This is an optimization exercise on Yosys and OpenROAD, whose aim is small area and a short achievable clock period, not a production implementation.
RTL that was checked went through simulation tests only; none was proved equivalent to the original.
Some runs may be left out. An edit can pass the tests and still lose a function that they never use.
The RTL of run 2 was laid out without a check of its function.
No activity file was given, so power comes from the tool's default toggle rates.

Figure 1. Worst path highlighted (run 1).
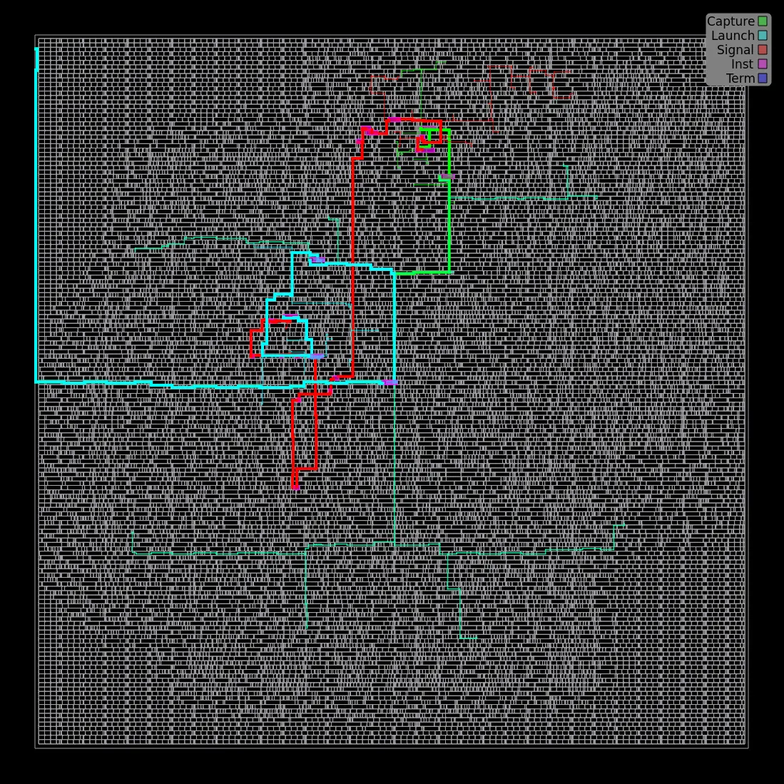
Figure 2. Gate-type map (run 1).
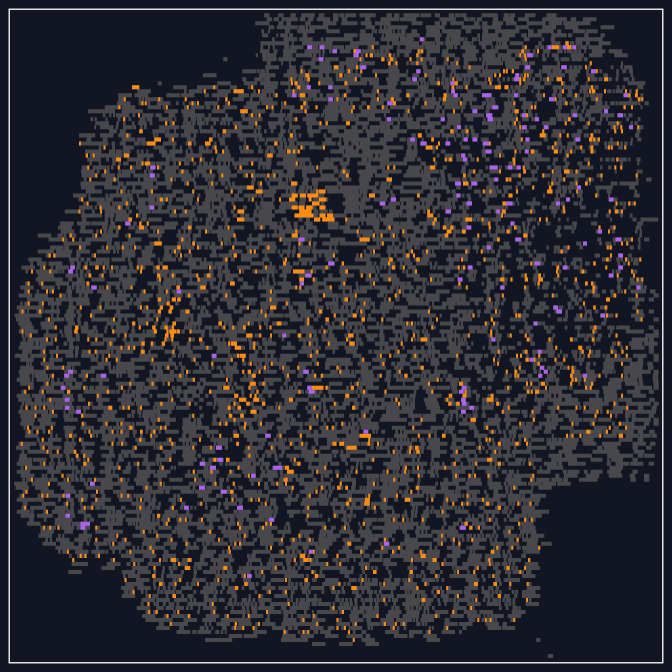
Figure 3. Metal layers overlaid (run 1).
Bar = 100 um.
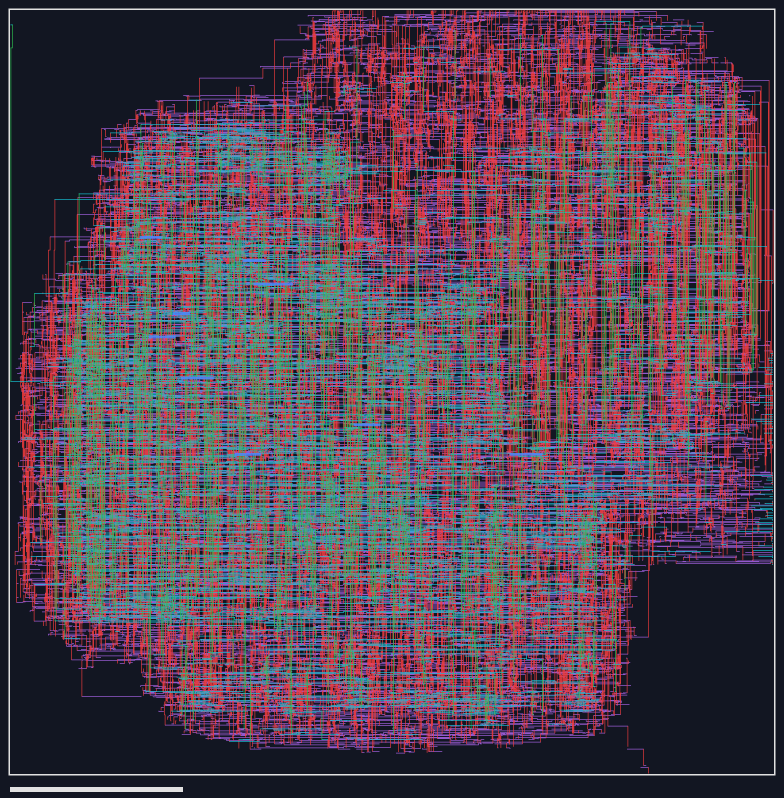
===== flow/config.mk =====
export PLATFORM = sky130hd
export DESIGN_NAME = MIPS
export DESIGN_NICKNAME = MIPS
export VERILOG_FILES = /design/flow/design.v
export SDC_FILE = /design/flow/constraint.sdc
export NUM_CORES = 4
export LEC_CHECK = 0
export CAP_MARGIN = 20
export CORE_MARGIN = 2
export CORE_UTILIZATION = 40
export SLEW_MARGIN = 20

===== flow/constraint.sdc =====
create_clock -name core_clock -period 10.0 [get_ports {clk}]
set_input_delay 2.0000 -clock core_clock [delete_from_list [all_inputs] [get_ports {clk}]]
set_output_delay 2.0000 -clock core_clock [all_outputs]
set_load 0.01 [all_outputs]

===== flow/design.v =====
module fetch_PC_REG ( clk, rst, hold_pc, old_pc, new_pc );
	input clk, rst, hold_pc;
	input [31:0] new_pc;
	output reg [31:0] old_pc;
	always_ff @( posedge clk, posedge rst )
		begin
			if (rst)
				old_pc <= 0;
			else if ( hold_pc==0 )
				old_pc <= new_pc;
		end
endmodule  
module fetch_MUX ( inc_pc, pc_branch, br, except, new_pc );
	input [31:0] inc_pc;	 
	input [31:0] pc_branch;
	input br, except;
	output reg [31:0] new_pc;
	always_comb
		begin
			case ( {br,except} )
				0: new_pc = inc_pc + 4;
				1: new_pc = 32'h8000_0180;
				2: new_pc = pc_branch;
				default: new_pc = inc_pc + 4;
			endcase
		end
endmodule  
module IF ( clk, inst_rom, rst, hold_pc, hold_if, pc_branch, br, except, pc_rom, pc_out, inst_out );
	input clk, rst, hold_pc, hold_if;
	input [31:0] pc_branch;
	input [31:0] inst_rom;
	input br, except;
	output [31:0] pc_rom;
	output reg [31:0] pc_out;
	output reg [31:0] inst_out;
	wire [31:0] pc;
	reg [31:0] pc_4;
	reg [31:0] inst_out_mux;
	fetch_PC_REG pc_REG(
      	.clk    	(	clk   	  ),  
      	.rst    	(	rst   	  ),  
      	.hold_pc  (	hold_pc   ),  
      	.old_pc 	(	pc    	  ),  
      	.new_pc 	(	pc_4  	  )   
	);
	fetch_MUX mux(
		.inc_pc   	(	pc				),  
		.pc_branch  (	pc_branch	),  
		.br  				(	br   			),  
		.except 		(	except  	),  
		.new_pc 		(	pc_4    	)   
	);
	assign pc_rom = pc;
	always_comb
		begin
			case( br )
					1: inst_out_mux = 0;
					0: inst_out_mux = inst_rom;
					default: inst_out_mux = inst_rom;
      endcase
		end
	always_ff @( posedge clk, posedge rst )
		begin
			if ( rst )
				begin
					pc_out <= 0;
					inst_out <= 0;
				end
			else
				begin
					pc_out <= pc;
					if ( hold_if==0 )
						inst_out <= inst_out_mux;
				end
		end
endmodule  
module decode_HAZARD_UNIT ( rt_id, rs_id, rt_ex, mem_Read, mux_ctrl_unit, hold_pc, hold_if );
	input [4:0] rt_id, rs_id, rt_ex;
	input mem_Read;
	output reg mux_ctrl_unit;
	output reg hold_pc, hold_if;
	always_comb
		begin
			hold_pc = 0;
			hold_if = 0;
			mux_ctrl_unit = 0;
			if ( mem_Read && (rt_ex==rs_id || rt_ex==rt_id) )
				begin
					hold_pc = 1;
					hold_if = 1;
					mux_ctrl_unit = 1;
				end
		end
endmodule  
module decode_REG_MAPP ( clk, rst, rs, rt, write_register, write_data_reg, reg_write, data_1, data_2 );
	input clk, rst;
	input [4:0] rs, rt;
	input reg_write;
	input [4:0] write_register;
	input [31:0] write_data_reg;
	output [31:0] data_1, data_2;
	reg [31:0] reg_file [0:31];
	integer i;
	assign data_1 = reg_file[rs]; 
	assign data_2 = reg_file[rt];
	always_ff @( negedge clk, posedge rst )  
		begin
			if ( rst )
				begin
					for ( i = 0; i < 32; i++ )
						reg_file[i] <= 0;
				end
			else if ( reg_write )
				reg_file[write_register] <= write_data_reg;
		end
endmodule  
module decode_CONTROL_UNIT ( inst_in, mux_ctrl_unit, flush_id, exception, jump, flush_ex, wb, m, ex );
	input mux_ctrl_unit, flush_id;
	input [31:26] inst_in;
	output flush_ex;
	output reg exception, jump;
	output reg [5:0] ex;
	output reg [3:0] m;
	output reg [1:0] wb;
	parameter R = 6'b000000;
	parameter J = 6'b000010;
	parameter JAL = 6'b000011;
	parameter BEQ = 6'b000100;
	parameter BNE = 6'b000101;
	parameter ADDI = 6'b001000;
	parameter ADDIU = 6'b001001;
	parameter SLTI = 6'b001010;
	parameter SLTIU = 6'b001011;
	parameter ANDI = 6'b001100;
	parameter ORI = 6'b001101;
	parameter XORI = 6'b001110;
	parameter LUI = 6'b001111;
	parameter LB = 6'b100000;
	parameter LW = 6'b100011;
	parameter LHU = 6'b100101;
	parameter SB = 6'b101000;
	parameter SH = 6'b101001;
	parameter SW = 6'b101011;
	parameter LBU = 6'b100100;
	assign flush_ex = flush_id;
	always_comb
		begin
			if ( mux_ctrl_unit || flush_id )
				begin
					ex = 6'b000000;
					m = 4'b0000;
					wb = 2'b00;
					jump = 0;
					exception = 0;
				end
			else begin
			case (inst_in[31:26])
				R:
				begin
					ex = 6'b100100;
					m = 4'b0000;
					wb = 2'b10;
					jump = 0;
					exception = 0;
				end
				ADDI:
				begin
					ex = 6'b000001;
					m = 4'b0000;
					wb = 2'b10;
					jump = 0;
					exception = 0;
				end
				ADDIU:
				begin
					ex = 6'b000001;
					m = 4'b0000;
					wb = 2'b10;
					jump = 0;
					exception = 0;
				end
				ANDI:
				begin
					ex = 6'b000111;
					m = 4'b0000;
					wb = 2'b10;
					jump = 0;
					exception = 0;
				end
				BEQ:
				begin
					ex = 6'b000010;
					m = 4'b0000;
					wb = 2'b00;
					jump = 1;
					exception = 0;
				end
				BNE:
				begin
					ex = 6'b000100;
					m = 4'b0000;
					wb = 2'b00;
					jump = 1;
					exception = 0;
				end
				J:
				begin
					ex = 6'b000110;
					m = 4'b0000;
					wb = 2'b00;
					jump = 1;
					exception = 0;
				end
				JAL:
				begin
					ex = 6'b001110;
					m = 4'b0000;
					wb = 2'b10;
					jump = 1;
					exception = 0;
				end
				ORI:
				begin
					ex = 6'b001001;
					m = 4'b0000;
					wb = 2'b10;
					jump = 0;
					exception = 0;
				end
				LUI:
				begin
					ex = 6'b001101;
					m = 4'b0000;
					wb = 2'b10;
					jump = 0;
					exception = 0;
				end
				SLTI:
				begin
					ex = 6'b001011;
					m = 4'b0000;
					wb = 2'b10;
					jump = 0;
					exception = 0;
				end
				SLTIU:
				begin
					ex = 6'b001011;
					m = 4'b0000;
					wb = 2'b10;
					jump = 0;
					exception = 0;
				end
				LB:
				begin
					ex = 6'b000001;
					m = 4'b0110;
					wb = 2'b11;
					jump = 0;
					exception = 0;
				end
				LW:
				begin
					ex = 6'b000001;
					m = 4'b0010;
					wb = 2'b11;
					jump = 0;
					exception = 0;
				end
				LHU:
				begin
					ex = 6'b000001;
					m = 4'b1010;
					wb = 2'b11;
					jump = 0;
					exception = 0;
				end
				LBU:
				begin
					ex = 6'b000001;
					m = 4'b1110;
					wb = 2'b11;
					jump = 0;
					exception = 0;
				end
				SB:
				begin
					ex = 6'b000001;
					m = 4'b0101;
					wb = 2'b00;
					jump = 0;
					exception = 0;
				end
				SH:
				begin
					ex = 6'b000001;
					m = 4'b1001;
					wb = 2'b00;
					jump = 0;
					exception = 0;
				end
				SW:
				begin
					ex = 6'b000001;
					m = 4'b0001;
					wb = 2'b00;
					jump = 0;
					exception = 0;
				end
				default:
				begin
					ex = 6'b000000;
					m = 4'b0000;
					wb = 2'b00;
					jump = 0;
					exception = 0;
				end
			endcase
		end
	end
endmodule  
module ID ( clk, rst, pc, inst_in, write_register, write_data_reg, reg_write, exception, jump, rs, rt, rd, imm, data_1, data_2, flush_id, wb, m, ex, br, pc_branch, hold_pc, hold_if, flush_ex, pc_ex );
	input clk, rst;
	input [31:0] inst_in, write_data_reg, pc;
	input reg_write, flush_id;
	input [4:0] write_register;
	output reg [31:0] pc_ex;
	output reg hold_pc, hold_if;
	output exception, jump, flush_ex;
	output reg [4:0] rs, rt, rd;
	output reg [31:0] imm, data_1, data_2;
	output reg br;
	output reg [31:0] pc_branch;
	output reg [5:0] ex;
	output reg [3:0] m;
	output reg [1:0] wb;
	reg mux_ctrl_unit;
	wire [4:0] old_rs, old_rt, old_rd;
	wire [31:0] old_imm;
	reg [5:0] old_ex;
	reg [3:0] old_m;
	reg [1:0] old_wb;
	reg [31:0] old_data_1, old_data_2;
	decode_REG_MAPP reg_MAPP ( clk, rst, old_rs, old_rt, write_register, write_data_reg, reg_write, old_data_1, old_data_2 );
	decode_CONTROL_UNIT control_UNIT ( inst_in[31:26], mux_ctrl_unit, flush_id, exception, jump, flush_ex, old_wb, old_m, old_ex );
	decode_HAZARD_UNIT hazard_unit ( old_rt, old_rs, rt, m[1], mux_ctrl_unit, hold_pc, hold_if);
	parameter ADDIU = 6'b001001;
	parameter SLTIU = 6'b001011;
	parameter LUI = 6'b001111;
	parameter LHU = 6'b100101;
	parameter LBU = 6'b100100;
	assign old_rs = inst_in[25:21];
	assign old_rt = inst_in[20:16];
	assign old_rd = ( old_ex == 6'b001110 ) ? 31 : inst_in[15:11];
	assign old_imm = ( inst_in[31:26] == ADDIU || inst_in[31:26] == SLTIU || inst_in[31:26] == LUI || inst_in[31:26] == LHU || inst_in[31:26] == LBU ) ? {16'h0000, inst_in[15:0]} : $signed(({inst_in[15:0], 16'h0000} >>> 16));
	always_comb
		begin
			pc_branch = {pc[31:16], pc[15:0] + (inst_in[15:0] << 2)};
			case ( old_ex[4:0] )
				5'b00010: br = (old_data_1 == old_data_2) & jump;
				5'b00100: br = (old_data_1 != old_data_2) & jump;
				5'b00110, 5'b01110: br = jump;
				default: br = 0;
			endcase
			if (old_ex == 6'b000110 || old_ex == 6'b001110 ) begin
				pc_branch = (pc & 32'hf0000000) | (inst_in[25:0] << 2);
			end
		end
	always_ff @( posedge clk, posedge rst )
		begin
			if ( rst )
				begin
					ex <= 0;
					m <= 0;
					wb <= 0;
					imm <= 0;
					rs <= 0;
					rt <= 0;
					rd <= 0;
					data_1 <= 0;
					data_2 <= 0;
					pc_ex <= 0;
				end
			else
				begin
			ex <= old_ex;
			m <= old_m;
			wb <= old_wb;
			imm <= old_imm;
			rs <= old_rs;
			rt <= old_rt;
			rd <= old_rd;
			data_1 <= old_data_1;
			data_2 <= old_data_2;
			pc_ex <= pc;
				end
		end
endmodule  
module forwarding_unit ( rs_id, rt_id, rd_ex, reg_write_ex, rd_wb, reg_write_wb, forward_a, forward_b );
	input [4:0] rs_id, rt_id, rd_ex, rd_wb;
	input reg_write_ex, reg_write_wb;
	output [1:0] forward_a, forward_b;
	reg [1:0] fw_a, fw_b;
	always_comb
		begin
			fw_a = 0;
			fw_b = 0;
			if ( reg_write_ex && (rd_ex!=0) && (rd_ex==rs_id) )
				fw_a = 2;
          if ( (reg_write_wb && (rd_wb!=0)) && !(reg_write_ex && rd_ex!=0 && rd_ex==rs_id) && (rd_wb==rs_id) )
				fw_a = 1;
			if ( reg_write_ex && (rd_ex!=0) && (rd_ex==rt_id) )
				fw_b = 2;
          if ( (reg_write_wb && (rd_wb!=0)) && !(reg_write_ex && rd_ex!=0 && rd_ex==rt_id) && (rd_wb==rt_id) )
				fw_b = 1;
		end
	assign forward_a = fw_a;
	assign forward_b = fw_b;
endmodule  
module execute_MUX_RTRD ( rt, rd, ex, write_register );
	input [4:0] rt, rd;
	input [5:0] ex;
	output [4:0] write_register;
	assign write_register = ( ex == 6'b001110 ) ? rd : (ex[5] ? rd : rt);
endmodule  
module ALU_ctrl_unit ( ALU_op, fnc_code, ALU_ctrl );
	input [3:0] ALU_op;
	input [5:0] fnc_code;
	output reg [3:0] ALU_ctrl;
	parameter ADD = 4'b0000;
	parameter SUB = 4'b0001;
	parameter AND = 4'b0010;
	parameter  OR = 4'b0011;
	parameter XOR = 4'b0100;
	parameter NOR = 4'b0101;
	parameter SLT = 4'b0110;
	parameter SLL = 4'b1010;
	parameter SRL = 4'b1011;
	parameter SRA = 4'b1100;
	parameter LUI = 4'b1101;
	always_comb
		begin
        	case( ALU_op )
				0: ALU_ctrl = ADD;
				1: ALU_ctrl = SUB;
				2: begin
						case(fnc_code)
							0: ALU_ctrl = SLL;  
							2: ALU_ctrl = SRL;  
							3: ALU_ctrl = SRA;  
							4: ALU_ctrl = SLL;  
							6: ALU_ctrl = SRL;  
							7: ALU_ctrl = SRA;  
							32: ALU_ctrl = ADD;  
							6'b100001: ALU_ctrl = ADD;  
							34: ALU_ctrl = SUB;  
							36: ALU_ctrl = AND;  
							37: ALU_ctrl = OR;   
							38: ALU_ctrl = XOR;
							39: ALU_ctrl = NOR;  
							42: ALU_ctrl = SLT;  
							default: ALU_ctrl = 4'b1111;
						endcase
					end
				3: ALU_ctrl = AND;
				4: ALU_ctrl = OR;
				5: ALU_ctrl = SLT;
				6: ALU_ctrl = LUI;
				7: ALU_ctrl = ADD;
				default: ALU_ctrl = 4'b1111;
			endcase
		end
endmodule  
module ALU ( op_1, fnc_code, op_2, ALU_ctrl, zero, over, res );
	input [3:0] ALU_ctrl;
	input [5:0] fnc_code;
	input signed [31:0] op_1, op_2;
	output zero;
	output reg over;
	output reg [31:0] res;
	parameter ADD = 4'b0000;
	parameter SUB = 4'b0001;
	parameter AND = 4'b0010;
	parameter  OR = 4'b0011;
	parameter XOR = 4'b0100;
	parameter NOR = 4'b0101;
	parameter SLT = 4'b0110;
	parameter SLL = 4'b1010;
	parameter SRL = 4'b1011;
	parameter SRA = 4'b1100;
	parameter LUI = 4'b1101;
	assign zero = (res==0);  
	always_comb
		begin
			case(ALU_ctrl)
				AND: res =   	op_1 & op_2;
				OR:  res =   	op_1 | op_2;
				ADD: res = 		op_1 + op_2;
				SUB: res = 		op_1 - op_2;
				XOR: res = 		op_1 ^ op_2;
				NOR: res =    ~(op_1 | op_2);
				SLT: res =   	op_1 < op_2 ? 1 : 0;   
				SLL: res =	  op_2 << op_1;
				SRA: res =	 	op_2 >>> op_1;
				SRL: res =	 	op_2 >> op_1;
				LUI: res = 		op_2 << 16;
			   default: res = 0;
			endcase
			if( fnc_code==32 || fnc_code==34 )
				over = (op_1[31] == op_2[31]) && (res[31] == ~op_1[31]);
			else
				over = 0;
		end
endmodule  
module EX ( clk, rst, pc, data_1, data_2, rs, rt, rd, ex, m_EX, wb_EX, wb_WB, rd_WB, flush_ex, write_data_reg, imm, zero, over, res, write_register_ex, write_data_ex, m_MEM, wb_MEM );
	input clk, rst;
	input [31:0] pc;
	input [4:0] rs, rt, rd, rd_WB;
	input [31:0] imm, data_1, data_2;
	input [5:0] ex;
	input [3:0] m_EX;
	input wb_WB;
	input [1:0] wb_EX;
	input flush_ex;
  input [31:0] write_data_reg;
	output reg zero;
  output over;
	output reg [31:0] res;
	output reg [4:0] write_register_ex;
	output reg [3:0] m_MEM;
	output reg [1:0] wb_MEM;
	output reg [31:0] write_data_ex;
	wire overflow, old_zero;
	wire [1:0] forward_a, forward_b;
	wire [3:0] ALU_op;
	wire [3:0] ALU_ctrl;
	wire [5:0] fnc_code;
	reg [31:0] op_1, op_2, op_21;
	wire [3:0] m_EX_mux;
	wire [1:0] wb_EX_mux;
	reg [31:0] old_res;
	reg [4:0] old_write_register_ex;
	execute_MUX_RTRD mux_RTRD ( rt, rd, ex, old_write_register_ex );
	ALU_ctrl_unit alu_ctrl_unit(
  		.ALU_op   	(	ALU_op	  ),  
  		.fnc_code   (	fnc_code  ),  
  		.ALU_ctrl  	(	ALU_ctrl  )   
	);
	ALU alu(
		.op_1 	  (	op_1		  ),  
		.fnc_code (	imm[5:0]	),  
		.op_2 	  (	op_2  		),  
		.ALU_ctrl (	ALU_ctrl	),  
		.zero 	  (	old_zero	),  
		.over 	  (	overflow	    ),  
		.res 	  	(	old_res		)   
	);
	forwarding_unit fw_unit ( rs, rt, write_register_ex, wb_MEM[1], rd_WB, wb_WB, forward_a, forward_b );
	assign over = ex==6'b100100 ? overflow : 0;
	assign ALU_op 	= ex[4:1];		   
	assign fnc_code = imm[5:0]; 	   
	always_comb
		begin
			if ( ex == 6'b001110 ) begin
				op_1 = pc;
				op_21 = 8;
			end
			else
				begin
					if ( ex == 6'b100100 && fnc_code <= 3 )
						op_1 = imm[10:6];
					else
						begin
							case(forward_a)
								0: op_1 = data_1;
								1: op_1 = write_data_reg;
								2: op_1 = res;
								default: op_1 = data_1;
							endcase
						end
					case(forward_b)
						0: op_21 = data_2;
						1: op_21 = write_data_reg;
						2: op_21 = res;
						default: op_21 = data_2;
					endcase
				end
				case(ex[0])
						1: op_2 = imm;
						0: op_2 = op_21;
						default: op_2 = op_21;
					endcase
			end
	assign m_EX_mux  = flush_ex ? 0 : m_EX;
	assign wb_EX_mux = flush_ex ? 0 : wb_EX;
	always_ff @( posedge clk, posedge rst )
		begin
			if ( rst )
				begin
					m_MEM <= 0;
					wb_MEM <= 0;
					res <= 0;
					write_register_ex <= 0;
					zero <= 0;
					write_data_ex <= 0;
				end
			else
				begin
			m_MEM <= m_EX_mux;
			wb_MEM <= wb_EX_mux;
			res <= old_res;
			write_register_ex <= old_write_register_ex;
			zero <= old_zero;
			write_data_ex <= op_21;
				end
		end
endmodule  
module MEM ( clk, rst, ram_word, wb_MEM, m, address_MEM, write_data_mem, write_register_ex, wb, read_data, address_WB, write_register_mem, ram_data, ram_adr, ram_read, ram_write, ram_size );
	input clk, rst;
	input [3:0] m;
	input [1:0] wb_MEM;
	input [4:0] write_register_ex;
	input [31:0] address_MEM, write_data_mem;
	input [31:0] ram_word;
	output ram_read, ram_write;
	output [1:0] ram_size;
	output reg [31:0] read_data, address_WB;
	output reg [1:0] wb;
	output reg [4:0] write_register_mem;
	output [31:0] ram_data;
	output [31:0] ram_adr;
	wire [31:0] old_address_WB;
	wire [31:0] old_read_data;
	assign old_address_WB = address_MEM;
	assign old_read_data = ram_word;
	assign ram_size = m[3:2];
	assign ram_read = m[1];
	assign ram_write = m[0];
  assign ram_adr = address_MEM;
	assign ram_data = write_data_mem;
  always_ff @ ( posedge clk, posedge rst )
		begin
			if ( rst )
				begin
					wb <= 0;
					write_register_mem <= 0;
					address_WB <= 0;
					read_data <= 0;
				end
			else
				begin
			wb <= wb_MEM;
			write_register_mem <= write_register_ex;
			address_WB <= old_address_WB;
			read_data <= old_read_data;
				end
		end
endmodule  
module WB ( wb, read_data, address_WB, write_register_mem, write_data_reg, write_register, reg_write );
	input [31:0] read_data, address_WB;
	input [1:0] wb;
	input [4:0] write_register_mem;
	output  [31:0] write_data_reg;
	output  [4:0] write_register;
	output reg_write;
	assign reg_write = wb[1];
	assign write_data_reg = wb[0] ? read_data : address_WB;
	assign write_register = write_register_mem;
endmodule  
module MIPS (clk, rst, pc_rom, inst_rom, ram_size, ram_read, ram_write, ram_data, ram_word, ram_adr);
    input clk, rst;
    input [31:0] inst_rom;
    input [31:0] ram_word;
    output [31:0] pc_rom;
    output [1:0] ram_size;
    output ram_read, ram_write;
    output [31:0] ram_data;
    output [31:0] ram_adr;
      reg hold_pc, hold_if;
      reg [31:0] pc_out;
      reg [31:0] inst_out;
      wire br;
      reg [31:0] pc_ex;
      wire [31:0] write_data_reg;
      wire reg_write;
      reg [4:0] write_register;
      wire [4:0] rs, rt, rd;
      wire [31:0] imm, pc_branch;
      reg [31:0] data_1, data_2;
      reg jump;
      reg exception;
      reg [5:0] ex;
      reg [3:0] m;
      reg [1:0] wb;
      reg flush_ex;
      reg [3:0] m_MEM;
      reg [1:0] wb_MEM;
      reg [31:0] res;
      reg [31:0] write_data_ex;
      reg [4:0] write_register_ex;
      wire zero, over;
      reg [4:0] write_register_mem;
      reg [1:0] wb_WB;
      reg [31:0] address_WB, read_data;
  IF instruction_fetch ( clk, inst_rom, rst, hold_pc, hold_if, pc_branch, br, exception, pc_rom, pc_out, inst_out );
  ID instruction_decode ( .clk(clk), .rst(rst), .pc(pc_out), .inst_in (inst_out), .write_register(write_register),
              .write_data_reg(write_data_reg), .reg_write(reg_write), .exception(exception),
              .jump(jump), .rs(rs), .rt(rt), .rd(rd), .imm(imm), .data_1(data_1), .data_2(data_2),
              .flush_id(over), .wb(wb), .m(m), .ex(ex), .pc_branch(pc_branch), .br(br), .hold_pc(hold_pc),
              .hold_if(hold_if), .flush_ex(flush_ex), .pc_ex(pc_ex)
              );
  EX execute ( clk, rst, pc_ex, data_1, data_2, rs, rt, rd, ex, m, wb, wb_WB[1], write_register_mem, flush_ex, write_data_reg, imm, zero, over, res, write_register_ex, write_data_ex, m_MEM, wb_MEM );
  MEM memory ( clk, rst, ram_word, wb_MEM, m_MEM, res, write_data_ex, write_register_ex, wb_WB, read_data, address_WB, write_register_mem, ram_data, ram_adr, ram_read, ram_write, ram_size );
  WB writeback ( wb_WB, read_data, address_WB, write_register_mem, write_data_reg, write_register, reg_write );
endmodule

===== flow/run.sh =====
#!/bin/bash
# synth_recipe.tcl (not shown) runs the flow's synth.tcl, then flattens the netlist and writes it again
# the make line also repeats each setting of config.mk as NAME=value (left out here)
make -C /OpenROAD-flow-scripts/flow DESIGN_CONFIG=/design/flow/config.mk WORK_HOME=/design/flow/orfs CLKGATE_MAP_FILE= SYNTH_SCRIPT=/design/flow/synth_recipe.tcl finish

==> flow_summary.toml, run 1 <==
[status]
outcome = "complete, no violations"

[clock_network]
cts.sinks = 1402
path_clk_slew_ps = 60
htreeDepth = 4
cts_root_buf = "clkbuf_16"
postCtsSetupRepairBufs = 0
clock_path_buffers = 3
clock_latency_ps = 850
cts_tree = "done"
cts_resized = 0
postCtsHoldBufs = 0
numCtsBuffers = 159

[synthesis]
synth_area_per_cell_um2 = 8.37
yosys_warnings = 13
synthSimpleGateAreaFrac_pct = 24.4
synth_async_sr_flop_share_pct = 100
synth-adder-area-share_pct = 2.03
ys_seq_area_share_pct = 45.5
synth_mux_area_share_pct = 2.02
synth_compound_area_share_pct = 19.5
syn_inst = 9198
synth-edff-count = 0
synth_top_area_share_pct = 33.3
ys_ff_latch = 1402
synthTopCellsByArea = "dfrtn_1 (33%), dfrtp_1 (12%), nand3_1 (6.8%), a21oi_1 (6.2%), nor2_1 (5.5%)"
yosysUniqueCellTypes = 100
synth_ff_type = "dfrtn_1"
synth_xor_area_share_pct = 1.13
synth_top_family_by_area = "simple AND/OR/NAND/NOR gates"
yosysTopAreaCell = "dfrtn_1"
netlist_area_um2 = 77000

[power_and_ir_drop]
switching_share_pct = 40.9
power.switching_mw = 9.01
p_clk_share_pct = 28.1
pwr-share-seq_pct = 39.9
ir_drop_uv = 159
leakagePower_nw = 38.2
powerDensity_nw_per_um2 = 250
internal_power_mw = 13.0
combPwrFrac_pct = 31.9
power_mw = 22.0

[place]
place.port_buffers = 165
place_congestion = 1.03
dpl.hpwl_um = 261000

[layout]
nets = 9181
drive_gt1_share_pct = 9.23
final_cell_mix = "nor2_1 (1072), nand3_1 (1047), dfrtn_1 (1024)"
n_fill_cell = 18600
syn_to_final_growth_pct = 14.3

[floorplan]
ios = 166
core-area_um2 = 192000
die_h_um = 443
fp.dieArea_um2 = 196000
start_util_pct = 40.1
die_w_um = 443
placementRows = 161

[timing]
rsz0062_at_grt = "false"
drv_slew = 0
finalClockSkew_ps = 131
tightest_slew_ps = 1290
timing.slew.headroom_pct = 13.7
finalSetupViolations = 0
hold_viol_final = 0

[grt]
overflow = 0
antenna_found_initial = 33
grt_max_degree = 157
grt_pass1_wl_um = 573000
grt_pass1_vias = 75200

[route]
drtIter0Drc = 14000
drt_pass1_iterations = 11
ant_nets = 0
drc = 0
viasPerCell = 6.89

[min_path]
min_path_cells = 0
holdPathEnd = "instruction_decode.pc_ex[2]$_DFF_PP0_"
worstHoldPathType = "reg2reg"
hp-start = "instruction_fetch.pc_out[2]$_DFF_PP0_"

[setup_path]
regToRegSetupSlack_ps = 350
path_class = "reg2reg"
crit_required_ps = 10670
endpoint_kind = "flop"
rr_worst_depth = 15
cp.arrival_ps = 10310
reg2reg_from = "instruction_decode.reg_MAPP.reg_file[28][31]$_DFFE_NP0P_"
path_max_fanout = 39
r2r-end = "instruction_fetch.pc_REG.old_pc[2]$_DFFE_PP0N_"
worstSetupStartpointType = "flop"

[flow_run]
drv_cap = 0
-- Figure 1 (at the start) --
setup TNS: 0 ps
setup slack after layout: 354 ps
fin cells: 11.7k
fin util: 45.8%

-- Figure 2 (at the start) --
legend:
  orange:
    family: nor cells
    cells: 1379
    most_used: nor2_1
    where: widely spread
  purple:
    family: non-inverting ao/oa cells
    cells: 158
    most_used: a22o_1
    where: widely spread
fraction of area in multi-input gates: 44.2%
most common cell after layout, fill and taps aside: nor2_1

-- Figure 3 (at the start) --
legend:
  green:
    layer: metal 4
    wire_length: 38.8 mm
  purple:
    layer: metal 1
    wire_length: 146 mm
  cyan:
    layer: metal 3
    wire_length: 56.7 mm
  red:
    layer: metal 2
    wire_length: 165 mm
  blue:
    layer: metal 5
    wire_length: 129 um
GRT Total Usage: 40.3%
total number of vias: 80.4k
routed length per instance: 34.8 um
Post-Route WL: 406000 um

run 1: metrics by stage:
stage	cell area [um2]	hold WS [ps]	cells	utilization (%)	worst slack, ps
6_report	88000	379	11700	45.8	354
5_1_grt	88000	388	11700	45.8	368
4_1_cts	87800	378	11600	45.7	488
3_5_place_dp	82300	364	11400	42.9	474
3_3_place_gp	82300	359	11300	42.9	496
2_1_floorplan	77000	347	9198	-	-15900
run 1: worst max path at each step:
stage,start,cells past startpoint,slack (ps),endpoint
floorplan,rst,1,-15900,instruction_decode.reg_MAPP.reg_file[0][0]$_DFFE_NP0P_
global placement,instruction_decode.reg_MAPP.reg_file[16][14]$_DFFE_NP0P_,15,500,instruction_fetch.pc_REG.old_pc[2]$_DFFE_PP0N_
detailed placement,instruction_decode.reg_MAPP.reg_file[16][14]$_DFFE_NP0P_,15,470,instruction_fetch.pc_REG.old_pc[2]$_DFFE_PP0N_
CTS,instruction_decode.reg_MAPP.reg_file[16][14]$_DFFE_NP0P_,15,490,instruction_fetch.pc_REG.old_pc[2]$_DFFE_PP0N_
global route,instruction_decode.reg_MAPP.reg_file[16][14]$_DFFE_NP0P_,16,370,instruction_fetch.pc_REG.old_pc[27]$_DFFE_PP0N_
finish,instruction_decode.reg_MAPP.reg_file[28][31]$_DFFE_NP0P_,15,350,instruction_fetch.pc_REG.old_pc[2]$_DFFE_PP0N_
run 1: cell families (layout without fill, tap and decap cells):
group                      after synthesis  after routing
and+or+nand+nor                       3944           3944
AOI/OAI and AO/OA                     2466           2466
DFF                                   1402           1402
buffers and inverters                 1014            939
muxes                                  150            150
adders and majority gates              123            123
xor gates and xnor gates                99             99
other                                    0             22
run 1: cell usage after synthesis (54+ instances only):
master / instances
xnor2_1: 63
nor3_1: 89
clkbuf_1: 640
nor2_1: 1126
inv_1: 144
mux2i_1: 109
nand4_1: 327
ha_1: 120
nor4_1: 94
dfrtn_1: 1024
a2111oi_0: 65
a21oi_1: 956
buf_2: 147
a221oi_1: 54
dfrtp_1: 378
o21ai_0: 630
a211oi_1: 61
and3_1: 252
nand2_1: 771
buf_1: 65
nand3_1: 1047
a22oi_1: 278
run 1: final cells by class:
type                            count  area [um2]  share of cell area (%)
Inverter                          147         556                   0.631
Tap cell                         2526        3160                    3.59
Antenna cell                       22        55.1                  0.0626
Multi-Input combinational cell   6782       38900                    44.2
Sequential cell                  1402       35100                    39.9
Timing Repair Buffer              500        4780                    5.43
Clock buffer                      228        4610                    5.24
Clock inverter                     64         867                   0.985
run 1: state kept, by name (all words and copies together), names as in the netlist, 32 cells and up:
| signal | cells |
|---|---|
| execute.res | 32 |
| instruction_fetch.inst_out | 32 |
| execute.write_data_ex | 32 |
| instruction_decode.pc_ex | 32 |
| instruction_fetch.pc_REG.old_pc | 32 |
| memory.read_data | 32 |
| instruction_decode.reg_MAPP.reg_file | 1024 |
| memory.address_WB | 32 |
| instruction_fetch.pc_out | 32 |
| instruction_decode.data_2 | 32 |
| instruction_decode.data_1 | 32 |
run 1: critical path: stages (launching register included):
cell       delay (ps)
dfrtn_1           360
and3_1            150
a2111oi_0         660
nand4_1           210
o22ai_1           240
xor2_1            210
a2111oi_1         690
buf_4             230
nand4_1            80
and4b_1           480
mux2i_1           180
a21oi_4           190
nand3b_4          190
buf_12            230
o41ai_1           350
a211oi_1           90
run 1: power by group through the flow:
| stage | clock, mW | sequential [mW] | combinational, mW |
|---|---|---|---|
| floorplan | 0 | 8.17 | 4.06 |
| global placement | 0 | 8.75 | 6.61 |
| detailed placement | 0 | 8.79 | 6.69 |
| CTS | 6.22 | 8.71 | 6.72 |
| global route | 6.47 | 8.90 | 7.41 |
| finish | 6.20 | 8.80 | 7.03 |
run 1: metal layers:
layer | vias up | GRT usage (%) | part of all wire [%]
met1 | 38700 | 50.0 | 36
li1 | 32800 | - | -
met3 | 2111 | 14.8 | 14
met4 | 18 | 30.6 | 9.5
met5 | - | 0 | 0.032
met2 | 6833 | 57.0 | 41
==> run 2: a larger rewrite; changed files in full <==
==> flow/design.v <==
module MIPS (clk, rst, pc_rom, inst_rom, ram_size, ram_read, ram_write, ram_data, ram_word, ram_adr);
  input clk, rst;
  input [31:0] inst_rom;
  input [31:0] ram_word;
  output [31:0] pc_rom;
  output [1:0] ram_size;
  output ram_read, ram_write;
  output [31:0] ram_data;
  output [31:0] ram_adr;
  reg [31:2] pc;
  reg [31:0] id_inst;
  reg [31:2] id_pc;
  reg        ex_we, ex_mrd, ex_mwr;
  reg [1:0]  ex_msz;
  reg        ex_useimm, ex_sub, ex_ovf;
  reg        ex_add, ex_and, ex_or, ex_xor, ex_nor, ex_slt, ex_sll, ex_srl, ex_sra, ex_lui;
  reg [15:0] ex_imm;
  reg [4:0]  ex_rt, ex_wreg;
  reg [31:0] ex_d1, ex_d2;
  reg        ex_fa_m, ex_fa_w, ex_fa_d, ex_fb_m, ex_fb_w, ex_fb_d;
  reg        mem_we, mem_rd, mem_wr;
  reg [1:0]  mem_sz;
  reg [4:0]  mem_wreg;
  reg [31:0] mem_res, mem_sd;
  reg        wb_we;
  reg [4:0]  wb_wreg;
  reg [31:0] wb_data;
  reg [31:0] rf [0:31];
  reg [31:0] rf_valid;
  assign ram_size  = mem_sz;
  assign ram_read  = mem_rd;
  assign ram_write = mem_wr;
  assign ram_adr   = mem_res;
  assign ram_data  = mem_sd;
  wire [31:0] mem_data = mem_rd ? ram_word : mem_res;
  always @(posedge clk) begin
    if (mem_we) rf[mem_wreg] <= mem_data;
  end
  integer k;
  always @(posedge clk or posedge rst) begin
    if (rst) rf_valid <= 32'b0;
    else if (mem_we)
      for (k = 0; k < 32; k = k + 1)
        if (mem_wreg == k) rf_valid[k] <= 1'b1;
  end
  always @(posedge clk or posedge rst) begin
    if (rst) wb_we <= 1'b0;
    else wb_we <= mem_we;
  end
  always @(posedge clk) begin
    wb_wreg <= mem_wreg;
    wb_data <= mem_data;
  end
  wire [5:0] op = id_inst[31:26];
  wire [5:0] fn = id_inst[5:0];
  wire [4:0] rs = id_inst[25:21];
  wire [4:0] rt = id_inst[20:16];
  wire [4:0] rd = id_inst[15:11];
  wire [31:0] rdA = rf_valid[rs] ? rf[rs] : 32'b0;
  wire [31:0] rdB = rf_valid[rt] ? rf[rt] : 32'b0;
  wire isR    = op == 6'b000000;
  wire isJ    = op == 6'b000010;
  wire isJAL  = op == 6'b000011;
  wire isBEQ  = op == 6'b000100;
  wire isBNE  = op == 6'b000101;
  wire isADDI = op == 6'b001000 || op == 6'b001001;
  wire isSLTI = op == 6'b001010 || op == 6'b001011;
  wire isANDI = op == 6'b001100;
  wire isORI  = op == 6'b001101;
  wire isLUI  = op == 6'b001111;
  wire isLB   = op == 6'b100000;
  wire isLW   = op == 6'b100011;
  wire isLHU  = op == 6'b100101;
  wire isLBU  = op == 6'b100100;
  wire isSB   = op == 6'b101000;
  wire isSH   = op == 6'b101001;
  wire isSW   = op == 6'b101011;
  wire isLoad  = isLB | isLW | isLHU | isLBU;
  wire isStore = isSB | isSH | isSW;
  wire fSLL  = fn == 6'd0 || fn == 6'd4;
  wire fSRL  = fn == 6'd2 || fn == 6'd6;
  wire fSRA  = fn == 6'd3 || fn == 6'd7;
  wire fADD  = fn == 6'd32 || fn == 6'd33;
  wire fSUB  = fn == 6'd34;
  wire fAND  = fn == 6'd36;
  wire fOR   = fn == 6'd37;
  wire fXOR  = fn == 6'd38;
  wire fNOR  = fn == 6'd39;
  wire fSLT  = fn == 6'd42;
  wire fShamt = fn[5:2] == 4'b0000;    
  wire stall = ex_mrd & ((ex_rt == rs) | (ex_rt == rt));
  wire over;
  wire eq = rdA == rdB;
  wire br_raw = (isBEQ & eq) | (isBNE & ~eq) | isJ | isJAL;
  wire br = br_raw & ~over;            
  wire [31:2] target = (isJ | isJAL) ? {id_pc[31:28], id_inst[25:0]}
                                     : {id_pc[31:16], id_pc[15:2] + id_inst[13:0]};
  wire kill = stall | over;
  wire [4:0] wreg = isJAL ? 5'd31 : (isR ? rd : rt);
  wire noFwdA = isJAL | (isR & fShamt);
  wire [31:3] link_hi = id_pc[31:3] + 29'd1;
  wire [31:0] d1 = isJAL ? {link_hi, id_pc[2], 2'b00}
                 : (isR & fShamt) ? {27'b0, id_inst[10:6]} : rdA;
  wire exw  = ex_we & ~over & (ex_wreg != 5'd0);
  wire memw = mem_we & (mem_wreg != 5'd0);
  wire fa_m = ~noFwdA & exw & (ex_wreg == rs);
  wire fa_w = ~noFwdA & ~fa_m & memw & (mem_wreg == rs);
  wire fb_m = exw & (ex_wreg == rt);
  wire fb_w = ~fb_m & memw & (mem_wreg == rt);
  always @(posedge clk or posedge rst) begin
    if (rst) begin
      ex_we <= 1'b0; ex_mrd <= 1'b0; ex_mwr <= 1'b0; ex_msz <= 2'b0;
      ex_useimm <= 1'b0; ex_sub <= 1'b0; ex_ovf <= 1'b0;
      ex_add <= 1'b0; ex_and <= 1'b0; ex_or <= 1'b0; ex_xor <= 1'b0; ex_nor <= 1'b0;
      ex_slt <= 1'b0; ex_sll <= 1'b0; ex_srl <= 1'b0; ex_sra <= 1'b0; ex_lui <= 1'b0;
    end else begin
      ex_we     <= ~kill & (isR | isADDI | isSLTI | isANDI | isORI | isLUI | isLoad | isJAL);
      ex_mrd    <= ~kill & isLoad;
      ex_mwr    <= ~kill & isStore;
      ex_msz    <= kill ? 2'b00 : {isLHU | isLBU | isSH, isLB | isLBU | isSB};
      ex_useimm <= ~kill & (isADDI | isSLTI | isANDI | isORI | isLUI | isLoad | isStore | isJAL);
      ex_sub    <= ~kill & ((isR & (fSUB | fSLT)) | isSLTI);
      ex_ovf    <= ~kill & isR & (fADD & ~fn[0] | fSUB);
      ex_add    <= ~kill & ((isR & (fADD | fSUB)) | isADDI | isLoad | isStore | isJAL);
      ex_and    <= ~kill & ((isR & fAND) | isANDI);
      ex_or     <= ~kill & ((isR & fOR) | isORI);
      ex_xor    <= ~kill & isR & fXOR;
      ex_nor    <= ~kill & isR & fNOR;
      ex_slt    <= ~kill & ((isR & fSLT) | isSLTI);
      ex_sll    <= ~kill & isR & fSLL;
      ex_srl    <= ~kill & isR & fSRL;
      ex_sra    <= ~kill & isR & fSRA;
      ex_lui    <= ~kill & isLUI;
    end
  end
  always @(posedge clk) begin
    ex_imm  <= isJAL ? 16'b0 : id_inst[15:0];
    ex_rt   <= rt;
    ex_wreg <= wreg;
    ex_d1   <= d1;
    ex_d2   <= rdB;
    ex_fa_m <= fa_m; ex_fa_w <= fa_w; ex_fa_d <= ~fa_m & ~fa_w;
    ex_fb_m <= fb_m; ex_fb_w <= fb_w; ex_fb_d <= ~fb_m & ~fb_w;
  end
  assign pc_rom = {pc, 2'b00};
  always @(posedge clk or posedge rst) begin
    if (rst) begin
      pc <= 30'b0;
      id_inst <= 32'b0;
    end else if (~stall) begin
      pc <= br ? target : pc + 30'd1;
      id_inst <= br ? 32'b0 : inst_rom;
    end
  end
  always @(posedge clk) id_pc <= pc;
  wire [31:0] op1  = ({32{ex_fa_m}} & mem_res) | ({32{ex_fa_w}} & wb_data) | ({32{ex_fa_d}} & ex_d1);
  wire [31:0] op21 = ({32{ex_fb_m}} & mem_res) | ({32{ex_fb_w}} & wb_data) | ({32{ex_fb_d}} & ex_d2);
  wire [31:0] op2  = ex_useimm ? {16'b0, ex_imm} : op21;
  wire [31:0] sum = op1 + (op2 ^ {32{ex_sub}}) + {31'b0, ex_sub};
  wire lt = (op1[31] ^ op2[31]) ? op1[31] : sum[31];
  function [31:0] rev32(input [31:0] x);
    integer i;
    for (i = 0; i < 32; i = i + 1) rev32[i] = x[31 - i];
  endfunction
  wire        big  = |op1[31:5];
  wire        fill = ex_sra & op2[31];
  wire [31:0] shin = ex_sll ? rev32(op2) : op2;
  wire signed [32:0] shx = $signed({fill, shin}) >>> op1[4:0];
  wire [31:0] shr  = big ? {32{fill}} : shx[31:0];
  wire [31:0] shres = ex_sll ? rev32(shr) : shr;
  wire [31:0] res = ({32{ex_add}} & sum)
                  | ({32{ex_and}} & (op1 & op2))
                  | ({32{ex_or}}  & (op1 | op2))
                  | ({32{ex_xor}} & (op1 ^ op2))
                  | ({32{ex_nor}} & ~(op1 | op2))
                  | {31'b0, ex_slt & lt}
                  | ({32{ex_sll | ex_srl | ex_sra}} & shres)
                  | ({32{ex_lui}} & {ex_imm, 16'b0});
  assign over = ex_ovf & (op1[31] == op2[31]) & (sum[31] != op1[31]);
  always @(posedge clk or posedge rst) begin
    if (rst) begin
      mem_we <= 1'b0; mem_rd <= 1'b0; mem_wr <= 1'b0; mem_sz <= 2'b0;
    end else begin
      mem_we <= ex_we & ~over;
      mem_rd <= ex_mrd;
      mem_wr <= ex_mwr;
      mem_sz <= ex_msz;
    end
  end
  always @(posedge clk) begin
    mem_wreg <= ex_wreg;
    mem_res  <= res;
    mem_sd   <= op21;
  end
endmodule
Figure 4. Cells coloured by class (run 2).
Bar = 100 um. Fill, decap, tap and diode cells in grey.
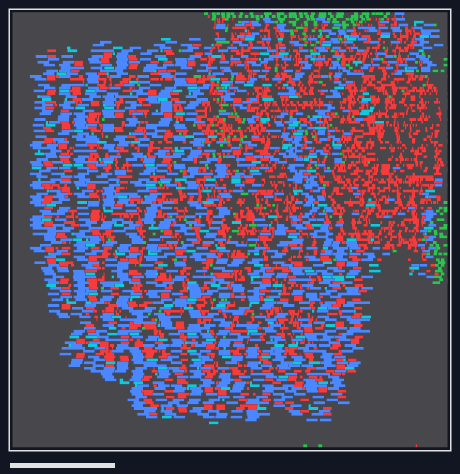
legend:
  red:
    class: combinational and other logic
    cells: 3141
  green:
    class: remaining buffers and delay cells
    cells: 284
  blue:
    class: sequential cells
    cells: 1368
  cyan:
    class: clock drivers and dummy loads
    cells: 273
Final Cell Area: 77300 um2
fin util: 45.2%
sequential cell area share: 49.5%
core footprint: 171000 um2
row cnt: 152

Figure 5. Metal layers overlaid (run 2).
Bar = 100 um.
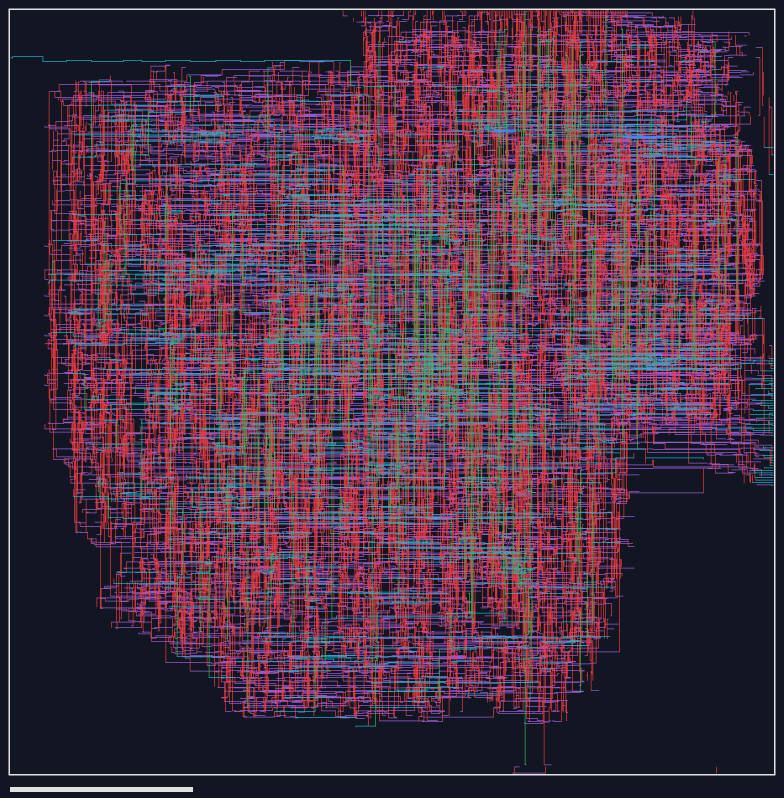
legend:
  green:
    layer: metal 4
    wire_length: 14400 um
  purple:
    layer: metal 1
    wire_length: 95.2 mm
  blue:
    layer: metal 5
    wire_length: 30.4 um
  cyan:
    layer: metal 3
    wire_length: 24.9 mm
  red:
    layer: metal 2
    wire_length: 116 mm
Post-Route WL: 250000 um
total number of vias: 47.8k

==> flow_summary.toml, run 2 <==
[status]
outcome = "complete, no violations"

[route]
wl_per_cell_um = 34.2
ant_nets = 0
drt_pass1_iterations = 12
drtIter0Drc = 7330
viasPerCell = 6.54
drc = 0

[timing]
finalSetupViolations = 0
finalClockSkew_ps = 36.2
min_period_over_period_pct = 65.6
tightest_slew_ps = 1260
drv_slew = 0
finalSetupTns_ps = 0
hold_viol_final = 0
hold_ws_ps = 346
rsz0062_at_grt = "false"
timing.slew.headroom_pct = 15.7
timing.fmax_ghz = 0.153

[grt]
track_usage_pct = 28.1
grt_pass1_vias = 46100
grt_pass1_wl_um = 349000
grt_max_degree = 128
antenna_found_initial = 16
overflow = 0

[setup_path]
startpoint = "id_inst[24]$_DFFE_PP0N_"
path_class = "reg2reg"
critPathMaxStageDelay_ps = 980
cp_top_family = "simple AND/OR/NAND/NOR gates"
crit_slowest_cell = "nor3_1"
reg2reg_from = "id_inst[24]$_DFFE_PP0N_"
crit_chain = "buf_4, and3b_2, buf_4, a22oi_1, nand2_1, nor3_1, a21oi_1, o22ai_1, o22ai_1, nor4_2, nand3_1, mux2i_1, o21ai_2, nor2_4, buf_4, a21oi_1, a311o_1"
endpoint_kind = "flop"
worstSetupStartpointType = "flop"
cp_common_cell = "buf_4"
path_max_fanout = 50
crit_required_ps = 10660
path_buf_inv = 3
cp.arrival_ps = 7210

[flow_run]
drv_cap = 0

[layout]
mostFrequentLayoutCell = "edfxtp_1"
largest_reg_flops = 1024
drive_gt1_share_pct = 19.3
multi_input_area_um2 = 28300
top_register = "rf"
seq_area_um2 = 38300
nets = 5122
syn_to_final_growth_pct = 12.6
final_cell_mix = "edfxtp_1 (1024), mux4_2 (451), nand2_1 (338)"
n_fill_cell = 15000

[synthesis]
yosysTopAreaCell = "edfxtp_1"
yosysUniqueCellTypes = 97
ys_ff_latch = 1368
syn_inst = 4844
yosys_warnings = 1
yosys-top-cells-count = "edfxtp_1 (1024), mux4_2 (451), nand2_1 (340)"
synth_ff_type = "edfxtp_1"
ys_seq_area_share_pct = 55.7
netlist_area_um2 = 68600
synth-edff-count = 1024
synth_top_area_share_pct = 44.8
synthTopCellsByArea = "edfxtp_1 (45%), mux4_2 (15%), dfxtp_1 (6.6%), mux2i_1 (4.3%), dfrtp_1 (4.3%)"
synth_area_per_cell_um2 = 14.2
yosysMostFrequentCell = "edfxtp_1"
synth_async_sr_flop_share_pct = 8.55

[place]
place.port_buffers = 163
dpl.hpwl_um = 161000
place_congestion = 0.965

[clock_network]
numCtsBuffers = 150
postCtsSetupRepairBufs = 0
htreeDepth = 4
postCtsHoldBufs = 0
path_clk_slew_ps = 60
cts_tree = "done"
clock_path_buffers = 3
cts_resized = 0
cts.sinks = 1368
cts_root_buf = "clkbuf_16"
clock_latency_ps = 800

[floorplan]
die_w_um = 418
fp.dieArea_um2 = 175000
die_h_um = 418
ios = 166
start_util_pct = 40.1

[power_and_ir_drop]
leakagePower_nw = 27.5
powerDensity_nw_per_um2 = 209
power_mw = 16.1
ir_drop_uv = 129

[min_path]
worstHoldPathType = "reg2reg"
hp-start = "ex_msz[1]$_DFF_PP0_"
Figure 6. Worst path highlighted (run 2).
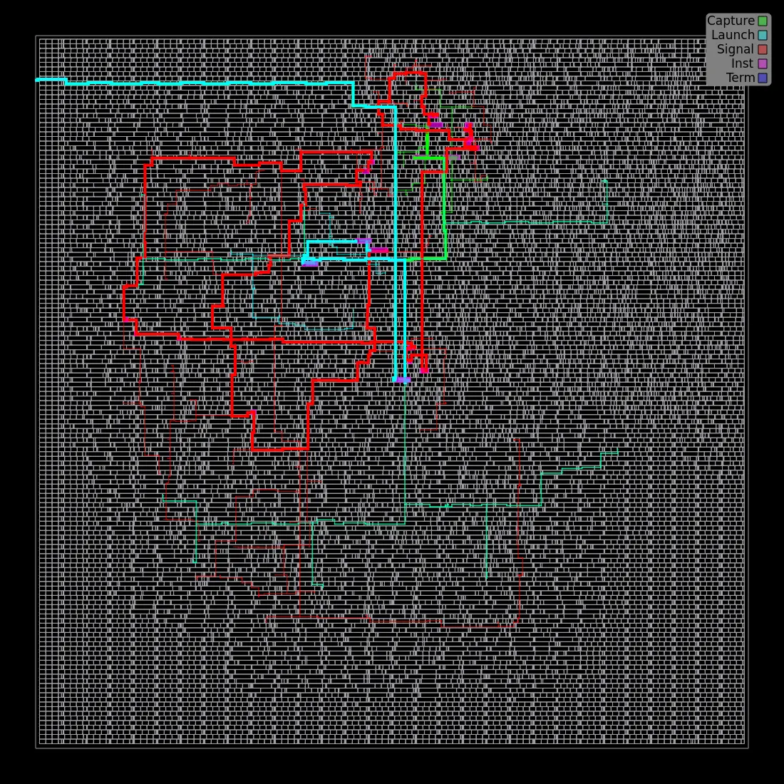
min cycle time layout: 6560 ps
setup slack after layout: 3440 ps
fin cells: 7303

run 2: changes by cell type after synthesis, moves of 431 or more:
| cell | before | now |
|---|---|---|
| a21oi_1 | 956 | 142 |
| clkbuf_1 | 640 | 144 |
| dfrtn_1 | 1024 | 0 |
| edfxtp_1 | 0 | 1024 |
| mux4_2 | 0 | 451 |
| nand2_1 | 771 | 340 |
| nand3_1 | 1047 | 69 |
| nor2_1 | 1126 | 239 |
| o21ai_0 | 630 | 174 |
run 2: cell families after synthesis:
family | count (synthesis) | share of synthesized area (%)
buffers and inverters | 473 | 3.53
AND/OR/NAND/NOR | 984 | 7.01
flip-flops | 1368 | 55.7
multiplexers | 816 | 20.3
AO/OA/AOI/OAI | 949 | 9.63
XOR/XNOR | 142 | 1.81
adder cells (fa/ha/maj) | 111 | 2.05
other | 1 | 0.00546
run 2: final cells by class:
type | count | area share (%)
sequential | 1368 | 49.5
multi-input combinational | 3004 | 36.6
clock buffer | 201 | 5.34
tap | 2233 | 3.61
timing repair buffer | 284 | 3.41
clock inverter | 72 | 0.811
inverter | 137 | 0.669
antenna | 4 | 0.0130
run 2: power breakdown:
part | switching, mW | leakage (nW) | internal [mW]
logic | 2.32 | 12.4 | 1.41
clock network | 2.36 | 2.31 | 3.03
registers | 0.416 | 12.8 | 6.60
run 2: final timing paths:
path | cells past startpoint | slack (ps) | to
setup / recovery | 17 | 3440 | pc[21]$_DFFE_PP0N_
hold / removal | 0 | 350 | mem_sz[1]$_DFF_PP0_
setup reg to reg | 17 | 3440 | pc[21]$_DFFE_PP0N_
hold reg to reg | 0 | 350 | mem_sz[1]$_DFF_PP0_
max in group asynchronous | 3 | 6820 | ex_sub$_DFF_PP0_
min in group asynchronous | 2 | 1670 | id_inst[25]$_DFFE_PP0N_
run 2: layer usage:
layer | up-vias | GRT usage [%] | share of wire [%]
li1 | 19500 | - | -
met1 | 24600 | 36.8 | 38
met2 | 2979 | 44.1 | 46
met3 | 651 | 6.13 | 9.9
met4 | 4 | 14.2 | 5.8
met5 | - | 0 | 0.012
run 2: per-stage QoR:
step           std cells  area [um2]  setup slack (ps)
6_report            7303       77300              3440
2_1_floorplan       4845       68600              4900
5_1_grt             7299       77300              3150
3_5_place_dp        7025       72500              3650
3_3_place_gp        7024       72500              3790
4_1_cts             7298       77300              3620
## Run 3: files that changed since run 2, shown whole
==> flow/design.v <==
module MIPS (clk, rst, pc_rom, inst_rom, ram_size, ram_read, ram_write, ram_data, ram_word, ram_adr);
  input clk, rst;
  input [31:0] inst_rom;
  input [31:0] ram_word;
  output [31:0] pc_rom;
  output [1:0] ram_size;
  output ram_read, ram_write;
  output [31:0] ram_data;
  output [31:0] ram_adr;
  reg [31:2] pc_a, pc_b;
  reg        br_q;
  reg [31:0] id_inst;
  reg        id_nop;
  reg [31:2] id_pc;
  reg [31:0] id_selA, id_selB;    
  reg        ex_we, ex_mrd, ex_mwr, ex_ovf;      
  reg [1:0]  ex_msz;
  reg        ex_useimm, ex_sub;
  reg        ex_add, ex_and, ex_or, ex_xor, ex_nor, ex_slt, ex_sll, ex_srl, ex_sra, ex_lui;
  reg [15:0] ex_imm;
  reg [4:0]  ex_rt, ex_wreg;
  reg [31:0] ex_d1, ex_d2;
  reg        ex_fa_m, ex_fb_m;
  reg        mem_we, mem_rd, mem_wr;
  reg [1:0]  mem_sz;
  reg [4:0]  mem_wreg;
  reg [31:0] mem_res, mem_sd;
  reg [31:0] rf [0:31];
  reg [31:0] rf_valid;
  assign ram_size  = mem_sz;
  assign ram_read  = mem_rd;
  assign ram_write = mem_wr;
  assign ram_adr   = mem_res;
  assign ram_data  = mem_sd;
  wire [31:0] mem_data = mem_rd ? ram_word : mem_res;
  wire [31:0] mem_wsel = mem_we ? (32'b1 << mem_wreg) : 32'b0;
  wire [31:0] valid_next = rf_valid | mem_wsel;
  always @(posedge clk) begin
    if (mem_we) rf[mem_wreg] <= mem_data;
  end
  always @(posedge clk or posedge rst) begin
    if (rst) rf_valid <= 32'b0;
    else rf_valid <= valid_next;
  end
  wire [31:0] inst = id_nop ? 32'b0 : id_inst;
  wire [5:0] op = inst[31:26];
  wire [5:0] fn = inst[5:0];
  wire [4:0] rs = inst[25:21];
  wire [4:0] rt = inst[20:16];
  wire [4:0] rd = inst[15:11];
  reg [31:0] rdA, rdB;
  integer j;
  always @* begin
    rdA = 32'b0;
    rdB = 32'b0;
    for (j = 0; j < 32; j = j + 1) begin
      rdA = rdA | ({32{id_selA[j]}} & rf[j]);
      rdB = rdB | ({32{id_selB[j]}} & rf[j]);
    end
  end
  wire [31:0] r0val = rf_valid[0] ? rf[0] : 32'b0;
  wire isR    = op == 6'b000000;
  wire isJ    = op == 6'b000010;
  wire isJAL  = op == 6'b000011;
  wire isBEQ  = op == 6'b000100;
  wire isBNE  = op == 6'b000101;
  wire isADDI = op == 6'b001000 || op == 6'b001001;
  wire isSLTI = op == 6'b001010 || op == 6'b001011;
  wire isANDI = op == 6'b001100;
  wire isORI  = op == 6'b001101;
  wire isLUI  = op == 6'b001111;
  wire isLB   = op == 6'b100000;
  wire isLW   = op == 6'b100011;
  wire isLHU  = op == 6'b100101;
  wire isLBU  = op == 6'b100100;
  wire isSB   = op == 6'b101000;
  wire isSH   = op == 6'b101001;
  wire isSW   = op == 6'b101011;
  wire isLoad  = isLB | isLW | isLHU | isLBU;
  wire isStore = isSB | isSH | isSW;
  wire fSLL  = fn == 6'd0 || fn == 6'd4;
  wire fSRL  = fn == 6'd2 || fn == 6'd6;
  wire fSRA  = fn == 6'd3 || fn == 6'd7;
  wire fADD  = fn == 6'd32 || fn == 6'd33;
  wire fSUB  = fn == 6'd34;
  wire fAND  = fn == 6'd36;
  wire fOR   = fn == 6'd37;
  wire fXOR  = fn == 6'd38;
  wire fNOR  = fn == 6'd39;
  wire fSLT  = fn == 6'd42;
  wire fShamt = fn[5:2] == 4'b0000;    
  wire stall = ex_mrd & ((ex_rt == rs) | (ex_rt == rt));
  wire over;
  wire kill = stall | over;
  wire eq = rdA == rdB;
  wire br = ((isBEQ & eq) | (isBNE & ~eq) | isJ | isJAL) & ~over;
  wire [31:2] target = (isJ | isJAL) ? {id_pc[31:28], inst[25:0]}
                                     : {id_pc[31:16], id_pc[15:2] + inst[13:0]};
  wire [4:0] wreg = isJAL ? 5'd31 : (isR ? rd : rt);
  wire noFwdA = isJAL | (isR & fShamt);
  wire memw = mem_we & (mem_wreg != 5'd0);
  wire byA = memw & (mem_wreg == rs);
  wire byB = memw & (mem_wreg == rt);
  wire [31:3] link_hi = id_pc[31:3] + 29'd1;
  wire [31:0] d1 = isJAL ? {link_hi, id_pc[2], 2'b00}
                 : (isR & fShamt) ? {27'b0, inst[10:6]}
                 : byA ? mem_data : rdA;
  wire [31:0] d2 = byB ? mem_data : id_nop ? r0val : rdB;
  wire exw  = ex_we & ~over & (ex_wreg != 5'd0);
  wire fa_m = ~noFwdA & exw & (ex_wreg == rs);
  wire fb_m = exw & (ex_wreg == rt);
  always @(posedge clk or posedge rst) begin
    if (rst) begin
      ex_we <= 1'b0; ex_mrd <= 1'b0; ex_mwr <= 1'b0; ex_ovf <= 1'b0;
    end else begin
      ex_we  <= ~kill & (isR | isADDI | isSLTI | isANDI | isORI | isLUI | isLoad | isJAL);
      ex_mrd <= ~kill & isLoad;
      ex_mwr <= ~kill & isStore;
      ex_ovf <= ~kill & isR & (fADD & ~fn[0] | fSUB);
    end
  end
  always @(posedge clk) begin
    ex_msz    <= {isLHU | isLBU | isSH, isLB | isLBU | isSB};
    ex_useimm <= isADDI | isSLTI | isANDI | isORI | isLUI | isLoad | isStore | isJAL;
    ex_sub    <= (isR & (fSUB | fSLT)) | isSLTI;
    ex_add    <= (isR & (fADD | fSUB)) | isADDI | isLoad | isStore | isJAL;
    ex_and    <= (isR & fAND) | isANDI;
    ex_or     <= (isR & fOR) | isORI;
    ex_xor    <= isR & fXOR;
    ex_nor    <= isR & fNOR;
    ex_slt    <= (isR & fSLT) | isSLTI;
    ex_sll    <= isR & fSLL;
    ex_srl    <= isR & fSRL;
    ex_sra    <= isR & fSRA;
    ex_lui    <= isLUI;
    ex_imm  <= isJAL ? 16'b0 : inst[15:0];
    ex_rt   <= rt;
    ex_wreg <= wreg;
    ex_d1   <= d1;
    ex_d2   <= d2;
    ex_fa_m <= fa_m;
    ex_fb_m <= fb_m;
  end
  wire [31:2] pc = br_q ? pc_a : pc_b;
  assign pc_rom = {pc, 2'b00};
  always @(posedge clk or posedge rst) begin
    if (rst) begin
      pc_b   <= 30'b0;
      br_q   <= 1'b0;
      id_nop <= 1'b1;
    end else begin
      pc_b   <= stall ? pc : pc + 30'd1;
      br_q   <= ~stall & br;
      if (~stall) id_nop <= br;
    end
  end
  wire [4:0] nrs = stall ? rs : inst_rom[25:21];
  wire [4:0] nrt = stall ? rt : inst_rom[20:16];
  always @(posedge clk) begin
    pc_a    <= target;
    id_pc   <= pc;
    if (~stall) id_inst <= inst_rom;
    id_selA <= (32'b1 << nrs) & valid_next;
    id_selB <= (32'b1 << nrt) & valid_next;
  end
  wire [31:0] op1  = ex_fa_m ? mem_res : ex_d1;
  wire [31:0] op21 = ex_fb_m ? mem_res : ex_d2;
  wire [31:0] op2  = ex_useimm ? {16'b0, ex_imm} : op21;
  wire [31:0] sum = op1 + (op2 ^ {32{ex_sub}}) + {31'b0, ex_sub};
  wire lt = (op1[31] ^ op2[31]) ? op1[31] : sum[31];
  function [31:0] rev32(input [31:0] x);
    integer i;
    for (i = 0; i < 32; i = i + 1) rev32[i] = x[31 - i];
  endfunction
  wire        big  = |op1[31:5];
  wire        fill = ex_sra & op2[31];
  wire [31:0] shin = ex_sll ? rev32(op2) : op2;
  wire signed [32:0] shx = $signed({fill, shin}) >>> op1[4:0];
  wire [31:0] shr  = big ? {32{fill}} : shx[31:0];
  wire [31:0] shres = ex_sll ? rev32(shr) : shr;
  wire [31:0] res = ({32{ex_add}} & sum)
                  | ({32{ex_and}} & (op1 & op2))
                  | ({32{ex_or}}  & (op1 | op2))
                  | ({32{ex_xor}} & (op1 ^ op2))
                  | ({32{ex_nor}} & ~(op1 | op2))
                  | {31'b0, ex_slt & lt}
                  | ({32{ex_sll | ex_srl | ex_sra}} & shres)
                  | ({32{ex_lui}} & {ex_imm, 16'b0});
  assign over = ex_ovf & (op1[31] == op2[31]) & (sum[31] != op1[31]);
  always @(posedge clk or posedge rst) begin
    if (rst) begin
      mem_we <= 1'b0; mem_rd <= 1'b0; mem_wr <= 1'b0;
    end else begin
      mem_we <= ex_we & ~over;
      mem_rd <= ex_mrd;
      mem_wr <= ex_mwr;
    end
  end
  always @(posedge clk) begin
    mem_sz   <= ex_msz;
    mem_wreg <= ex_wreg;
    mem_res  <= res;
    mem_sd   <= op21;
  end
endmodule
==> flow/config.mk <==
export PLATFORM = sky130hd
export DESIGN_NAME = MIPS
export DESIGN_NICKNAME = MIPS
export VERILOG_FILES = /design/flow/design.v
export SDC_FILE = /design/flow/constraint.sdc
export NUM_CORES = 4
export LEC_CHECK = 0
export CAP_MARGIN = 20
export CORE_MARGIN = 2
export CORE_UTILIZATION = 60
export SETUP_SLACK_MARGIN = 5
export SLEW_MARGIN = 20
Figure 7. Gate-type map (run 3).
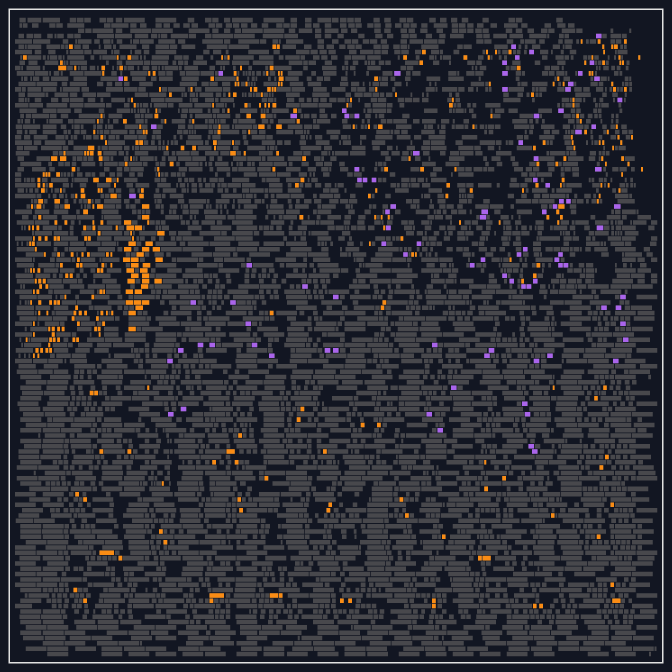
legend:
  purple:
    family: non-inverting ao/oa cells
    cells: 97
    most_used: a21o_1
  orange:
    family: nor cells
    cells: 433
    most_used: nor2_1
fraction of area in multi-input gates: 32.2%
most common cell after layout, fill and taps aside: edfxtp_1
fin cells: 6826

Figure 8. Worst path highlighted (run 3).
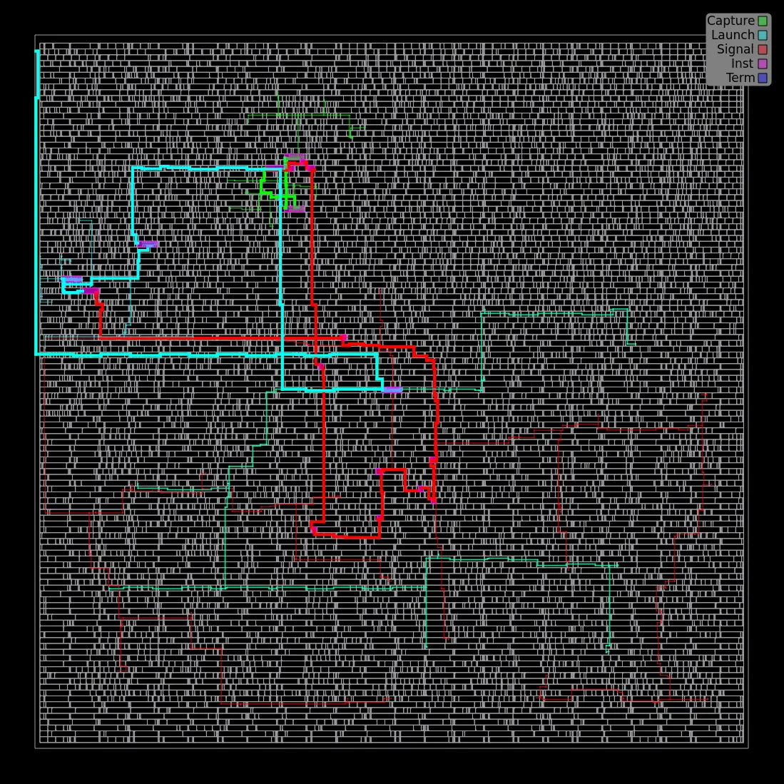
min cycle time layout: 5110 ps
fin util: 68.6%
setup slack after layout: 4890 ps

Figure 9. Cells coloured by class (run 3).
Bar = 100 um. Fill, decap, tap and diode cells in grey.
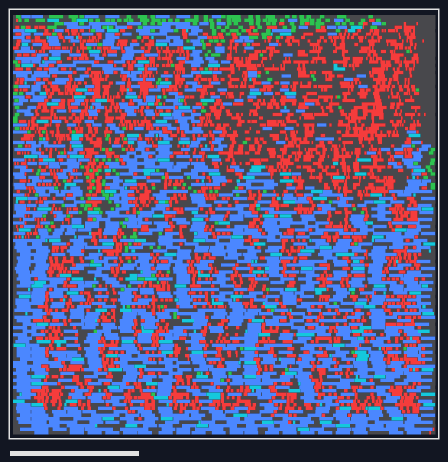
legend:
  blue:
    class: sequential cells
    cells: 1428
  cyan:
    class: clock drivers and dummy loads
    cells: 270
  green:
    class: remaining buffers and delay cells
    cells: 313
  red:
    class: combinational and other logic
    cells: 3378
core footprint: 107000 um2
row cnt: 120
Final Cell Area: 73500 um2
sequential cell area share: 53.9%

==> flow_summary.toml, run 3 <==
[flow_run]
drv_cap = 0

[place]
place_congestion = 1.04
place.port_buffers = 163
dpl.hpwl_um = 179000

[power_and_ir_drop]
power_mw = 15.8
pwr-share-seq_pct = 45.2
internal_power_mw = 11.1
power.switching_mw = 4.70
powerDensity_nw_per_um2 = 214
leakagePower_nw = 25.9
switching_share_pct = 29.8
p_clk_share_pct = 36.0
ir_drop_uv = 207
combPwrFrac_pct = 18.8

[grt]
overflow = 0
grt_pass1_wl_um = 413000
grt_pass1_vias = 52500
grt_max_degree = 74
antenna_found_initial = 22
track_usage_pct = 53.9

[layout]
drive_gt1_share_pct = 12.7
top_register = "rf"
syn_to_final_growth_pct = 13.3
seq_area_um2 = 39600
n_fill_cell = 7782
largest_reg_flops = 1024
multi_input_area_um2 = 23700
nets = 5444
final_cell_mix = "edfxtp_1 (1056), a22oi_1 (975), nand4_1 (243)"

[floorplan]
ios = 166
start_util_pct = 60.6
die_h_um = 333
die_w_um = 333
fp.dieArea_um2 = 111000

[clock_network]
clock_latency_ps = 790
clock_path_buffers = 3
cts.sinks = 1428
cts_root_buf = "clkbuf_16"
path_clk_slew_ps = 60
cts_tree = "done"
htreeDepth = 4
postCtsHoldBufs = 0
numCtsBuffers = 146

[synthesis]
synth_area_per_cell_um2 = 12.6
netlist_area_um2 = 64900
syn_inst = 5141
yosysUniqueCellTypes = 97
synthTopCellsByArea = "edfxtp_1 (49%), a22oi_1 (11%), dfxtp_1 (9.3%), dfrtp_1 (2.7%), nand4_1 (2.3%)"
yosys_warnings = 1
synth_top_area_share_pct = 48.8
yosysTopAreaCell = "edfxtp_1"
ys_seq_area_share_pct = 60.9
yosys-top-cells-count = "edfxtp_1 (1056), a22oi_1 (975), dfxtp_1 (301)"
synth_async_sr_flop_share_pct = 4.97
ys_ff_latch = 1428
yosysMostFrequentCell = "edfxtp_1"
synth_ff_type = "edfxtp_1"
synth-edff-count = 1056

[setup_path]
worstSetupStartpointType = "flop"
crit_slowest_cell = "nor4_1"
path_class = "reg2reg"
path_max_fanout = 19
critPathMaxStageDelay_ps = 1030
regToRegSetupSlack_ps = 4890
cp.arrival_ps = 5790
endpoint_kind = "flop"
cp_common_cell = "nor4_1"
crit_chain = "buf_4, a22oi_1, nand4_1, nor4_1, xor2_1, nor4_1, nand4_1, nor4_1, mux2i_1, a21boi_1, o21bai_1"
crit_required_ps = 10680

[timing]
tightest_slew_ps = 1340
finalClockSkew_ps = 34.8
hold_ws_ps = 327
finalSetupViolations = 0
rsz0062_at_grt = "true"
drv_slew = 0
finalSetupTns_ps = 0
min_period_over_period_pct = 51.1
hold_viol_final = 0
timing.fmax_ghz = 0.196
timing.slew.headroom_pct = 9.62

[route]
drtIter0Drc = 14700
viasPerCell = 8.39
drc = 0
wl_per_cell_um = 44.8
ant_nets = 0
drt_pass1_iterations = 14
wirelength_um = 306000
vias = 57300

[min_path]
worstHoldPathType = "reg2reg"

[status]
outcome = "complete, no violations"
## run 3: changes by cell type after synthesis, sizes merged, moves of 137 or more
cell | before | now
buf | 192 | 42
nand2 | 340 | 191
mux2i | 297 | 160
mux4 | 452 | 28
a22oi | 188 | 975
clkbuf | 144 | 294
nand4 | 36 | 243
## run 3: power groups by stage
stage	clock network (mW)	registers [mW]	logic, mW
floorplan	0	7.04	1.70
global placement	0	7.20	2.77
detailed placement	0	7.21	2.77
CTS	5.63	7.08	2.79
global route	5.84	7.11	3.06
finish	5.68	7.12	2.96
## run 3: worst paths after layout
| check | depth (start not counted) | endpoint | from |
|---|---|---|---|
| setup / recovery | 11 | id_nop$_DFFE_PP1N_ | id_selA[26]$_DFF_P_ |
| hold / removal | 0 | mem_sz[0]$_DFF_P_ | ex_msz[0]$_DFF_P_ |
| setup reg to reg | 11 | id_nop$_DFFE_PP1N_ | id_selA[26]$_DFF_P_ |
| hold reg to reg | 0 | mem_sz[0]$_DFF_P_ | ex_msz[0]$_DFF_P_ |
| max in group asynchronous | 3 | mem_rd$_DFF_PP0_ | rst |
| min in group asynchronous | 3 | pc_b[22]$_DFF_PP0_ | rst |
## run 3: timing repair
item,4_1_cts,5_1_grt
hold endpoints to repair,0,0
gates resized for setup,4,10
endpoints found under the setup margin,11,14
buffers inserted,0,0
## run 3: kinds of logic (layout without fill, tap and decap cells)
family | count (synthesis) | after routing | synth area share, %
compound gates | 1533 | 1533 | 17.2
flops | 1428 | 1428 | 60.9
simple gates | 1068 | 1068 | 8.60
buf+inv | 514 | 761 | 3.21
mux | 304 | 304 | 5.55
xor+xnor | 181 | 181 | 2.44
fa+ha+maj | 112 | 112 | 2.18
other cells | 1 | 36 | 0.00578
## run 3: final cells by class
class | instances | share of cell area (%)
multi-input combinational | 3200 | 32.2
antenna | 34 | 0.116
clock inverter | 70 | 1.08
inverter | 178 | 0.926
clock buffer | 200 | 5.64
timing repair buffer | 313 | 3.76
sequential | 1428 | 53.9
tap | 1403 | 2.39
## run 3: through the flow
step                      cells  instance area, um2  setup slack [ps]
after CTS                  6790               73400              5060
after global routing       6794               73500              4960
after global placement     6520               68400              4730
after detailed placement   6520               68400              4830
after floorplan            5142               64900              5960
final                      6826               73500              4890
## run 3: routing by layer
layer	up-vias	global-route usage (%)	share of wire [%]
met1	27100	67.9	32
met5	-	2.48	0.20
met3	2250	28.5	19
li1	20900	-	-
met2	7049	70.4	38
met4	36	37.6	10
## run 3: critical path: cells and delay by family, from the launching register on
family	cells	cell delay [ps]
and+or+nand+nor	5	2840
buffers and inverters	1	470
AOI/OAI and AO/OA	3	540
DFF	1	640
muxes	1	270
xor gates and xnor gates	1	210
Figure 10. Routed metal per tile (run 3).
The die is cut into 33 by 33 equal tiles; white is low, dark blue is high, scaled to the fullest tile. Values are wire area over tile area, all layers added.
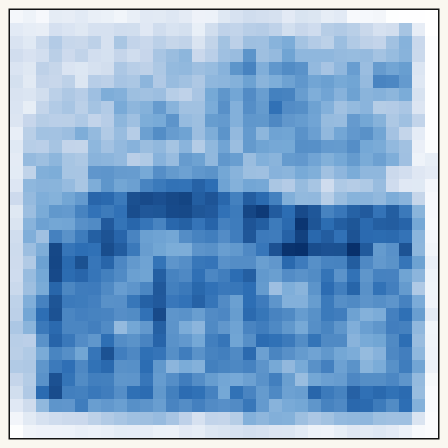

--- run 4 (diff from run 3) ---
--- a/flow/design.v
+++ b/flow/design.v
@@ -8,17 +8,19 @@
   output [31:0] ram_data;
   output [31:0] ram_adr;
   reg [31:2] pc_a, pc_b;
-  reg        br_q;
+  reg        br_q, nbr_q;          
   reg [31:0] id_inst;
   reg        id_nop;
   reg [31:2] id_pc;
   reg [31:0] id_selA, id_selB;    
   reg        ex_we, ex_mrd, ex_mwr, ex_ovf;      
   reg [1:0]  ex_msz;
-  reg        ex_useimm, ex_sub;
+  reg        ex_sub;
   reg        ex_add, ex_and, ex_or, ex_xor, ex_nor, ex_slt, ex_sll, ex_srl, ex_sra, ex_lui;
-  reg [15:0] ex_imm;
-  reg [4:0]  ex_rt, ex_wreg;
+  reg [31:0] ex_op2x;             
+  reg        ex_fb2;
+  reg [4:0]  ex_wreg;
+  reg        ex_rt_rs, ex_rt_rt, ex_rt_0;   
   reg [31:0] ex_d1, ex_d2;
   reg        ex_fa_m, ex_fb_m;
   reg        mem_we, mem_rd, mem_wr;
@@ -89,7 +91,7 @@
   wire fNOR  = fn == 6'd39;
   wire fSLT  = fn == 6'd42;
   wire fShamt = fn[5:2] == 4'b0000;    
-  wire stall = ex_mrd & ((ex_rt == rs) | (ex_rt == rt));
+  wire stall = ex_mrd & (id_nop ? ex_rt_0 : (ex_rt_rs | ex_rt_rt));
   wire over;
   wire kill = stall | over;
   wire eq = rdA == rdB;
@@ -119,10 +121,11 @@
       ex_ovf <= ~kill & isR & (fADD & ~fn[0] | fSUB);
     end
   end
+  wire useimm = isADDI | isSLTI | isANDI | isORI | isLUI | isLoad | isStore | isJAL;
+  wire sub    = (isR & (fSUB | fSLT)) | isSLTI;
   always @(posedge clk) begin
     ex_msz    <= {isLHU | isLBU | isSH, isLB | isLBU | isSB};
-    ex_useimm <= isADDI | isSLTI | isANDI | isORI | isLUI | isLoad | isStore | isJAL;
-    ex_sub    <= (isR & (fSUB | fSLT)) | isSLTI;
+    ex_sub    <= sub;
     ex_add    <= (isR & (fADD | fSUB)) | isADDI | isLoad | isStore | isJAL;
     ex_and    <= (isR & fAND) | isANDI;
     ex_or     <= (isR & fOR) | isORI;
@@ -133,24 +136,29 @@
     ex_srl    <= isR & fSRL;
     ex_sra    <= isR & fSRA;
     ex_lui    <= isLUI;
-    ex_imm  <= isJAL ? 16'b0 : inst[15:0];
-    ex_rt   <= rt;
+    ex_op2x <= (useimm ? {16'b0, isJAL ? 16'b0 : inst[15:0]} : d2) ^ {32{sub}};
+    ex_fb2  <= fb_m & ~useimm;
+    ex_rt_rs <= rt == inst_rom[25:21];
+    ex_rt_rt <= rt == inst_rom[20:16];
+    ex_rt_0  <= rt == 5'd0;
     ex_wreg <= wreg;
     ex_d1   <= d1;
     ex_d2   <= d2;
     ex_fa_m <= fa_m;
     ex_fb_m <= fb_m;
   end
-  wire [31:2] pc = br_q ? pc_a : pc_b;
+  wire [31:2] pc = ({30{br_q}} & pc_a) | ({30{nbr_q}} & pc_b);
   assign pc_rom = {pc, 2'b00};
   always @(posedge clk or posedge rst) begin
     if (rst) begin
       pc_b   <= 30'b0;
       br_q   <= 1'b0;
+      nbr_q  <= 1'b0;
       id_nop <= 1'b1;
     end else begin
       pc_b   <= stall ? pc : pc + 30'd1;
       br_q   <= ~stall & br;
+      nbr_q  <= stall | ~br;
       if (~stall) id_nop <= br;
     end
   end
@@ -165,9 +173,11 @@
   end
   wire [31:0] op1  = ex_fa_m ? mem_res : ex_d1;
   wire [31:0] op21 = ex_fb_m ? mem_res : ex_d2;
-  wire [31:0] op2  = ex_useimm ? {16'b0, ex_imm} : op21;
-  wire [31:0] sum = op1 + (op2 ^ {32{ex_sub}}) + {31'b0, ex_sub};
-  wire lt = (op1[31] ^ op2[31]) ? op1[31] : sum[31];
+  wire [31:0] op2x = ex_fb2 ? (mem_res ^ {32{ex_sub}}) : ex_op2x;
+  wire [31:0] op2  = op2x;           
+  wire        op2s = op2x[31] ^ ex_sub;
+  wire [31:0] sum = op1 + op2x + {31'b0, ex_sub};
+  wire lt = (op1[31] ^ op2s) ? op1[31] : sum[31];
   function [31:0] rev32(input [31:0] x);
     integer i;
     for (i = 0; i < 32; i = i + 1) rev32[i] = x[31 - i];
@@ -185,8 +195,8 @@
                   | ({32{ex_nor}} & ~(op1 | op2))
                   | {31'b0, ex_slt & lt}
                   | ({32{ex_sll | ex_srl | ex_sra}} & shres)
-                  | ({32{ex_lui}} & {ex_imm, 16'b0});
-  assign over = ex_ovf & (op1[31] == op2[31]) & (sum[31] != op1[31]);
+                  | ({32{ex_lui}} & {op2[15:0], 16'b0});
+  assign over = ex_ovf & (op1[31] == op2s) & (sum[31] != op1[31]);
   always @(posedge clk or posedge rst) begin
     if (rst) begin
       mem_we <= 1'b0; mem_rd <= 1'b0; mem_wr <= 1'b0;
==> flow/flow/run.sh (new file) <==
#!/bin/bash
# Layout flow: the standard ORFS flow (standard.sh) with two changes:
# repair_timing aims for 6 ns of setup slack (the clock and constraints are
# unchanged), and the port buffers are buf_4 cells.
set -euo pipefail
bash standard.sh SETUP_SLACK_MARGIN=6 "BUFFER_PORTS_ARGS=-buffer_cell sky130_fd_sc_hd__buf_4" finish > flow.log 2>&1
==> flow/standard.sh (new file) <==
#!/bin/bash
# synth_recipe.tcl (not shown) runs the flow's synth.tcl, then flattens the netlist and writes it again
# the make line also repeats each setting of config.mk as NAME=value (left out here)
make -C /OpenROAD-flow-scripts/flow DESIGN_CONFIG=/design/flow/config.mk WORK_HOME=/design/flow/orfs CLKGATE_MAP_FILE= SYNTH_SCRIPT=/design/flow/synth_recipe.tcl "${@:-finish}"
--- a/flow/config.mk
+++ b/flow/config.mk
@@ -8,5 +8,6 @@
 export CAP_MARGIN = 20
 export CORE_MARGIN = 2
 export CORE_UTILIZATION = 60
-export SETUP_SLACK_MARGIN = 5
+export CTS_CLUSTER_DIAMETER = 80
+export CTS_CLUSTER_SIZE = 24
 export SLEW_MARGIN = 20
removed: flow/run.sh
Figure 11. Routed metal per tile (run 4).
The die is cut into 33 by 33 equal tiles; white is low, dark blue is high, scaled to the fullest tile. Values are wire area over tile area, all layers added.
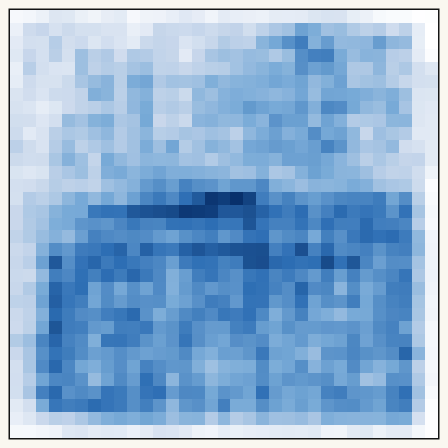
nearly empty tiles: 0.80%
densest ninth of the die: centre
fullest tile: 1.2
GRT Total Usage: 54.0%
Post-Route WL: 309000 um
total number of vias: 57.5k

Figure 12. Cells coloured by class (run 4).
Bar = 100 um. Fill, decap, tap and diode cells in grey.
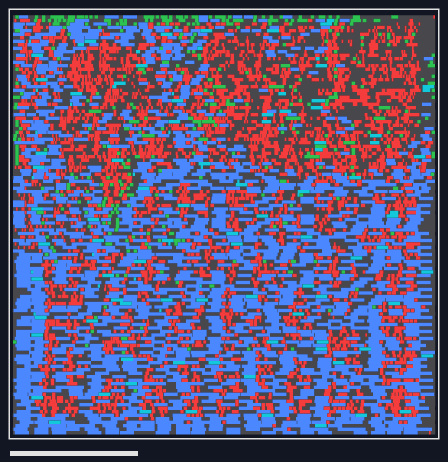
legend:
  green:
    class: remaining buffers and delay cells
    cells: 384
  red:
    class: combinational and other logic
    cells: 3492
  cyan:
    class: clock drivers and dummy loads
    cells: 113
  blue:
    class: sequential cells
    cells: 1443
Final Cell Area: 72000 um2
fin util: 67.1%

==> flow_summary.toml, run 4 <==
[layout]
multi_input_area_um2 = 24100
syn_to_final_growth_pct = 10.7
top_register = "rf"
drive_gt1_share_pct = 15.4
largest_reg_flops = 1024
seq_area_um2 = 39900
final_cell_mix = "edfxtp_1 (1056), a22oi_1 (992), buf_4 (353)"
mostFrequentLayoutCell = "edfxtp_1"

[floorplan]
start_util_pct = 60.6
core-area_um2 = 107000
ios = 166
placementRows = 120

[setup_path]
worstSetupStartpointType = "flop"
endpoint_kind = "flop"
critPathMaxStageDelay_ps = 650
crit_required_ps = 10650
path_buf_inv = 2
crit_chain = "buf_4, a221oi_1, nand3_1, or4_1, xnor2_2, nand4_1, nor4_2, buf_4, mux2i_1, o211ai_2, nand2_1"
path_max_fanout = 17
cp_top_family = "simple AND/OR/NAND/NOR gates"
path_class = "reg2reg"

[flow_run]
drv_cap = 0

[synthesis]
ys_ff_latch = 1443
syn_inst = 5274
yosysUniqueCellTypes = 90
synthTopCellsByArea = "edfxtp_1 (49%), a22oi_1 (12%), dfxtp_1 (9.7%), dfrtp_1 (2.7%), nand4_1 (2.3%)"
yosysMostFrequentCell = "edfxtp_1"
yosys-top-cells-count = "edfxtp_1 (1056), a22oi_1 (1003), dfxtp_1 (315)"
synth_ff_type = "edfxtp_1"
synth_async_sr_flop_share_pct = 4.99
synth_top_area_share_pct = 48.8
yosys_warnings = 1

[grt]
grt_pass1_wl_um = 413000
top_usage_layer = "met2"
use_met2_pct = 70.8
overflow = 0

[timing]
hold_viol_final = 0
finalSetupViolations = 0
timing.slew.headroom_pct = 12.9
finalSetupTns_ps = 0
tightest_slew_ps = 1290
worst_slack_ps = 5800
timing.fmax_ghz = 0.238

[power_and_ir_drop]
ir_drop_uv = 175
power_mw = 14.0
powerDensity_nw_per_um2 = 194
leakagePower_nw = 25.0

[route]
drtIter0Drc = 14600
wl_per_cell_um = 45.1
drt_pass1_iterations = 17
viasPerCell = 8.39

[status]
outcome = "complete, no violations"

[place]
placed_area_um2 = 68100
dpl.hpwl_um = 177000

[clock_network]
cts_tree = "done"
numCtsBuffers = 75
clock_latency_ps = 730
cts.sinks = 1443
htreeDepth = 3
path_clk_slew_ps = 100

[min_path]
worstHoldPathType = "reg2reg"
hp-start = "ex_msz[0]$_DFF_P_"
Figure 13. Gate-type map (run 4).
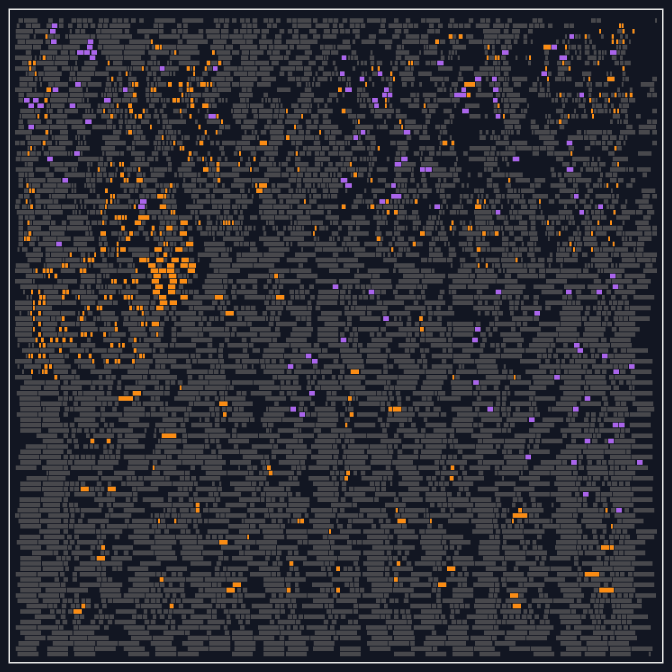
legend:
  purple:
    family: non-inverting ao/oa cells
    cells: 113
    most_used: a22o_1
  orange:
    family: nor cells
    cells: 466
    most_used: nor2_1
    where: widely spread
fin cells: 6854
fraction of area in multi-input gates: 33.5%

==> run 4: cell count changes in the layout (fill, tap and decap cells not counted), moves of 21 or more <==
cell             change
clkdlybuf4s50_1    -163
mux2i_1             -36
ha_1                -35
a211oi_1            +21
a21oi_1             +66
nor2_1              +56
clkbuf_16           -70
nor4_1              -25
mux2_2              -38
buf_4              +207
nand2_1             +84
a22o_1              +24
==> run 4: report_power, final <==
group	internal, mW	switching, mW	total, mW
registers	6.92	0.361	7.28
logic	1.07	2.14	3.21
clock network	1.47	2.02	3.50
total	9.46	4.53	14.0
==> run 4: routing by layer <==
layer  part of all wire [%]  wire (um)  vias up
met5                   0.18        547        -
li1                       -          -    21100
met1                     32      99300    27200
met4                    9.7      30100       26
met3                     20      61800     2120
met2                     38     117000     7026
==> run 4: cells by family (layout without fill, tap and decap cells) <==
kind of cell | count (synthesis) | count (layout) | share of synthesized area [%]
AO/OA/AOI/OAI | 1659 | 1659 | 18.5
flip-flops | 1443 | 1443 | 61.3
AND/OR/NAND/NOR | 1164 | 1164 | 9.00
buffers and inverters | 517 | 672 | 3.19
multiplexers | 210 | 212 | 3.70
XOR/XNOR | 197 | 197 | 2.72
adder cells (fa/ha/maj) | 83 | 83 | 1.63
other | 1 | 21 | 0.00577
==> run 4: worst paths after layout <==
path	end	slack [ps]	cells after the start
setup / recovery	id_nop$_DFFE_PP1N_	5800	11
hold / removal	mem_sz[0]$_DFF_P_	340	0
setup reg to reg	id_nop$_DFFE_PP1N_	5800	11
hold reg to reg	mem_sz[0]$_DFF_P_	340	0
max in group asynchronous	mem_rd$_DFF_PP0_	7960	3
min in group asynchronous	pc_b[7]$_DFF_PP0_	1460	3
==> run 4: cell type report <==
class	instances	area share (%)
Timing Repair inverter	1	0.00696
Clock inverter	13	0.276
Sequential cell	1443	55.5
Inverter	174	0.939
Multi-Input combinational cell	3317	33.5
Clock buffer	100	2.81
Tap cell	1403	2.44
Antenna cell	19	0.0661
Timing Repair Buffer	384	4.47
==> run 4: timing repair <==
| item | in CTS | in global routing |
|---|---|---|
| endpoints found under the setup margin | 139 | 77 |
| hold buffers | 0 | 0 |
| cloned | 5 | 5 |
| pin swaps | 7 | 23 |
| setup buffers | 21 | 43 |
| resized for setup | 61 | 97 |
Figure 14. Worst path highlighted (run 4).
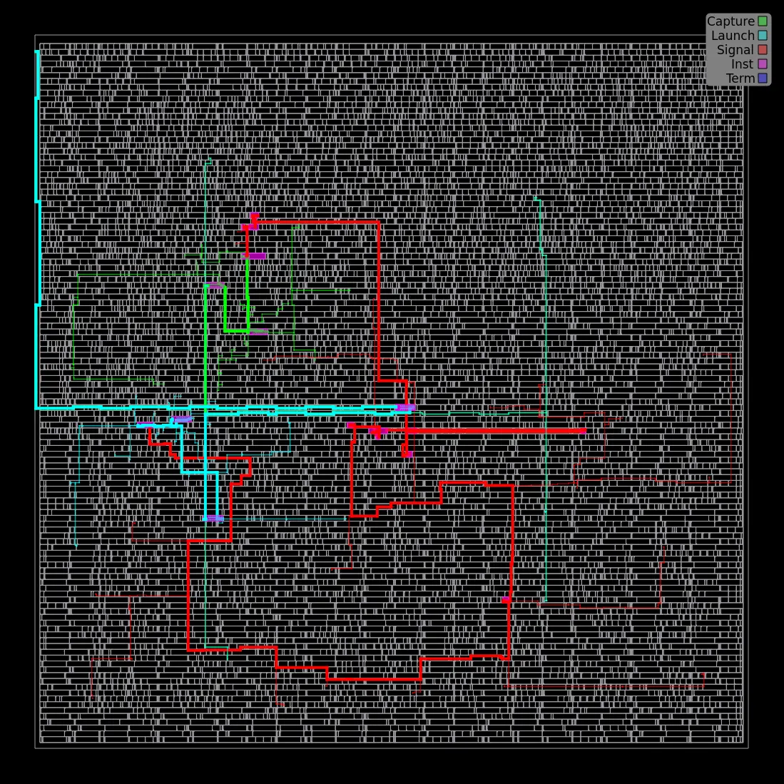

--- run 5 (diff from run 4) ---
--- a/flow/design.v
+++ b/flow/design.v
@@ -13,7 +13,12 @@
   reg        id_nop;
   reg [31:2] id_pc;
   reg [31:0] id_selA, id_selB;    
-  reg        ex_we, ex_mrd, ex_mwr, ex_ovf;      
+  reg        ex_we_r, ex_mrd_r, ex_mwr_r, ex_ovf_r;  
+  reg        ex_okill;           
+  wire ex_we  = ex_we_r  & ~ex_okill;
+  wire ex_mrd = ex_mrd_r & ~ex_okill;
+  wire ex_mwr = ex_mwr_r & ~ex_okill;
+  wire ex_ovf = ex_ovf_r & ~ex_okill;
   reg [1:0]  ex_msz;
   reg        ex_sub;
   reg        ex_add, ex_and, ex_or, ex_xor, ex_nor, ex_slt, ex_sll, ex_srl, ex_sra, ex_lui;
@@ -93,9 +98,11 @@
   wire fShamt = fn[5:2] == 4'b0000;    
   wire stall = ex_mrd & (id_nop ? ex_rt_0 : (ex_rt_rs | ex_rt_rt));
   wire over;
-  wire kill = stall | over;
   wire eq = rdA == rdB;
-  wire br = ((isBEQ & eq) | (isBNE & ~eq) | isJ | isJAL) & ~over;
+  wire jmp = isJ | isJAL;
+  wire tEQ = ~over & (jmp | isBEQ);    
+  wire tNE = ~over & (jmp | isBNE);    
+  wire br  = eq ? tEQ : tNE;
   wire [31:2] target = (isJ | isJAL) ? {id_pc[31:28], inst[25:0]}
                                      : {id_pc[31:16], id_pc[15:2] + inst[13:0]};
   wire [4:0] wreg = isJAL ? 5'd31 : (isR ? rd : rt);
@@ -113,12 +120,14 @@
   wire fb_m = exw & (ex_wreg == rt);
   always @(posedge clk or posedge rst) begin
     if (rst) begin
-      ex_we <= 1'b0; ex_mrd <= 1'b0; ex_mwr <= 1'b0; ex_ovf <= 1'b0;
+      ex_we_r <= 1'b0; ex_mrd_r <= 1'b0; ex_mwr_r <= 1'b0; ex_ovf_r <= 1'b0;
+      ex_okill <= 1'b0;
     end else begin
-      ex_we  <= ~kill & (isR | isADDI | isSLTI | isANDI | isORI | isLUI | isLoad | isJAL);
-      ex_mrd <= ~kill & isLoad;
-      ex_mwr <= ~kill & isStore;
-      ex_ovf <= ~kill & isR & (fADD & ~fn[0] | fSUB);
+      ex_we_r  <= ~stall & (isR | isADDI | isSLTI | isANDI | isORI | isLUI | isLoad | isJAL);
+      ex_mrd_r <= ~stall & isLoad;
+      ex_mwr_r <= ~stall & isStore;
+      ex_ovf_r <= ~stall & isR & (fADD & ~fn[0] | fSUB);
+      ex_okill <= over;
     end
   end
   wire useimm = isADDI | isSLTI | isANDI | isORI | isLUI | isLoad | isStore | isJAL;
@@ -157,9 +166,9 @@
       id_nop <= 1'b1;
     end else begin
       pc_b   <= stall ? pc : pc + 30'd1;
-      br_q   <= ~stall & br;
-      nbr_q  <= stall | ~br;
-      if (~stall) id_nop <= br;
+      br_q   <= eq ? ~stall & tEQ : ~stall & tNE;
+      nbr_q  <= eq ? stall | ~tEQ : stall | ~tNE;
+      id_nop <= eq ? (stall ? id_nop : tEQ) : (stall ? id_nop : tNE);
     end
   end
   wire [4:0] nrs = stall ? rs : inst_rom[25:21];
Figure 15. Worst path highlighted (run 5).
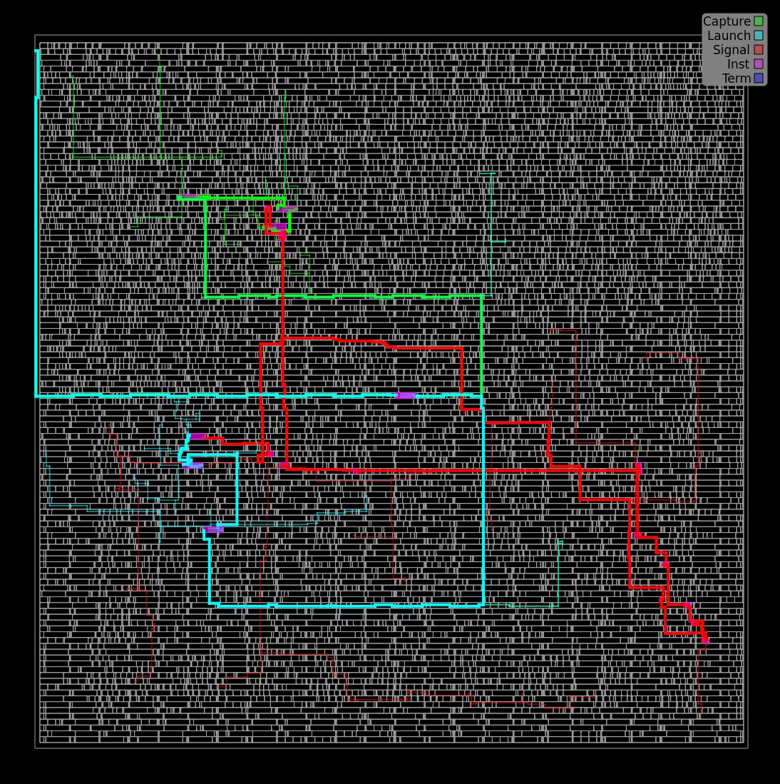
fin cells: 6817
setup slack after layout: 5850 ps
min cycle time layout: 4150 ps

Figure 16. Cells coloured by class (run 5).
Bar = 100 um. Fill, decap, tap and diode cells in grey.
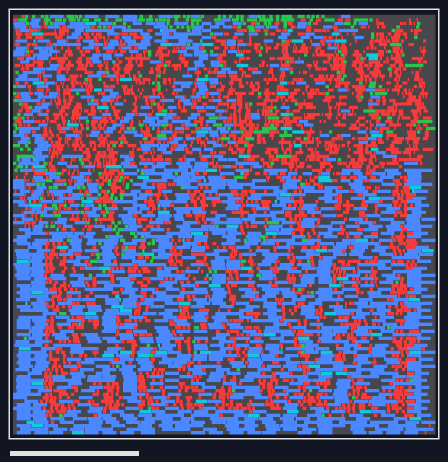
legend:
  red:
    class: combinational and other logic
    cells: 3468
  green:
    class: remaining buffers and delay cells
    cells: 375
  cyan:
    class: clock drivers and dummy loads
    cells: 115
  blue:
    class: sequential cells
    cells: 1444
fin util: 66.9%
Final Cell Area: 71700 um2
sequential cell area share: 55.8%

Figure 17. Routed metal per tile (run 5).
The die is cut into 33 by 33 equal tiles; white is low, dark blue is high, scaled to the fullest tile. Values are wire area over tile area, all layers added.
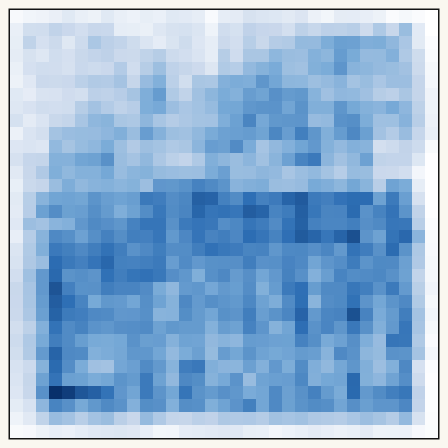
fullest tile: 1.2
densest ninth of the die: centre
tiles over half the peak: 45%
mean over tiles: 0.55
nearly empty tiles: 1.3%
emptiest ninth of the die: upper left
routed length per instance: 45.5 um
GRT Total Usage: 54.5%
total number of vias: 57.7k
Post-Route WL: 310000 um

==> flow_summary.toml, run 5 <==
[status]
outcome = "complete, no violations"

[floorplan]
placementRows = 120
ios = 166
die_h_um = 333
fp.dieArea_um2 = 111000
core-area_um2 = 107000
start_util_pct = 60.5
die_w_um = 333

[synthesis]
yosys_warnings = 1
synth_top_area_share_pct = 48.9
synth_mux_area_share_pct = 3.85
yosysMostFrequentCell = "edfxtp_1"
yosysTopAreaCell = "edfxtp_1"
ys_seq_area_share_pct = 61.4
synth-adder-area-share_pct = 1.63
synth_area_per_cell_um2 = 12.3
synth_compound_area_share_pct = 18.1
yosys-top-cells-count = "edfxtp_1 (1056), a22oi_1 (983), dfxtp_1 (315)"
syn_inst = 5266
synth_ff_type = "edfxtp_1"
yosysUniqueCellTypes = 91
netlist_area_um2 = 64800
synthTopCellsByArea = "edfxtp_1 (49%), a22oi_1 (11%), dfxtp_1 (9.7%), dfrtp_1 (2.8%), nand4_1 (2.3%)"
synth_async_sr_flop_share_pct = 5.06
synth-edff-count = 1056
ys_ff_latch = 1444
synth_xor_area_share_pct = 2.75
synthSimpleGateAreaFrac_pct = 9.16
synth_top_family_by_area = "compound AO/OA/AOI/OAI gates"

[clock_network]
clock_path_buffers = 3
htreeDepth = 3
clock_latency_ps = 750
cts.sinks = 1444
path_clk_slew_ps = 100
cts_root_buf = "clkbuf_16"
numCtsBuffers = 74
cts_tree = "done"

[setup_path]
path_max_fanout = 20
worstSetupStartpointType = "flop"
endpoint_kind = "flop"
rr_worst_depth = 13
cp.arrival_ps = 4740
path_class = "reg2reg"
crit_required_ps = 10600

[power_and_ir_drop]
p_clk_share_pct = 25.6
leakagePower_nw = 24.8
switching_share_pct = 31.8
power.switching_mw = 4.34
power_mw = 13.7
pwr-share-seq_pct = 52.5
internal_power_mw = 9.32
powerDensity_nw_per_um2 = 191
combPwrFrac_pct = 21.9
ir_drop_uv = 194

[place]
dp_slack_ps = 4770
place_inst = 6626
dpl.hpwl_um = 181000
placed_area_um2 = 68000
place_congestion = 1.04
place.port_buffers = 163

[layout]
mostFrequentLayoutCell = "edfxtp_1"
seq_area_um2 = 40000
largest_reg_flops = 1024
drive_gt1_share_pct = 15.6
nets = 5511
multi_input_area_um2 = 23900
syn_to_final_growth_pct = 10.6
n_fill_cell = 8019
final_cell_mix = "edfxtp_1 (1056), a22oi_1 (971), buf_4 (328)"
top_register = "rf"

[flow_run]
drv_cap = 0

[timing]
finalClockSkew_ps = 64.3
finalSetupTns_ps = 0
rsz0062_at_grt = "true"
timing.fmax_ghz = 0.241
hold_ws_ps = 335
tightest_slew_ps = 1370
timing.slew.headroom_pct = 8.02
finalSetupViolations = 0
min_period_over_period_pct = 41.5
drv_slew = 0
hold_viol_final = 0

[grt]
grt_max_degree = 74
antenna_found_initial = 20
overflow = 0
grt_pass1_wl_um = 417000
grt_pass1_vias = 52500

[route]
drtIter0Drc = 15200
ant_nets = 0
viasPerCell = 8.46
drc = 0
drt_pass1_iterations = 15

[min_path]
worstHoldPathType = "reg2reg"
min_path_cells = 0
[run 5: cell types whose count changed after synthesis, moves of 21 or more]
cell,change
buf_1,+39
o21ai_0,+33
mux2_2,+28
mux2i_1,-26
a211oi_1,-24
xnor2_1,+23
nand2_1,+22
inv_1,-21
[run 5: logic make-up after synthesis]
family,count (synthesis)
and+or+nand+nor,1187
adders and majority gates,83
other,1
muxes,214
xor gates and xnor gates,203
DFF,1444
buffers and inverters,509
AOI/OAI and AO/OA,1625
[run 5: path summary, 6_finish.rpt]
check	from	endpoint	slack, ps
worst min-delay path	ex_msz[0]$_DFF_P_	mem_sz[0]$_DFF_P_	330
worst max-delay path	id_selA[6]$_DFF_P_	nbr_q$_DFF_PP0_	5850
min in group asynchronous	rst	pc_b[17]$_DFF_PP0_	1470
worst min register to register	ex_msz[0]$_DFF_P_	mem_sz[0]$_DFF_P_	330
max in group asynchronous	rst	mem_rd$_DFF_PP0_	7950
worst max register to register	id_selA[6]$_DFF_P_	nbr_q$_DFF_PP0_	5850
[run 5: power groups by stage]
stage	sequential (mW)	clock, mW	combinational [mW]
2_1_floorplan	7.11	0	1.60
3_3_place_gp	7.27	0	2.62
3_5_place_dp	7.27	0	2.64
4_1_cts	7.14	3.44	2.75
5_1_grt	7.18	3.63	3.08
6_report	7.17	3.49	2.99
[run 5: routing by layer]
layer,share of wire (%),GRT usage (%),up-vias
met3,20,29.9,2199
li1,-,-,21000
met4,10,37.9,28
met1,32,69.3,27200
met2,37,70.0,7239
met5,0.12,0.738,-
[run 5: final cells by class]
| type | count | share of cell area, % |
|---|---|---|
| clock inverters | 15 | 0.314 |
| inverters | 152 | 0.813 |
| repair inverters | 2 | 0.0140 |
| diodes | 12 | 0.0419 |
| repair buffers | 375 | 4.52 |
| multi-input cells | 3314 | 33.3 |
| clock buffers | 100 | 2.78 |
| well taps | 1403 | 2.45 |
| flip-flops and latches | 1444 | 55.8 |
[run 5: timing repair]
item	in CTS	in global routing
resized for setup	87	81
endpoints found under the setup margin	55	25
hold buffers	0	0
endpoints found under the hold margin	0	0
pin swaps	15	12
setup buffers	28	22
cloned	10	3
[run 5: worst max-delay path: stages (launching register included)]
cell     delay [ps]
dfxtp_2         800
buf_4           670
a22oi_1         210
nand4_1         170
nor4_1           80
buf_4           180
xnor2_1         220
nand4_1         140
nor2_2          370
nand3_1         250
nor2_4          240
xnor2_1         140
a21oi_1         120
or3_1           370
--- run 6 (diff from run 5) ---
==> flow/flow/run.sh (replaced) <==
#!/bin/bash
# Layout flow: the standard ORFS flow (standard.sh) with two changes:
# repair_timing aims for 6.3 ns of setup slack (the clock and constraints are
# unchanged), and the port buffers are buf_4 cells.
set -euo pipefail
bash standard.sh SETUP_SLACK_MARGIN=6.3 "BUFFER_PORTS_ARGS=-buffer_cell sky130_fd_sc_hd__buf_4" finish > flow.log 2>&1
Figure 18. Metal layers overlaid (run 6).
Bar = 100 um.
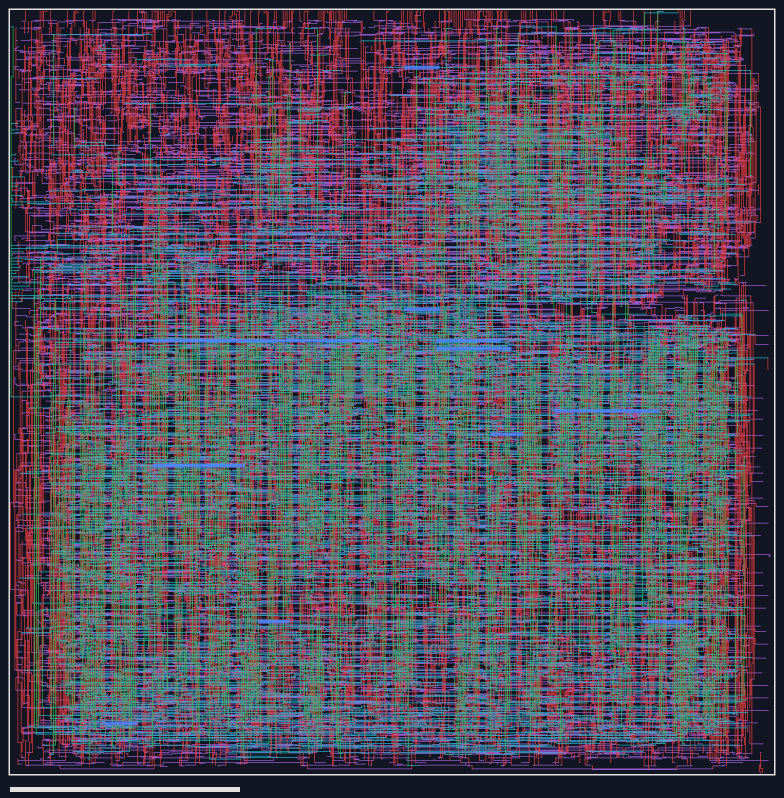
legend:
  purple:
    layer: metal 1
    wire_length: 97.5 mm
  green:
    layer: metal 4
    wire_length: 33.3 mm
  cyan:
    layer: metal 3
    wire_length: 62.5 mm
  blue:
    layer: metal 5
    wire_length: 334 um
  red:
    layer: metal 2
    wire_length: 118 mm
Post-Route WL: 311000 um
GRT Total Usage: 54.8%

Figure 19. Gate-type map (run 6).
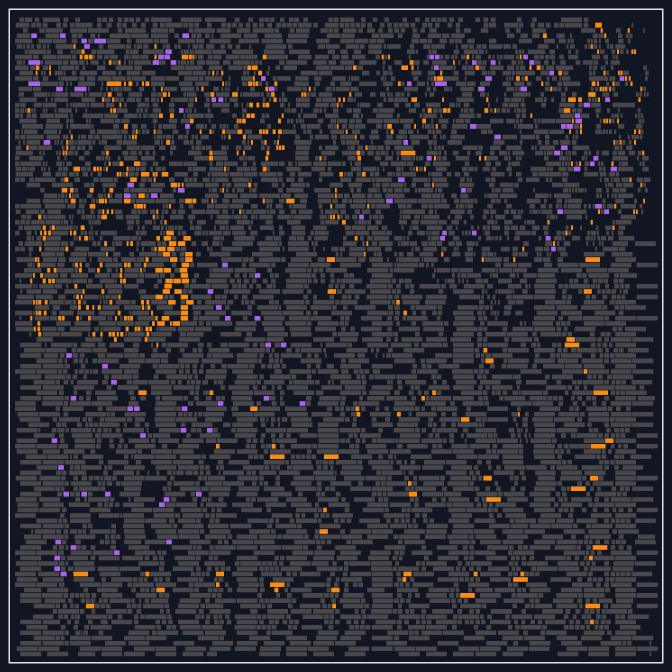
legend:
  orange:
    family: nor cells
    cells: 478
    most_used: nor2_1
  purple:
    family: non-inverting ao/oa cells
    cells: 104
    most_used: a22o_1
    where: widely spread
fin cells: 6868
fraction of area in multi-input gates: 33.7%

==> flow_summary.toml, run 6 <==
[setup_path]
reg2reg_from = "id_selB[22]$_DFF_P_"
crit_slowest_cell = "nor4_1"
crit_required_ps = 10590
startpoint = "id_selB[22]$_DFF_P_"
endpoint_kind = "flop"
path_max_fanout = 19
path_buf_inv = 1
path_class = "reg2reg"
crit_chain = "buf_4, a22oi_1, nand4_1, nor4_1, xnor2_1, nand4_1, nor2_1, nand3_1, nor2_4, xnor2_1, a21oi_1, or3_1"
worstSetupStartpointType = "flop"
cp_top_family = "simple AND/OR/NAND/NOR gates"
cp.arrival_ps = 4720
regToRegSetupSlack_ps = 5870
critPathMaxStageDelay_ps = 650

[route]
drt_pass1_iterations = 12
viasPerCell = 8.39
drc = 0
ant_nets = 0
drtIter0Drc = 15300

[timing]
worst_slack_ps = 5870
period_minus_slack_ps = 4130
hold_ws_ps = 361
tightest_slew_ps = 1230
finalSetupTns_ps = 0
min_period_over_period_pct = 41.3
finalSetupViolations = 0
drv_slew = 0
finalClockSkew_ps = 61.8
timing.fmax_ghz = 0.242
timing.slew.headroom_pct = 17.2
rsz0062_at_grt = "true"
hold_viol_final = 0

[power_and_ir_drop]
combPwrFrac_pct = 22.7
ir_drop_uv = 186
power.switching_mw = 4.41
switching_share_pct = 31.9
pwr-share-seq_pct = 51.9
power_mw = 13.8
leakagePower_nw = 25.2
powerDensity_nw_per_um2 = 190
p_clk_share_pct = 25.5
internal_power_mw = 9.42

[layout]
post-route-util_pct = 68.0
multi_input_area_um2 = 24600
top_register = "rf"
drive_gt1_share_pct = 18.1
seq_area_um2 = 40000
final_cell_mix = "edfxtp_1 (1056), a22oi_1 (965), buf_4 (355)"
mostFrequentLayoutCell = "edfxtp_1"
nets = 5555
largest_reg_flops = 1024
finalInstanceArea_um2 = 72900
n_fill_cell = 7911
syn_to_final_growth_pct = 12.4

[floorplan]
ios = 166
fp.dieArea_um2 = 111000
die_h_um = 333
placementRows = 120
core-area_um2 = 107000
start_util_pct = 60.5
die_w_um = 333

[synthesis]
yosysMostFrequentCell = "edfxtp_1"
yosysTopAreaCell = "edfxtp_1"
synthTopCellsByArea = "edfxtp_1 (49%), a22oi_1 (11%), dfxtp_1 (9.7%), dfrtp_1 (2.8%), nand4_1 (2.3%)"
yosysUniqueCellTypes = 91
synth_async_sr_flop_share_pct = 5.06
yosys-top-cells-count = "edfxtp_1 (1056), a22oi_1 (983), dfxtp_1 (315)"
synth_top_area_share_pct = 48.9
synth_area_per_cell_um2 = 12.3
netlist_area_um2 = 64800
yosys_warnings = 1
ys_seq_area_share_pct = 61.4
synth-edff-count = 1056
synth_ff_type = "edfxtp_1"
syn_inst = 5266
ys_ff_latch = 1444

[clock_network]
cts_tree = "done"
cts.sinks = 1444
cts_root_buf = "clkbuf_16"
path_clk_slew_ps = 100
clock_path_buffers = 3
numCtsBuffers = 74
clock_latency_ps = 760
htreeDepth = 3

[place]
placed_area_um2 = 68000
dpl.hpwl_um = 175000
place_congestion = 1.04
dp_slack_ps = 4350
place.port_buffers = 163
place_inst = 6623

[grt]
grt_pass1_vias = 53000
antenna_found_initial = 17
grt_pass1_wl_um = 419000
grt_max_degree = 74
overflow = 0

[min_path]
worstHoldPathType = "reg2reg"
hp-start = "ex_msz[0]$_DFF_P_"

[status]
outcome = "complete, no violations"

[flow_run]
drv_cap = 0
Figure 20. Routed metal per tile (run 6).
The die is cut into 33 by 33 equal tiles; white is low, dark blue is high, scaled to the fullest tile. Values are wire area over tile area, all layers added.
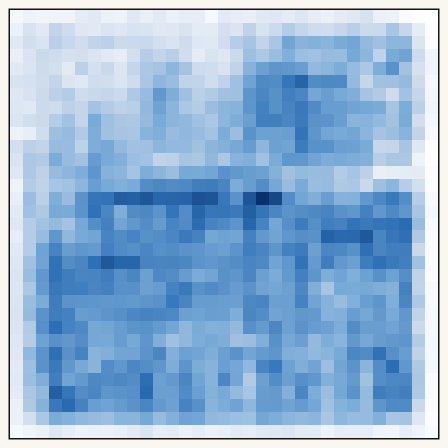
tiles over half the peak: 46%
mean over tiles: 0.56
emptiest ninth of the die: upper left
densest ninth of the die: centre
nearly empty tiles: 0.80%
total number of vias: 57.6k
routed length per instance: 45.3 um

## run 6: power by group through the flow
stage | sequential, mW | combinational [mW] | clock [mW]
after global routing | 7.18 | 3.22 | 3.65
after detailed placement | 7.26 | 2.63 | 0
after floorplan | 7.11 | 1.61 | 0
after CTS | 7.14 | 2.83 | 3.46
final | 7.18 | 3.13 | 3.52
after global placement | 7.26 | 2.62 | 0
## run 6: cell families (layout without fill, tap and decap cells)
logic type | Yosys count | in the layout | synth area share, %
other | 1 | 23 | 0.00578
muxes | 214 | 216 | 3.85
and+or+nand+nor | 1187 | 1187 | 9.16
buffers and inverters | 509 | 684 | 3.09
AOI/OAI and AO/OA | 1625 | 1625 | 18.1
xor gates and xnor gates | 203 | 203 | 2.75
DFF | 1444 | 1444 | 61.4
adders and majority gates | 83 | 83 | 1.63
## run 6: worst paths after layout
| kind | to | cells past startpoint |
|---|---|---|
| worst min register to register | mem_sz[0]$_DFF_P_ | 0 |
| worst min-delay path | mem_sz[0]$_DFF_P_ | 0 |
| worst max register to register | nbr_q$_DFF_PP0_ | 12 |
| worst max-delay path | nbr_q$_DFF_PP0_ | 12 |
| min in group asynchronous | pc_b[31]$_DFF_PP0_ | 3 |
| max in group asynchronous | mem_rd$_DFF_PP0_ | 3 |
## run 6: final cells by class
cell class | instances | share of cell area (%)
antenna | 21 | 0.0721
clock buffer | 99 | 2.80
clock inverter | 14 | 0.266
inverter | 152 | 0.829
multi-input combinational | 3316 | 33.7
sequential | 1444 | 54.9
tap | 1403 | 2.41
timing repair buffer | 417 | 5.02
timing repair inverter | 2 | 0.0137
## run 6: timing repair
item                                    4_1_cts  5_1_grt
cloned                                       11        1
endpoints found under the setup margin      171      134
pin swaps                                    38       34
gates resized for setup                     181      157
hold buffers                                  0        0
buffers inserted                             59       40
## run 6: per-layer routing
| metal | track usage (%) | routed length [um] |
|---|---|---|
| met5 | 1.30 | 333 |
| met4 | 39.9 | 33300 |
| met3 | 29.2 | 62500 |
| met2 | 71.8 | 118000 |
| met1 | 68.3 | 97500 |
Figure 21. Cells coloured by class (run 6).
Bar = 100 um. Fill, decap, tap and diode cells in grey.
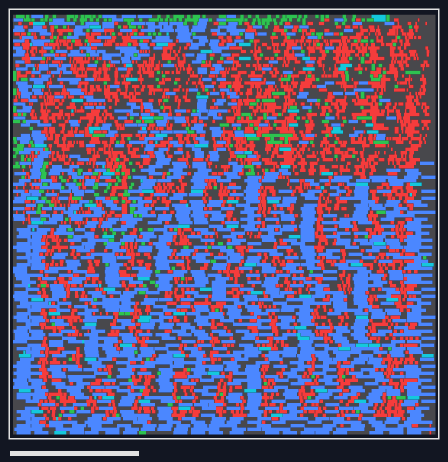

--- run 7 (diff from run 6) ---
--- a/flow/design.v
+++ b/flow/design.v
@@ -23,7 +23,7 @@
   reg        ex_sub;
   reg        ex_add, ex_and, ex_or, ex_xor, ex_nor, ex_slt, ex_sll, ex_srl, ex_sra, ex_lui;
   reg [31:0] ex_op2x;             
-  reg        ex_fb2;
+  reg        ex_fb2p, ex_fb2n, ex_fb2d;    
   reg [4:0]  ex_wreg;
   reg        ex_rt_rs, ex_rt_rt, ex_rt_0;   
   reg [31:0] ex_d1, ex_d2;
@@ -146,7 +146,9 @@
     ex_sra    <= isR & fSRA;
     ex_lui    <= isLUI;
     ex_op2x <= (useimm ? {16'b0, isJAL ? 16'b0 : inst[15:0]} : d2) ^ {32{sub}};
-    ex_fb2  <= fb_m & ~useimm;
+    ex_fb2p <= fb_m & ~useimm & ~sub;
+    ex_fb2n <= fb_m & ~useimm & sub;
+    ex_fb2d <= ~(fb_m & ~useimm);
     ex_rt_rs <= rt == inst_rom[25:21];
     ex_rt_rt <= rt == inst_rom[20:16];
     ex_rt_0  <= rt == 5'd0;
@@ -182,7 +184,7 @@
   end
   wire [31:0] op1  = ex_fa_m ? mem_res : ex_d1;
   wire [31:0] op21 = ex_fb_m ? mem_res : ex_d2;
-  wire [31:0] op2x = ex_fb2 ? (mem_res ^ {32{ex_sub}}) : ex_op2x;
+  wire [31:0] op2x = ({32{ex_fb2p}} & mem_res) | ({32{ex_fb2n}} & ~mem_res) | ({32{ex_fb2d}} & ex_op2x);
   wire [31:0] op2  = op2x;           
   wire        op2s = op2x[31] ^ ex_sub;
   wire [31:0] sum = op1 + op2x + {31'b0, ex_sub};
==> flow/flow/run.sh (replaced) <==
#!/bin/bash
# Layout flow: the standard ORFS flow (standard.sh) with two changes:
# repair_timing aims for 6 ns of setup slack (the clock and constraints are
# unchanged), and the port buffers are buf_4 cells.
set -euo pipefail
bash standard.sh SETUP_SLACK_MARGIN=6 "BUFFER_PORTS_ARGS=-buffer_cell sky130_fd_sc_hd__buf_4" finish > flow.log 2>&1
Figure 22. Cells coloured by class (run 7).
Bar = 100 um. Fill, decap, tap and diode cells in grey.
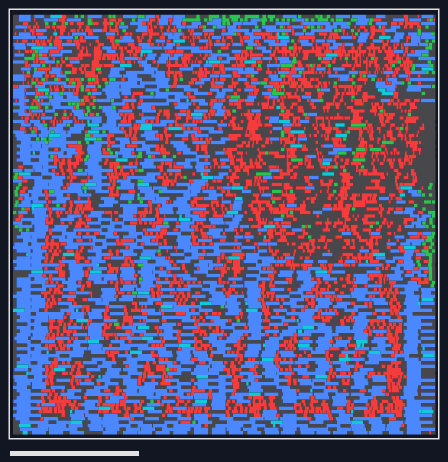
legend:
  red:
    class: combinational and other logic
    cells: 3396
  cyan:
    class: clock drivers and dummy loads
    cells: 126
  green:
    class: remaining buffers and delay cells
    cells: 337
  blue:
    class: sequential cells
    cells: 1446
Final Cell Area: 71200 um2
sequential cell area share: 56.2%
fin util: 66.5%

Figure 23. Metal layers overlaid (run 7).
Bar = 100 um.
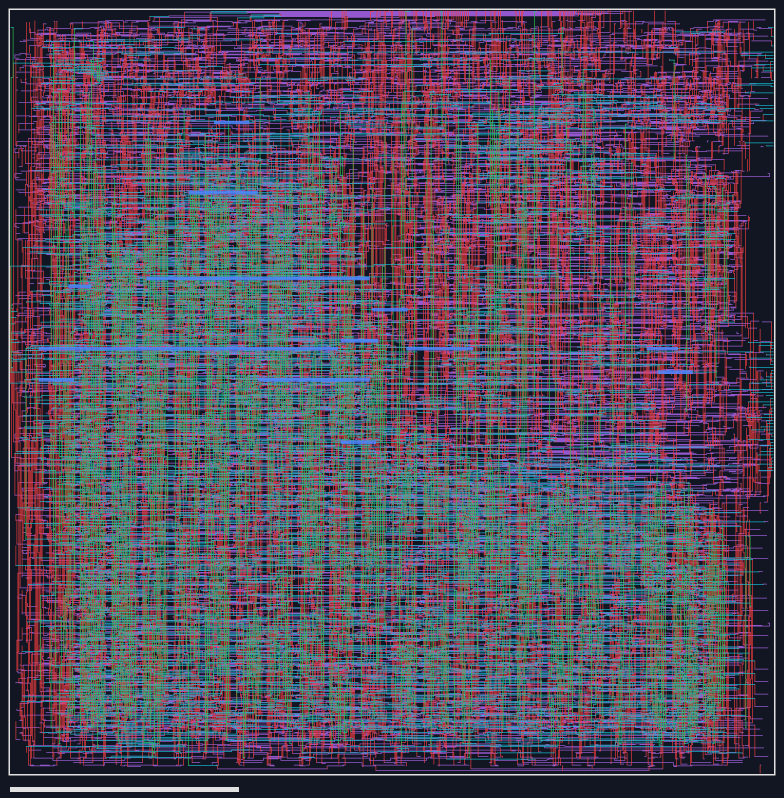
legend:
  purple:
    layer: metal 1
    wire_length: 99.4 mm
  green:
    layer: metal 4
    wire_length: 32.4 mm
  red:
    layer: metal 2
    wire_length: 116 mm
  cyan:
    layer: metal 3
    wire_length: 59.6 mm
  blue:
    layer: metal 5
    wire_length: 432 um
GRT Total Usage: 54.0%
routed length per instance: 45.7 um
Post-Route WL: 307000 um
total number of vias: 57.4k

==> flow_summary.toml, run 7 <==
[min_path]
worstHoldPathType = "reg2reg"
min_path_cells = 0
hp-start = "ex_msz[1]$_DFF_P_"

[setup_path]
worstSetupStartpointType = "flop"
rr_worst_depth = 11
path_max_fanout = 19
cp.arrival_ps = 4870
r2r-end = "id_nop$_DFFE_PP1N_"
reg2reg_from = "id_selB[26]$_DFF_P_"
startpoint = "id_selB[26]$_DFF_P_"
crit_required_ps = 10640

[floorplan]
placementRows = 120
fp.dieArea_um2 = 111000
start_util_pct = 60.5
die_w_um = 333
core-area_um2 = 107000

[timing]
timing.fmax_ghz = 0.236
hold_ws_ps = 329
rsz0062_at_grt = "true"
drv_slew = 0
finalSetupTns_ps = 0
timing.slew.headroom_pct = 11.7
hold_viol_final = 0
period_minus_slack_ps = 4230
min_period_over_period_pct = 42.3
tightest_slew_ps = 1310
finalSetupViolations = 0

[layout]
nets = 5402
n_fill_cell = 8027
top_register = "rf"
seq_area_um2 = 40000
mostFrequentLayoutCell = "edfxtp_1"
syn_to_final_growth_pct = 9.76
drive_gt1_share_pct = 14.7
largest_reg_flops = 1024

[clock_network]
path_clk_slew_ps = 100
cts_tree = "done"
cts.sinks = 1446
htreeDepth = 3
numCtsBuffers = 73

[flow_run]
drv_cap = 0

[route]
drc = 0
drtIter0Drc = 14400
drt_pass1_iterations = 14

[place]
dpl.hpwl_um = 178000
dp_slack_ps = 4700

[synthesis]
synth_ff_type = "edfxtp_1"
ys_ff_latch = 1446
yosys-top-cells-count = "edfxtp_1 (1056), a22oi_1 (1003), dfxtp_1 (317)"
yosysUniqueCellTypes = 87
synthTopCellsByArea = "edfxtp_1 (49%), a22oi_1 (12%), dfxtp_1 (9.8%), dfrtp_1 (2.8%), nand4_1 (2.3%)"
ys_seq_area_share_pct = 61.4
yosysTopAreaCell = "edfxtp_1"
synth_top_area_share_pct = 48.9
syn_inst = 5189

[grt]
top_usage_layer = "met2"
grt.met1_usage_pct = 68.6
use_met2_pct = 70.4
grt_pass1_vias = 51700
antenna_found_initial = 27
overflow = 0

[power_and_ir_drop]
powerDensity_nw_per_um2 = 190

[status]
outcome = "complete, no violations"
Figure 24. Routed metal per tile (run 7).
The die is cut into 33 by 33 equal tiles; white is low, dark blue is high, scaled to the fullest tile. Values are wire area over tile area, all layers added.
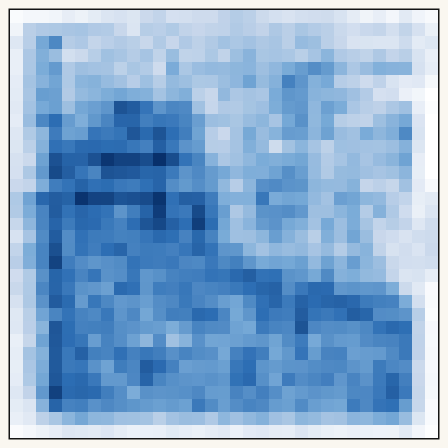
nearly empty tiles: 0.70%
fullest tile: 1.1
tiles over half the peak: 50%

[run 7: cell count changes after synthesis, moves of 22 or more]
| cell | before | now |
|---|---|---|
| a21oi_1 | 160 | 104 |
| buf_1 | 64 | 19 |
| xnor2_1 | 142 | 99 |
| nand2_1 | 297 | 263 |
| buf_2 | 20 | 52 |
| a221o_1 | 12 | 42 |
| nor2_1 | 253 | 229 |
| mux2i_1 | 88 | 110 |
| nor2b_1 | 33 | 55 |
[run 7: how the worst max path moves through the flow]
| stage | slack [ps] | endpoint | cells past startpoint |
|---|---|---|---|
| 2_1_floorplan | 6050 | br_q$_DFF_PP0_ | 16 |
| 3_3_place_gp | 4690 | mem_res[30]$_DFF_P_ | 15 |
| 3_5_place_dp | 4700 | mem_res[30]$_DFF_P_ | 15 |
| 4_1_cts | 5940 | mem_res[30]$_DFF_P_ | 10 |
| 5_1_grt | 5990 | mem_res[0]$_DFF_P_ | 16 |
| 6_report | 5770 | id_nop$_DFFE_PP1N_ | 11 |
[run 7: power breakdown]
part / total, mW / internal [mW] / switching (mW)
combinational: 2.92 / 1.01 / 1.91
clock: 3.46 / 1.45 / 2.00
sequential: 7.18 / 6.87 / 0.308
[run 7: kinds of logic (layout without fill, tap and decap cells)]
group                      after synthesis  count (layout)  share of synthesized area, %
other                                    1              26                       0.00578
xor gates and xnor gates               165             165                          2.23
DFF                                   1446            1446                          61.4
adders and majority gates               83              83                          1.63
AOI/OAI and AO/OA                     1590            1590                          18.0
and+or+nand+nor                       1160            1160                          9.12
buffers and inverters                  512             627                          3.15
muxes                                  232             232                          4.40
[run 7: area by class of cell]
class                           count  area share [%]
Antenna cell                       24          0.0843
Clock inverter                     12           0.227
Timing Repair Buffer              337            3.94
Sequential cell                  1446            56.2
Clock buffer                      114            2.87
Inverter                          162           0.878
Multi-Input combinational cell   3232            33.3
Tap cell                         1403            2.46
Timing Repair inverter              2          0.0141
[run 7: timing repair]
| item | 4_1_cts | 5_1_grt |
|---|---|---|
| cloned | 4 | 3 |
| pin swaps | 1 | 19 |
| hold buffers | 0 | 0 |
| setup buffers | 4 | 31 |
| endpoints found under the setup margin | 76 | 53 |
| gates resized for setup | 50 | 110 |
[run 7: through the flow]
stage	utilization, %	cell area (um2)	instances
3_3_place_gp	63.3	67800	6540
5_1_grt	66.4	71200	6710
3_5_place_dp	63.3	67800	6540
2_1_floorplan	-	64900	5190
4_1_cts	65.6	70400	6674
6_report	66.5	71200	6732
[run 7: critical path, stage by stage (launching register included)]
cell,delay (ps)
dfxtp_4,540
buf_4,400
a22oi_1,230
nand4_1,190
nor4_2,580
xor2_1,230
nor4_1,450
nand4_1,390
nor4_4,540
mux2i_1,150
a211o_1,370
nand2_1,70
[run 7: layer usage]
metal / share of wire, % / vias up
met3: 19 / 2266
met5: 0.14 / -
met4: 11 / 26
met1: 32 / 27100
met2: 38 / 7213
li1: - / 20800

-- separate check: timing with driven ports --
How much do the figures lean on ideal ports? The routed layouts below were timed once more, with nothing changed but the port constraints. Step 1, drivers: a clkbuf_16 drives clk and a buf_2 each remaining input, both assumed. Step 2 also shifts input and output timing later by t, the mid clock arrival at the registers, as if the neighbouring blocks saw the same clock. Three values: no drivers, after step 1, after step 2; two values: the first two.
run	t, ns	setup WS [ns]	hold WS [ns]	clock arrival spread, ns
run 2	0.864	3.445 / 3.445 / 3.445	0.346 / 0.346 / 0.346	0.042 / 0.042
run 3	0.857	4.891 / 4.891 / 4.891	0.327 / 0.327 / 0.327	0.039 / 0.039
run 4	0.782	5.803 / 5.803 / 5.370	0.343 / 0.343 / 0.343	0.087 / 0.087
run 5	0.794	5.851 / 5.851 / 5.443	0.335 / 0.335 / 0.335	0.064 / 0.065
run 6	0.798	5.872 / 5.872 / 5.653	0.361 / 0.361 / 0.361	0.078 / 0.079
run 7	0.788	5.765 / 5.765 / 5.485	0.329 / 0.329 / 0.329	0.050 / 0.050
After both steps setup and hold are still met in every run listed. The setup slack of run 4, which loses most, moves by 0.000 ns with the drivers and by -0.433 ns with both steps.
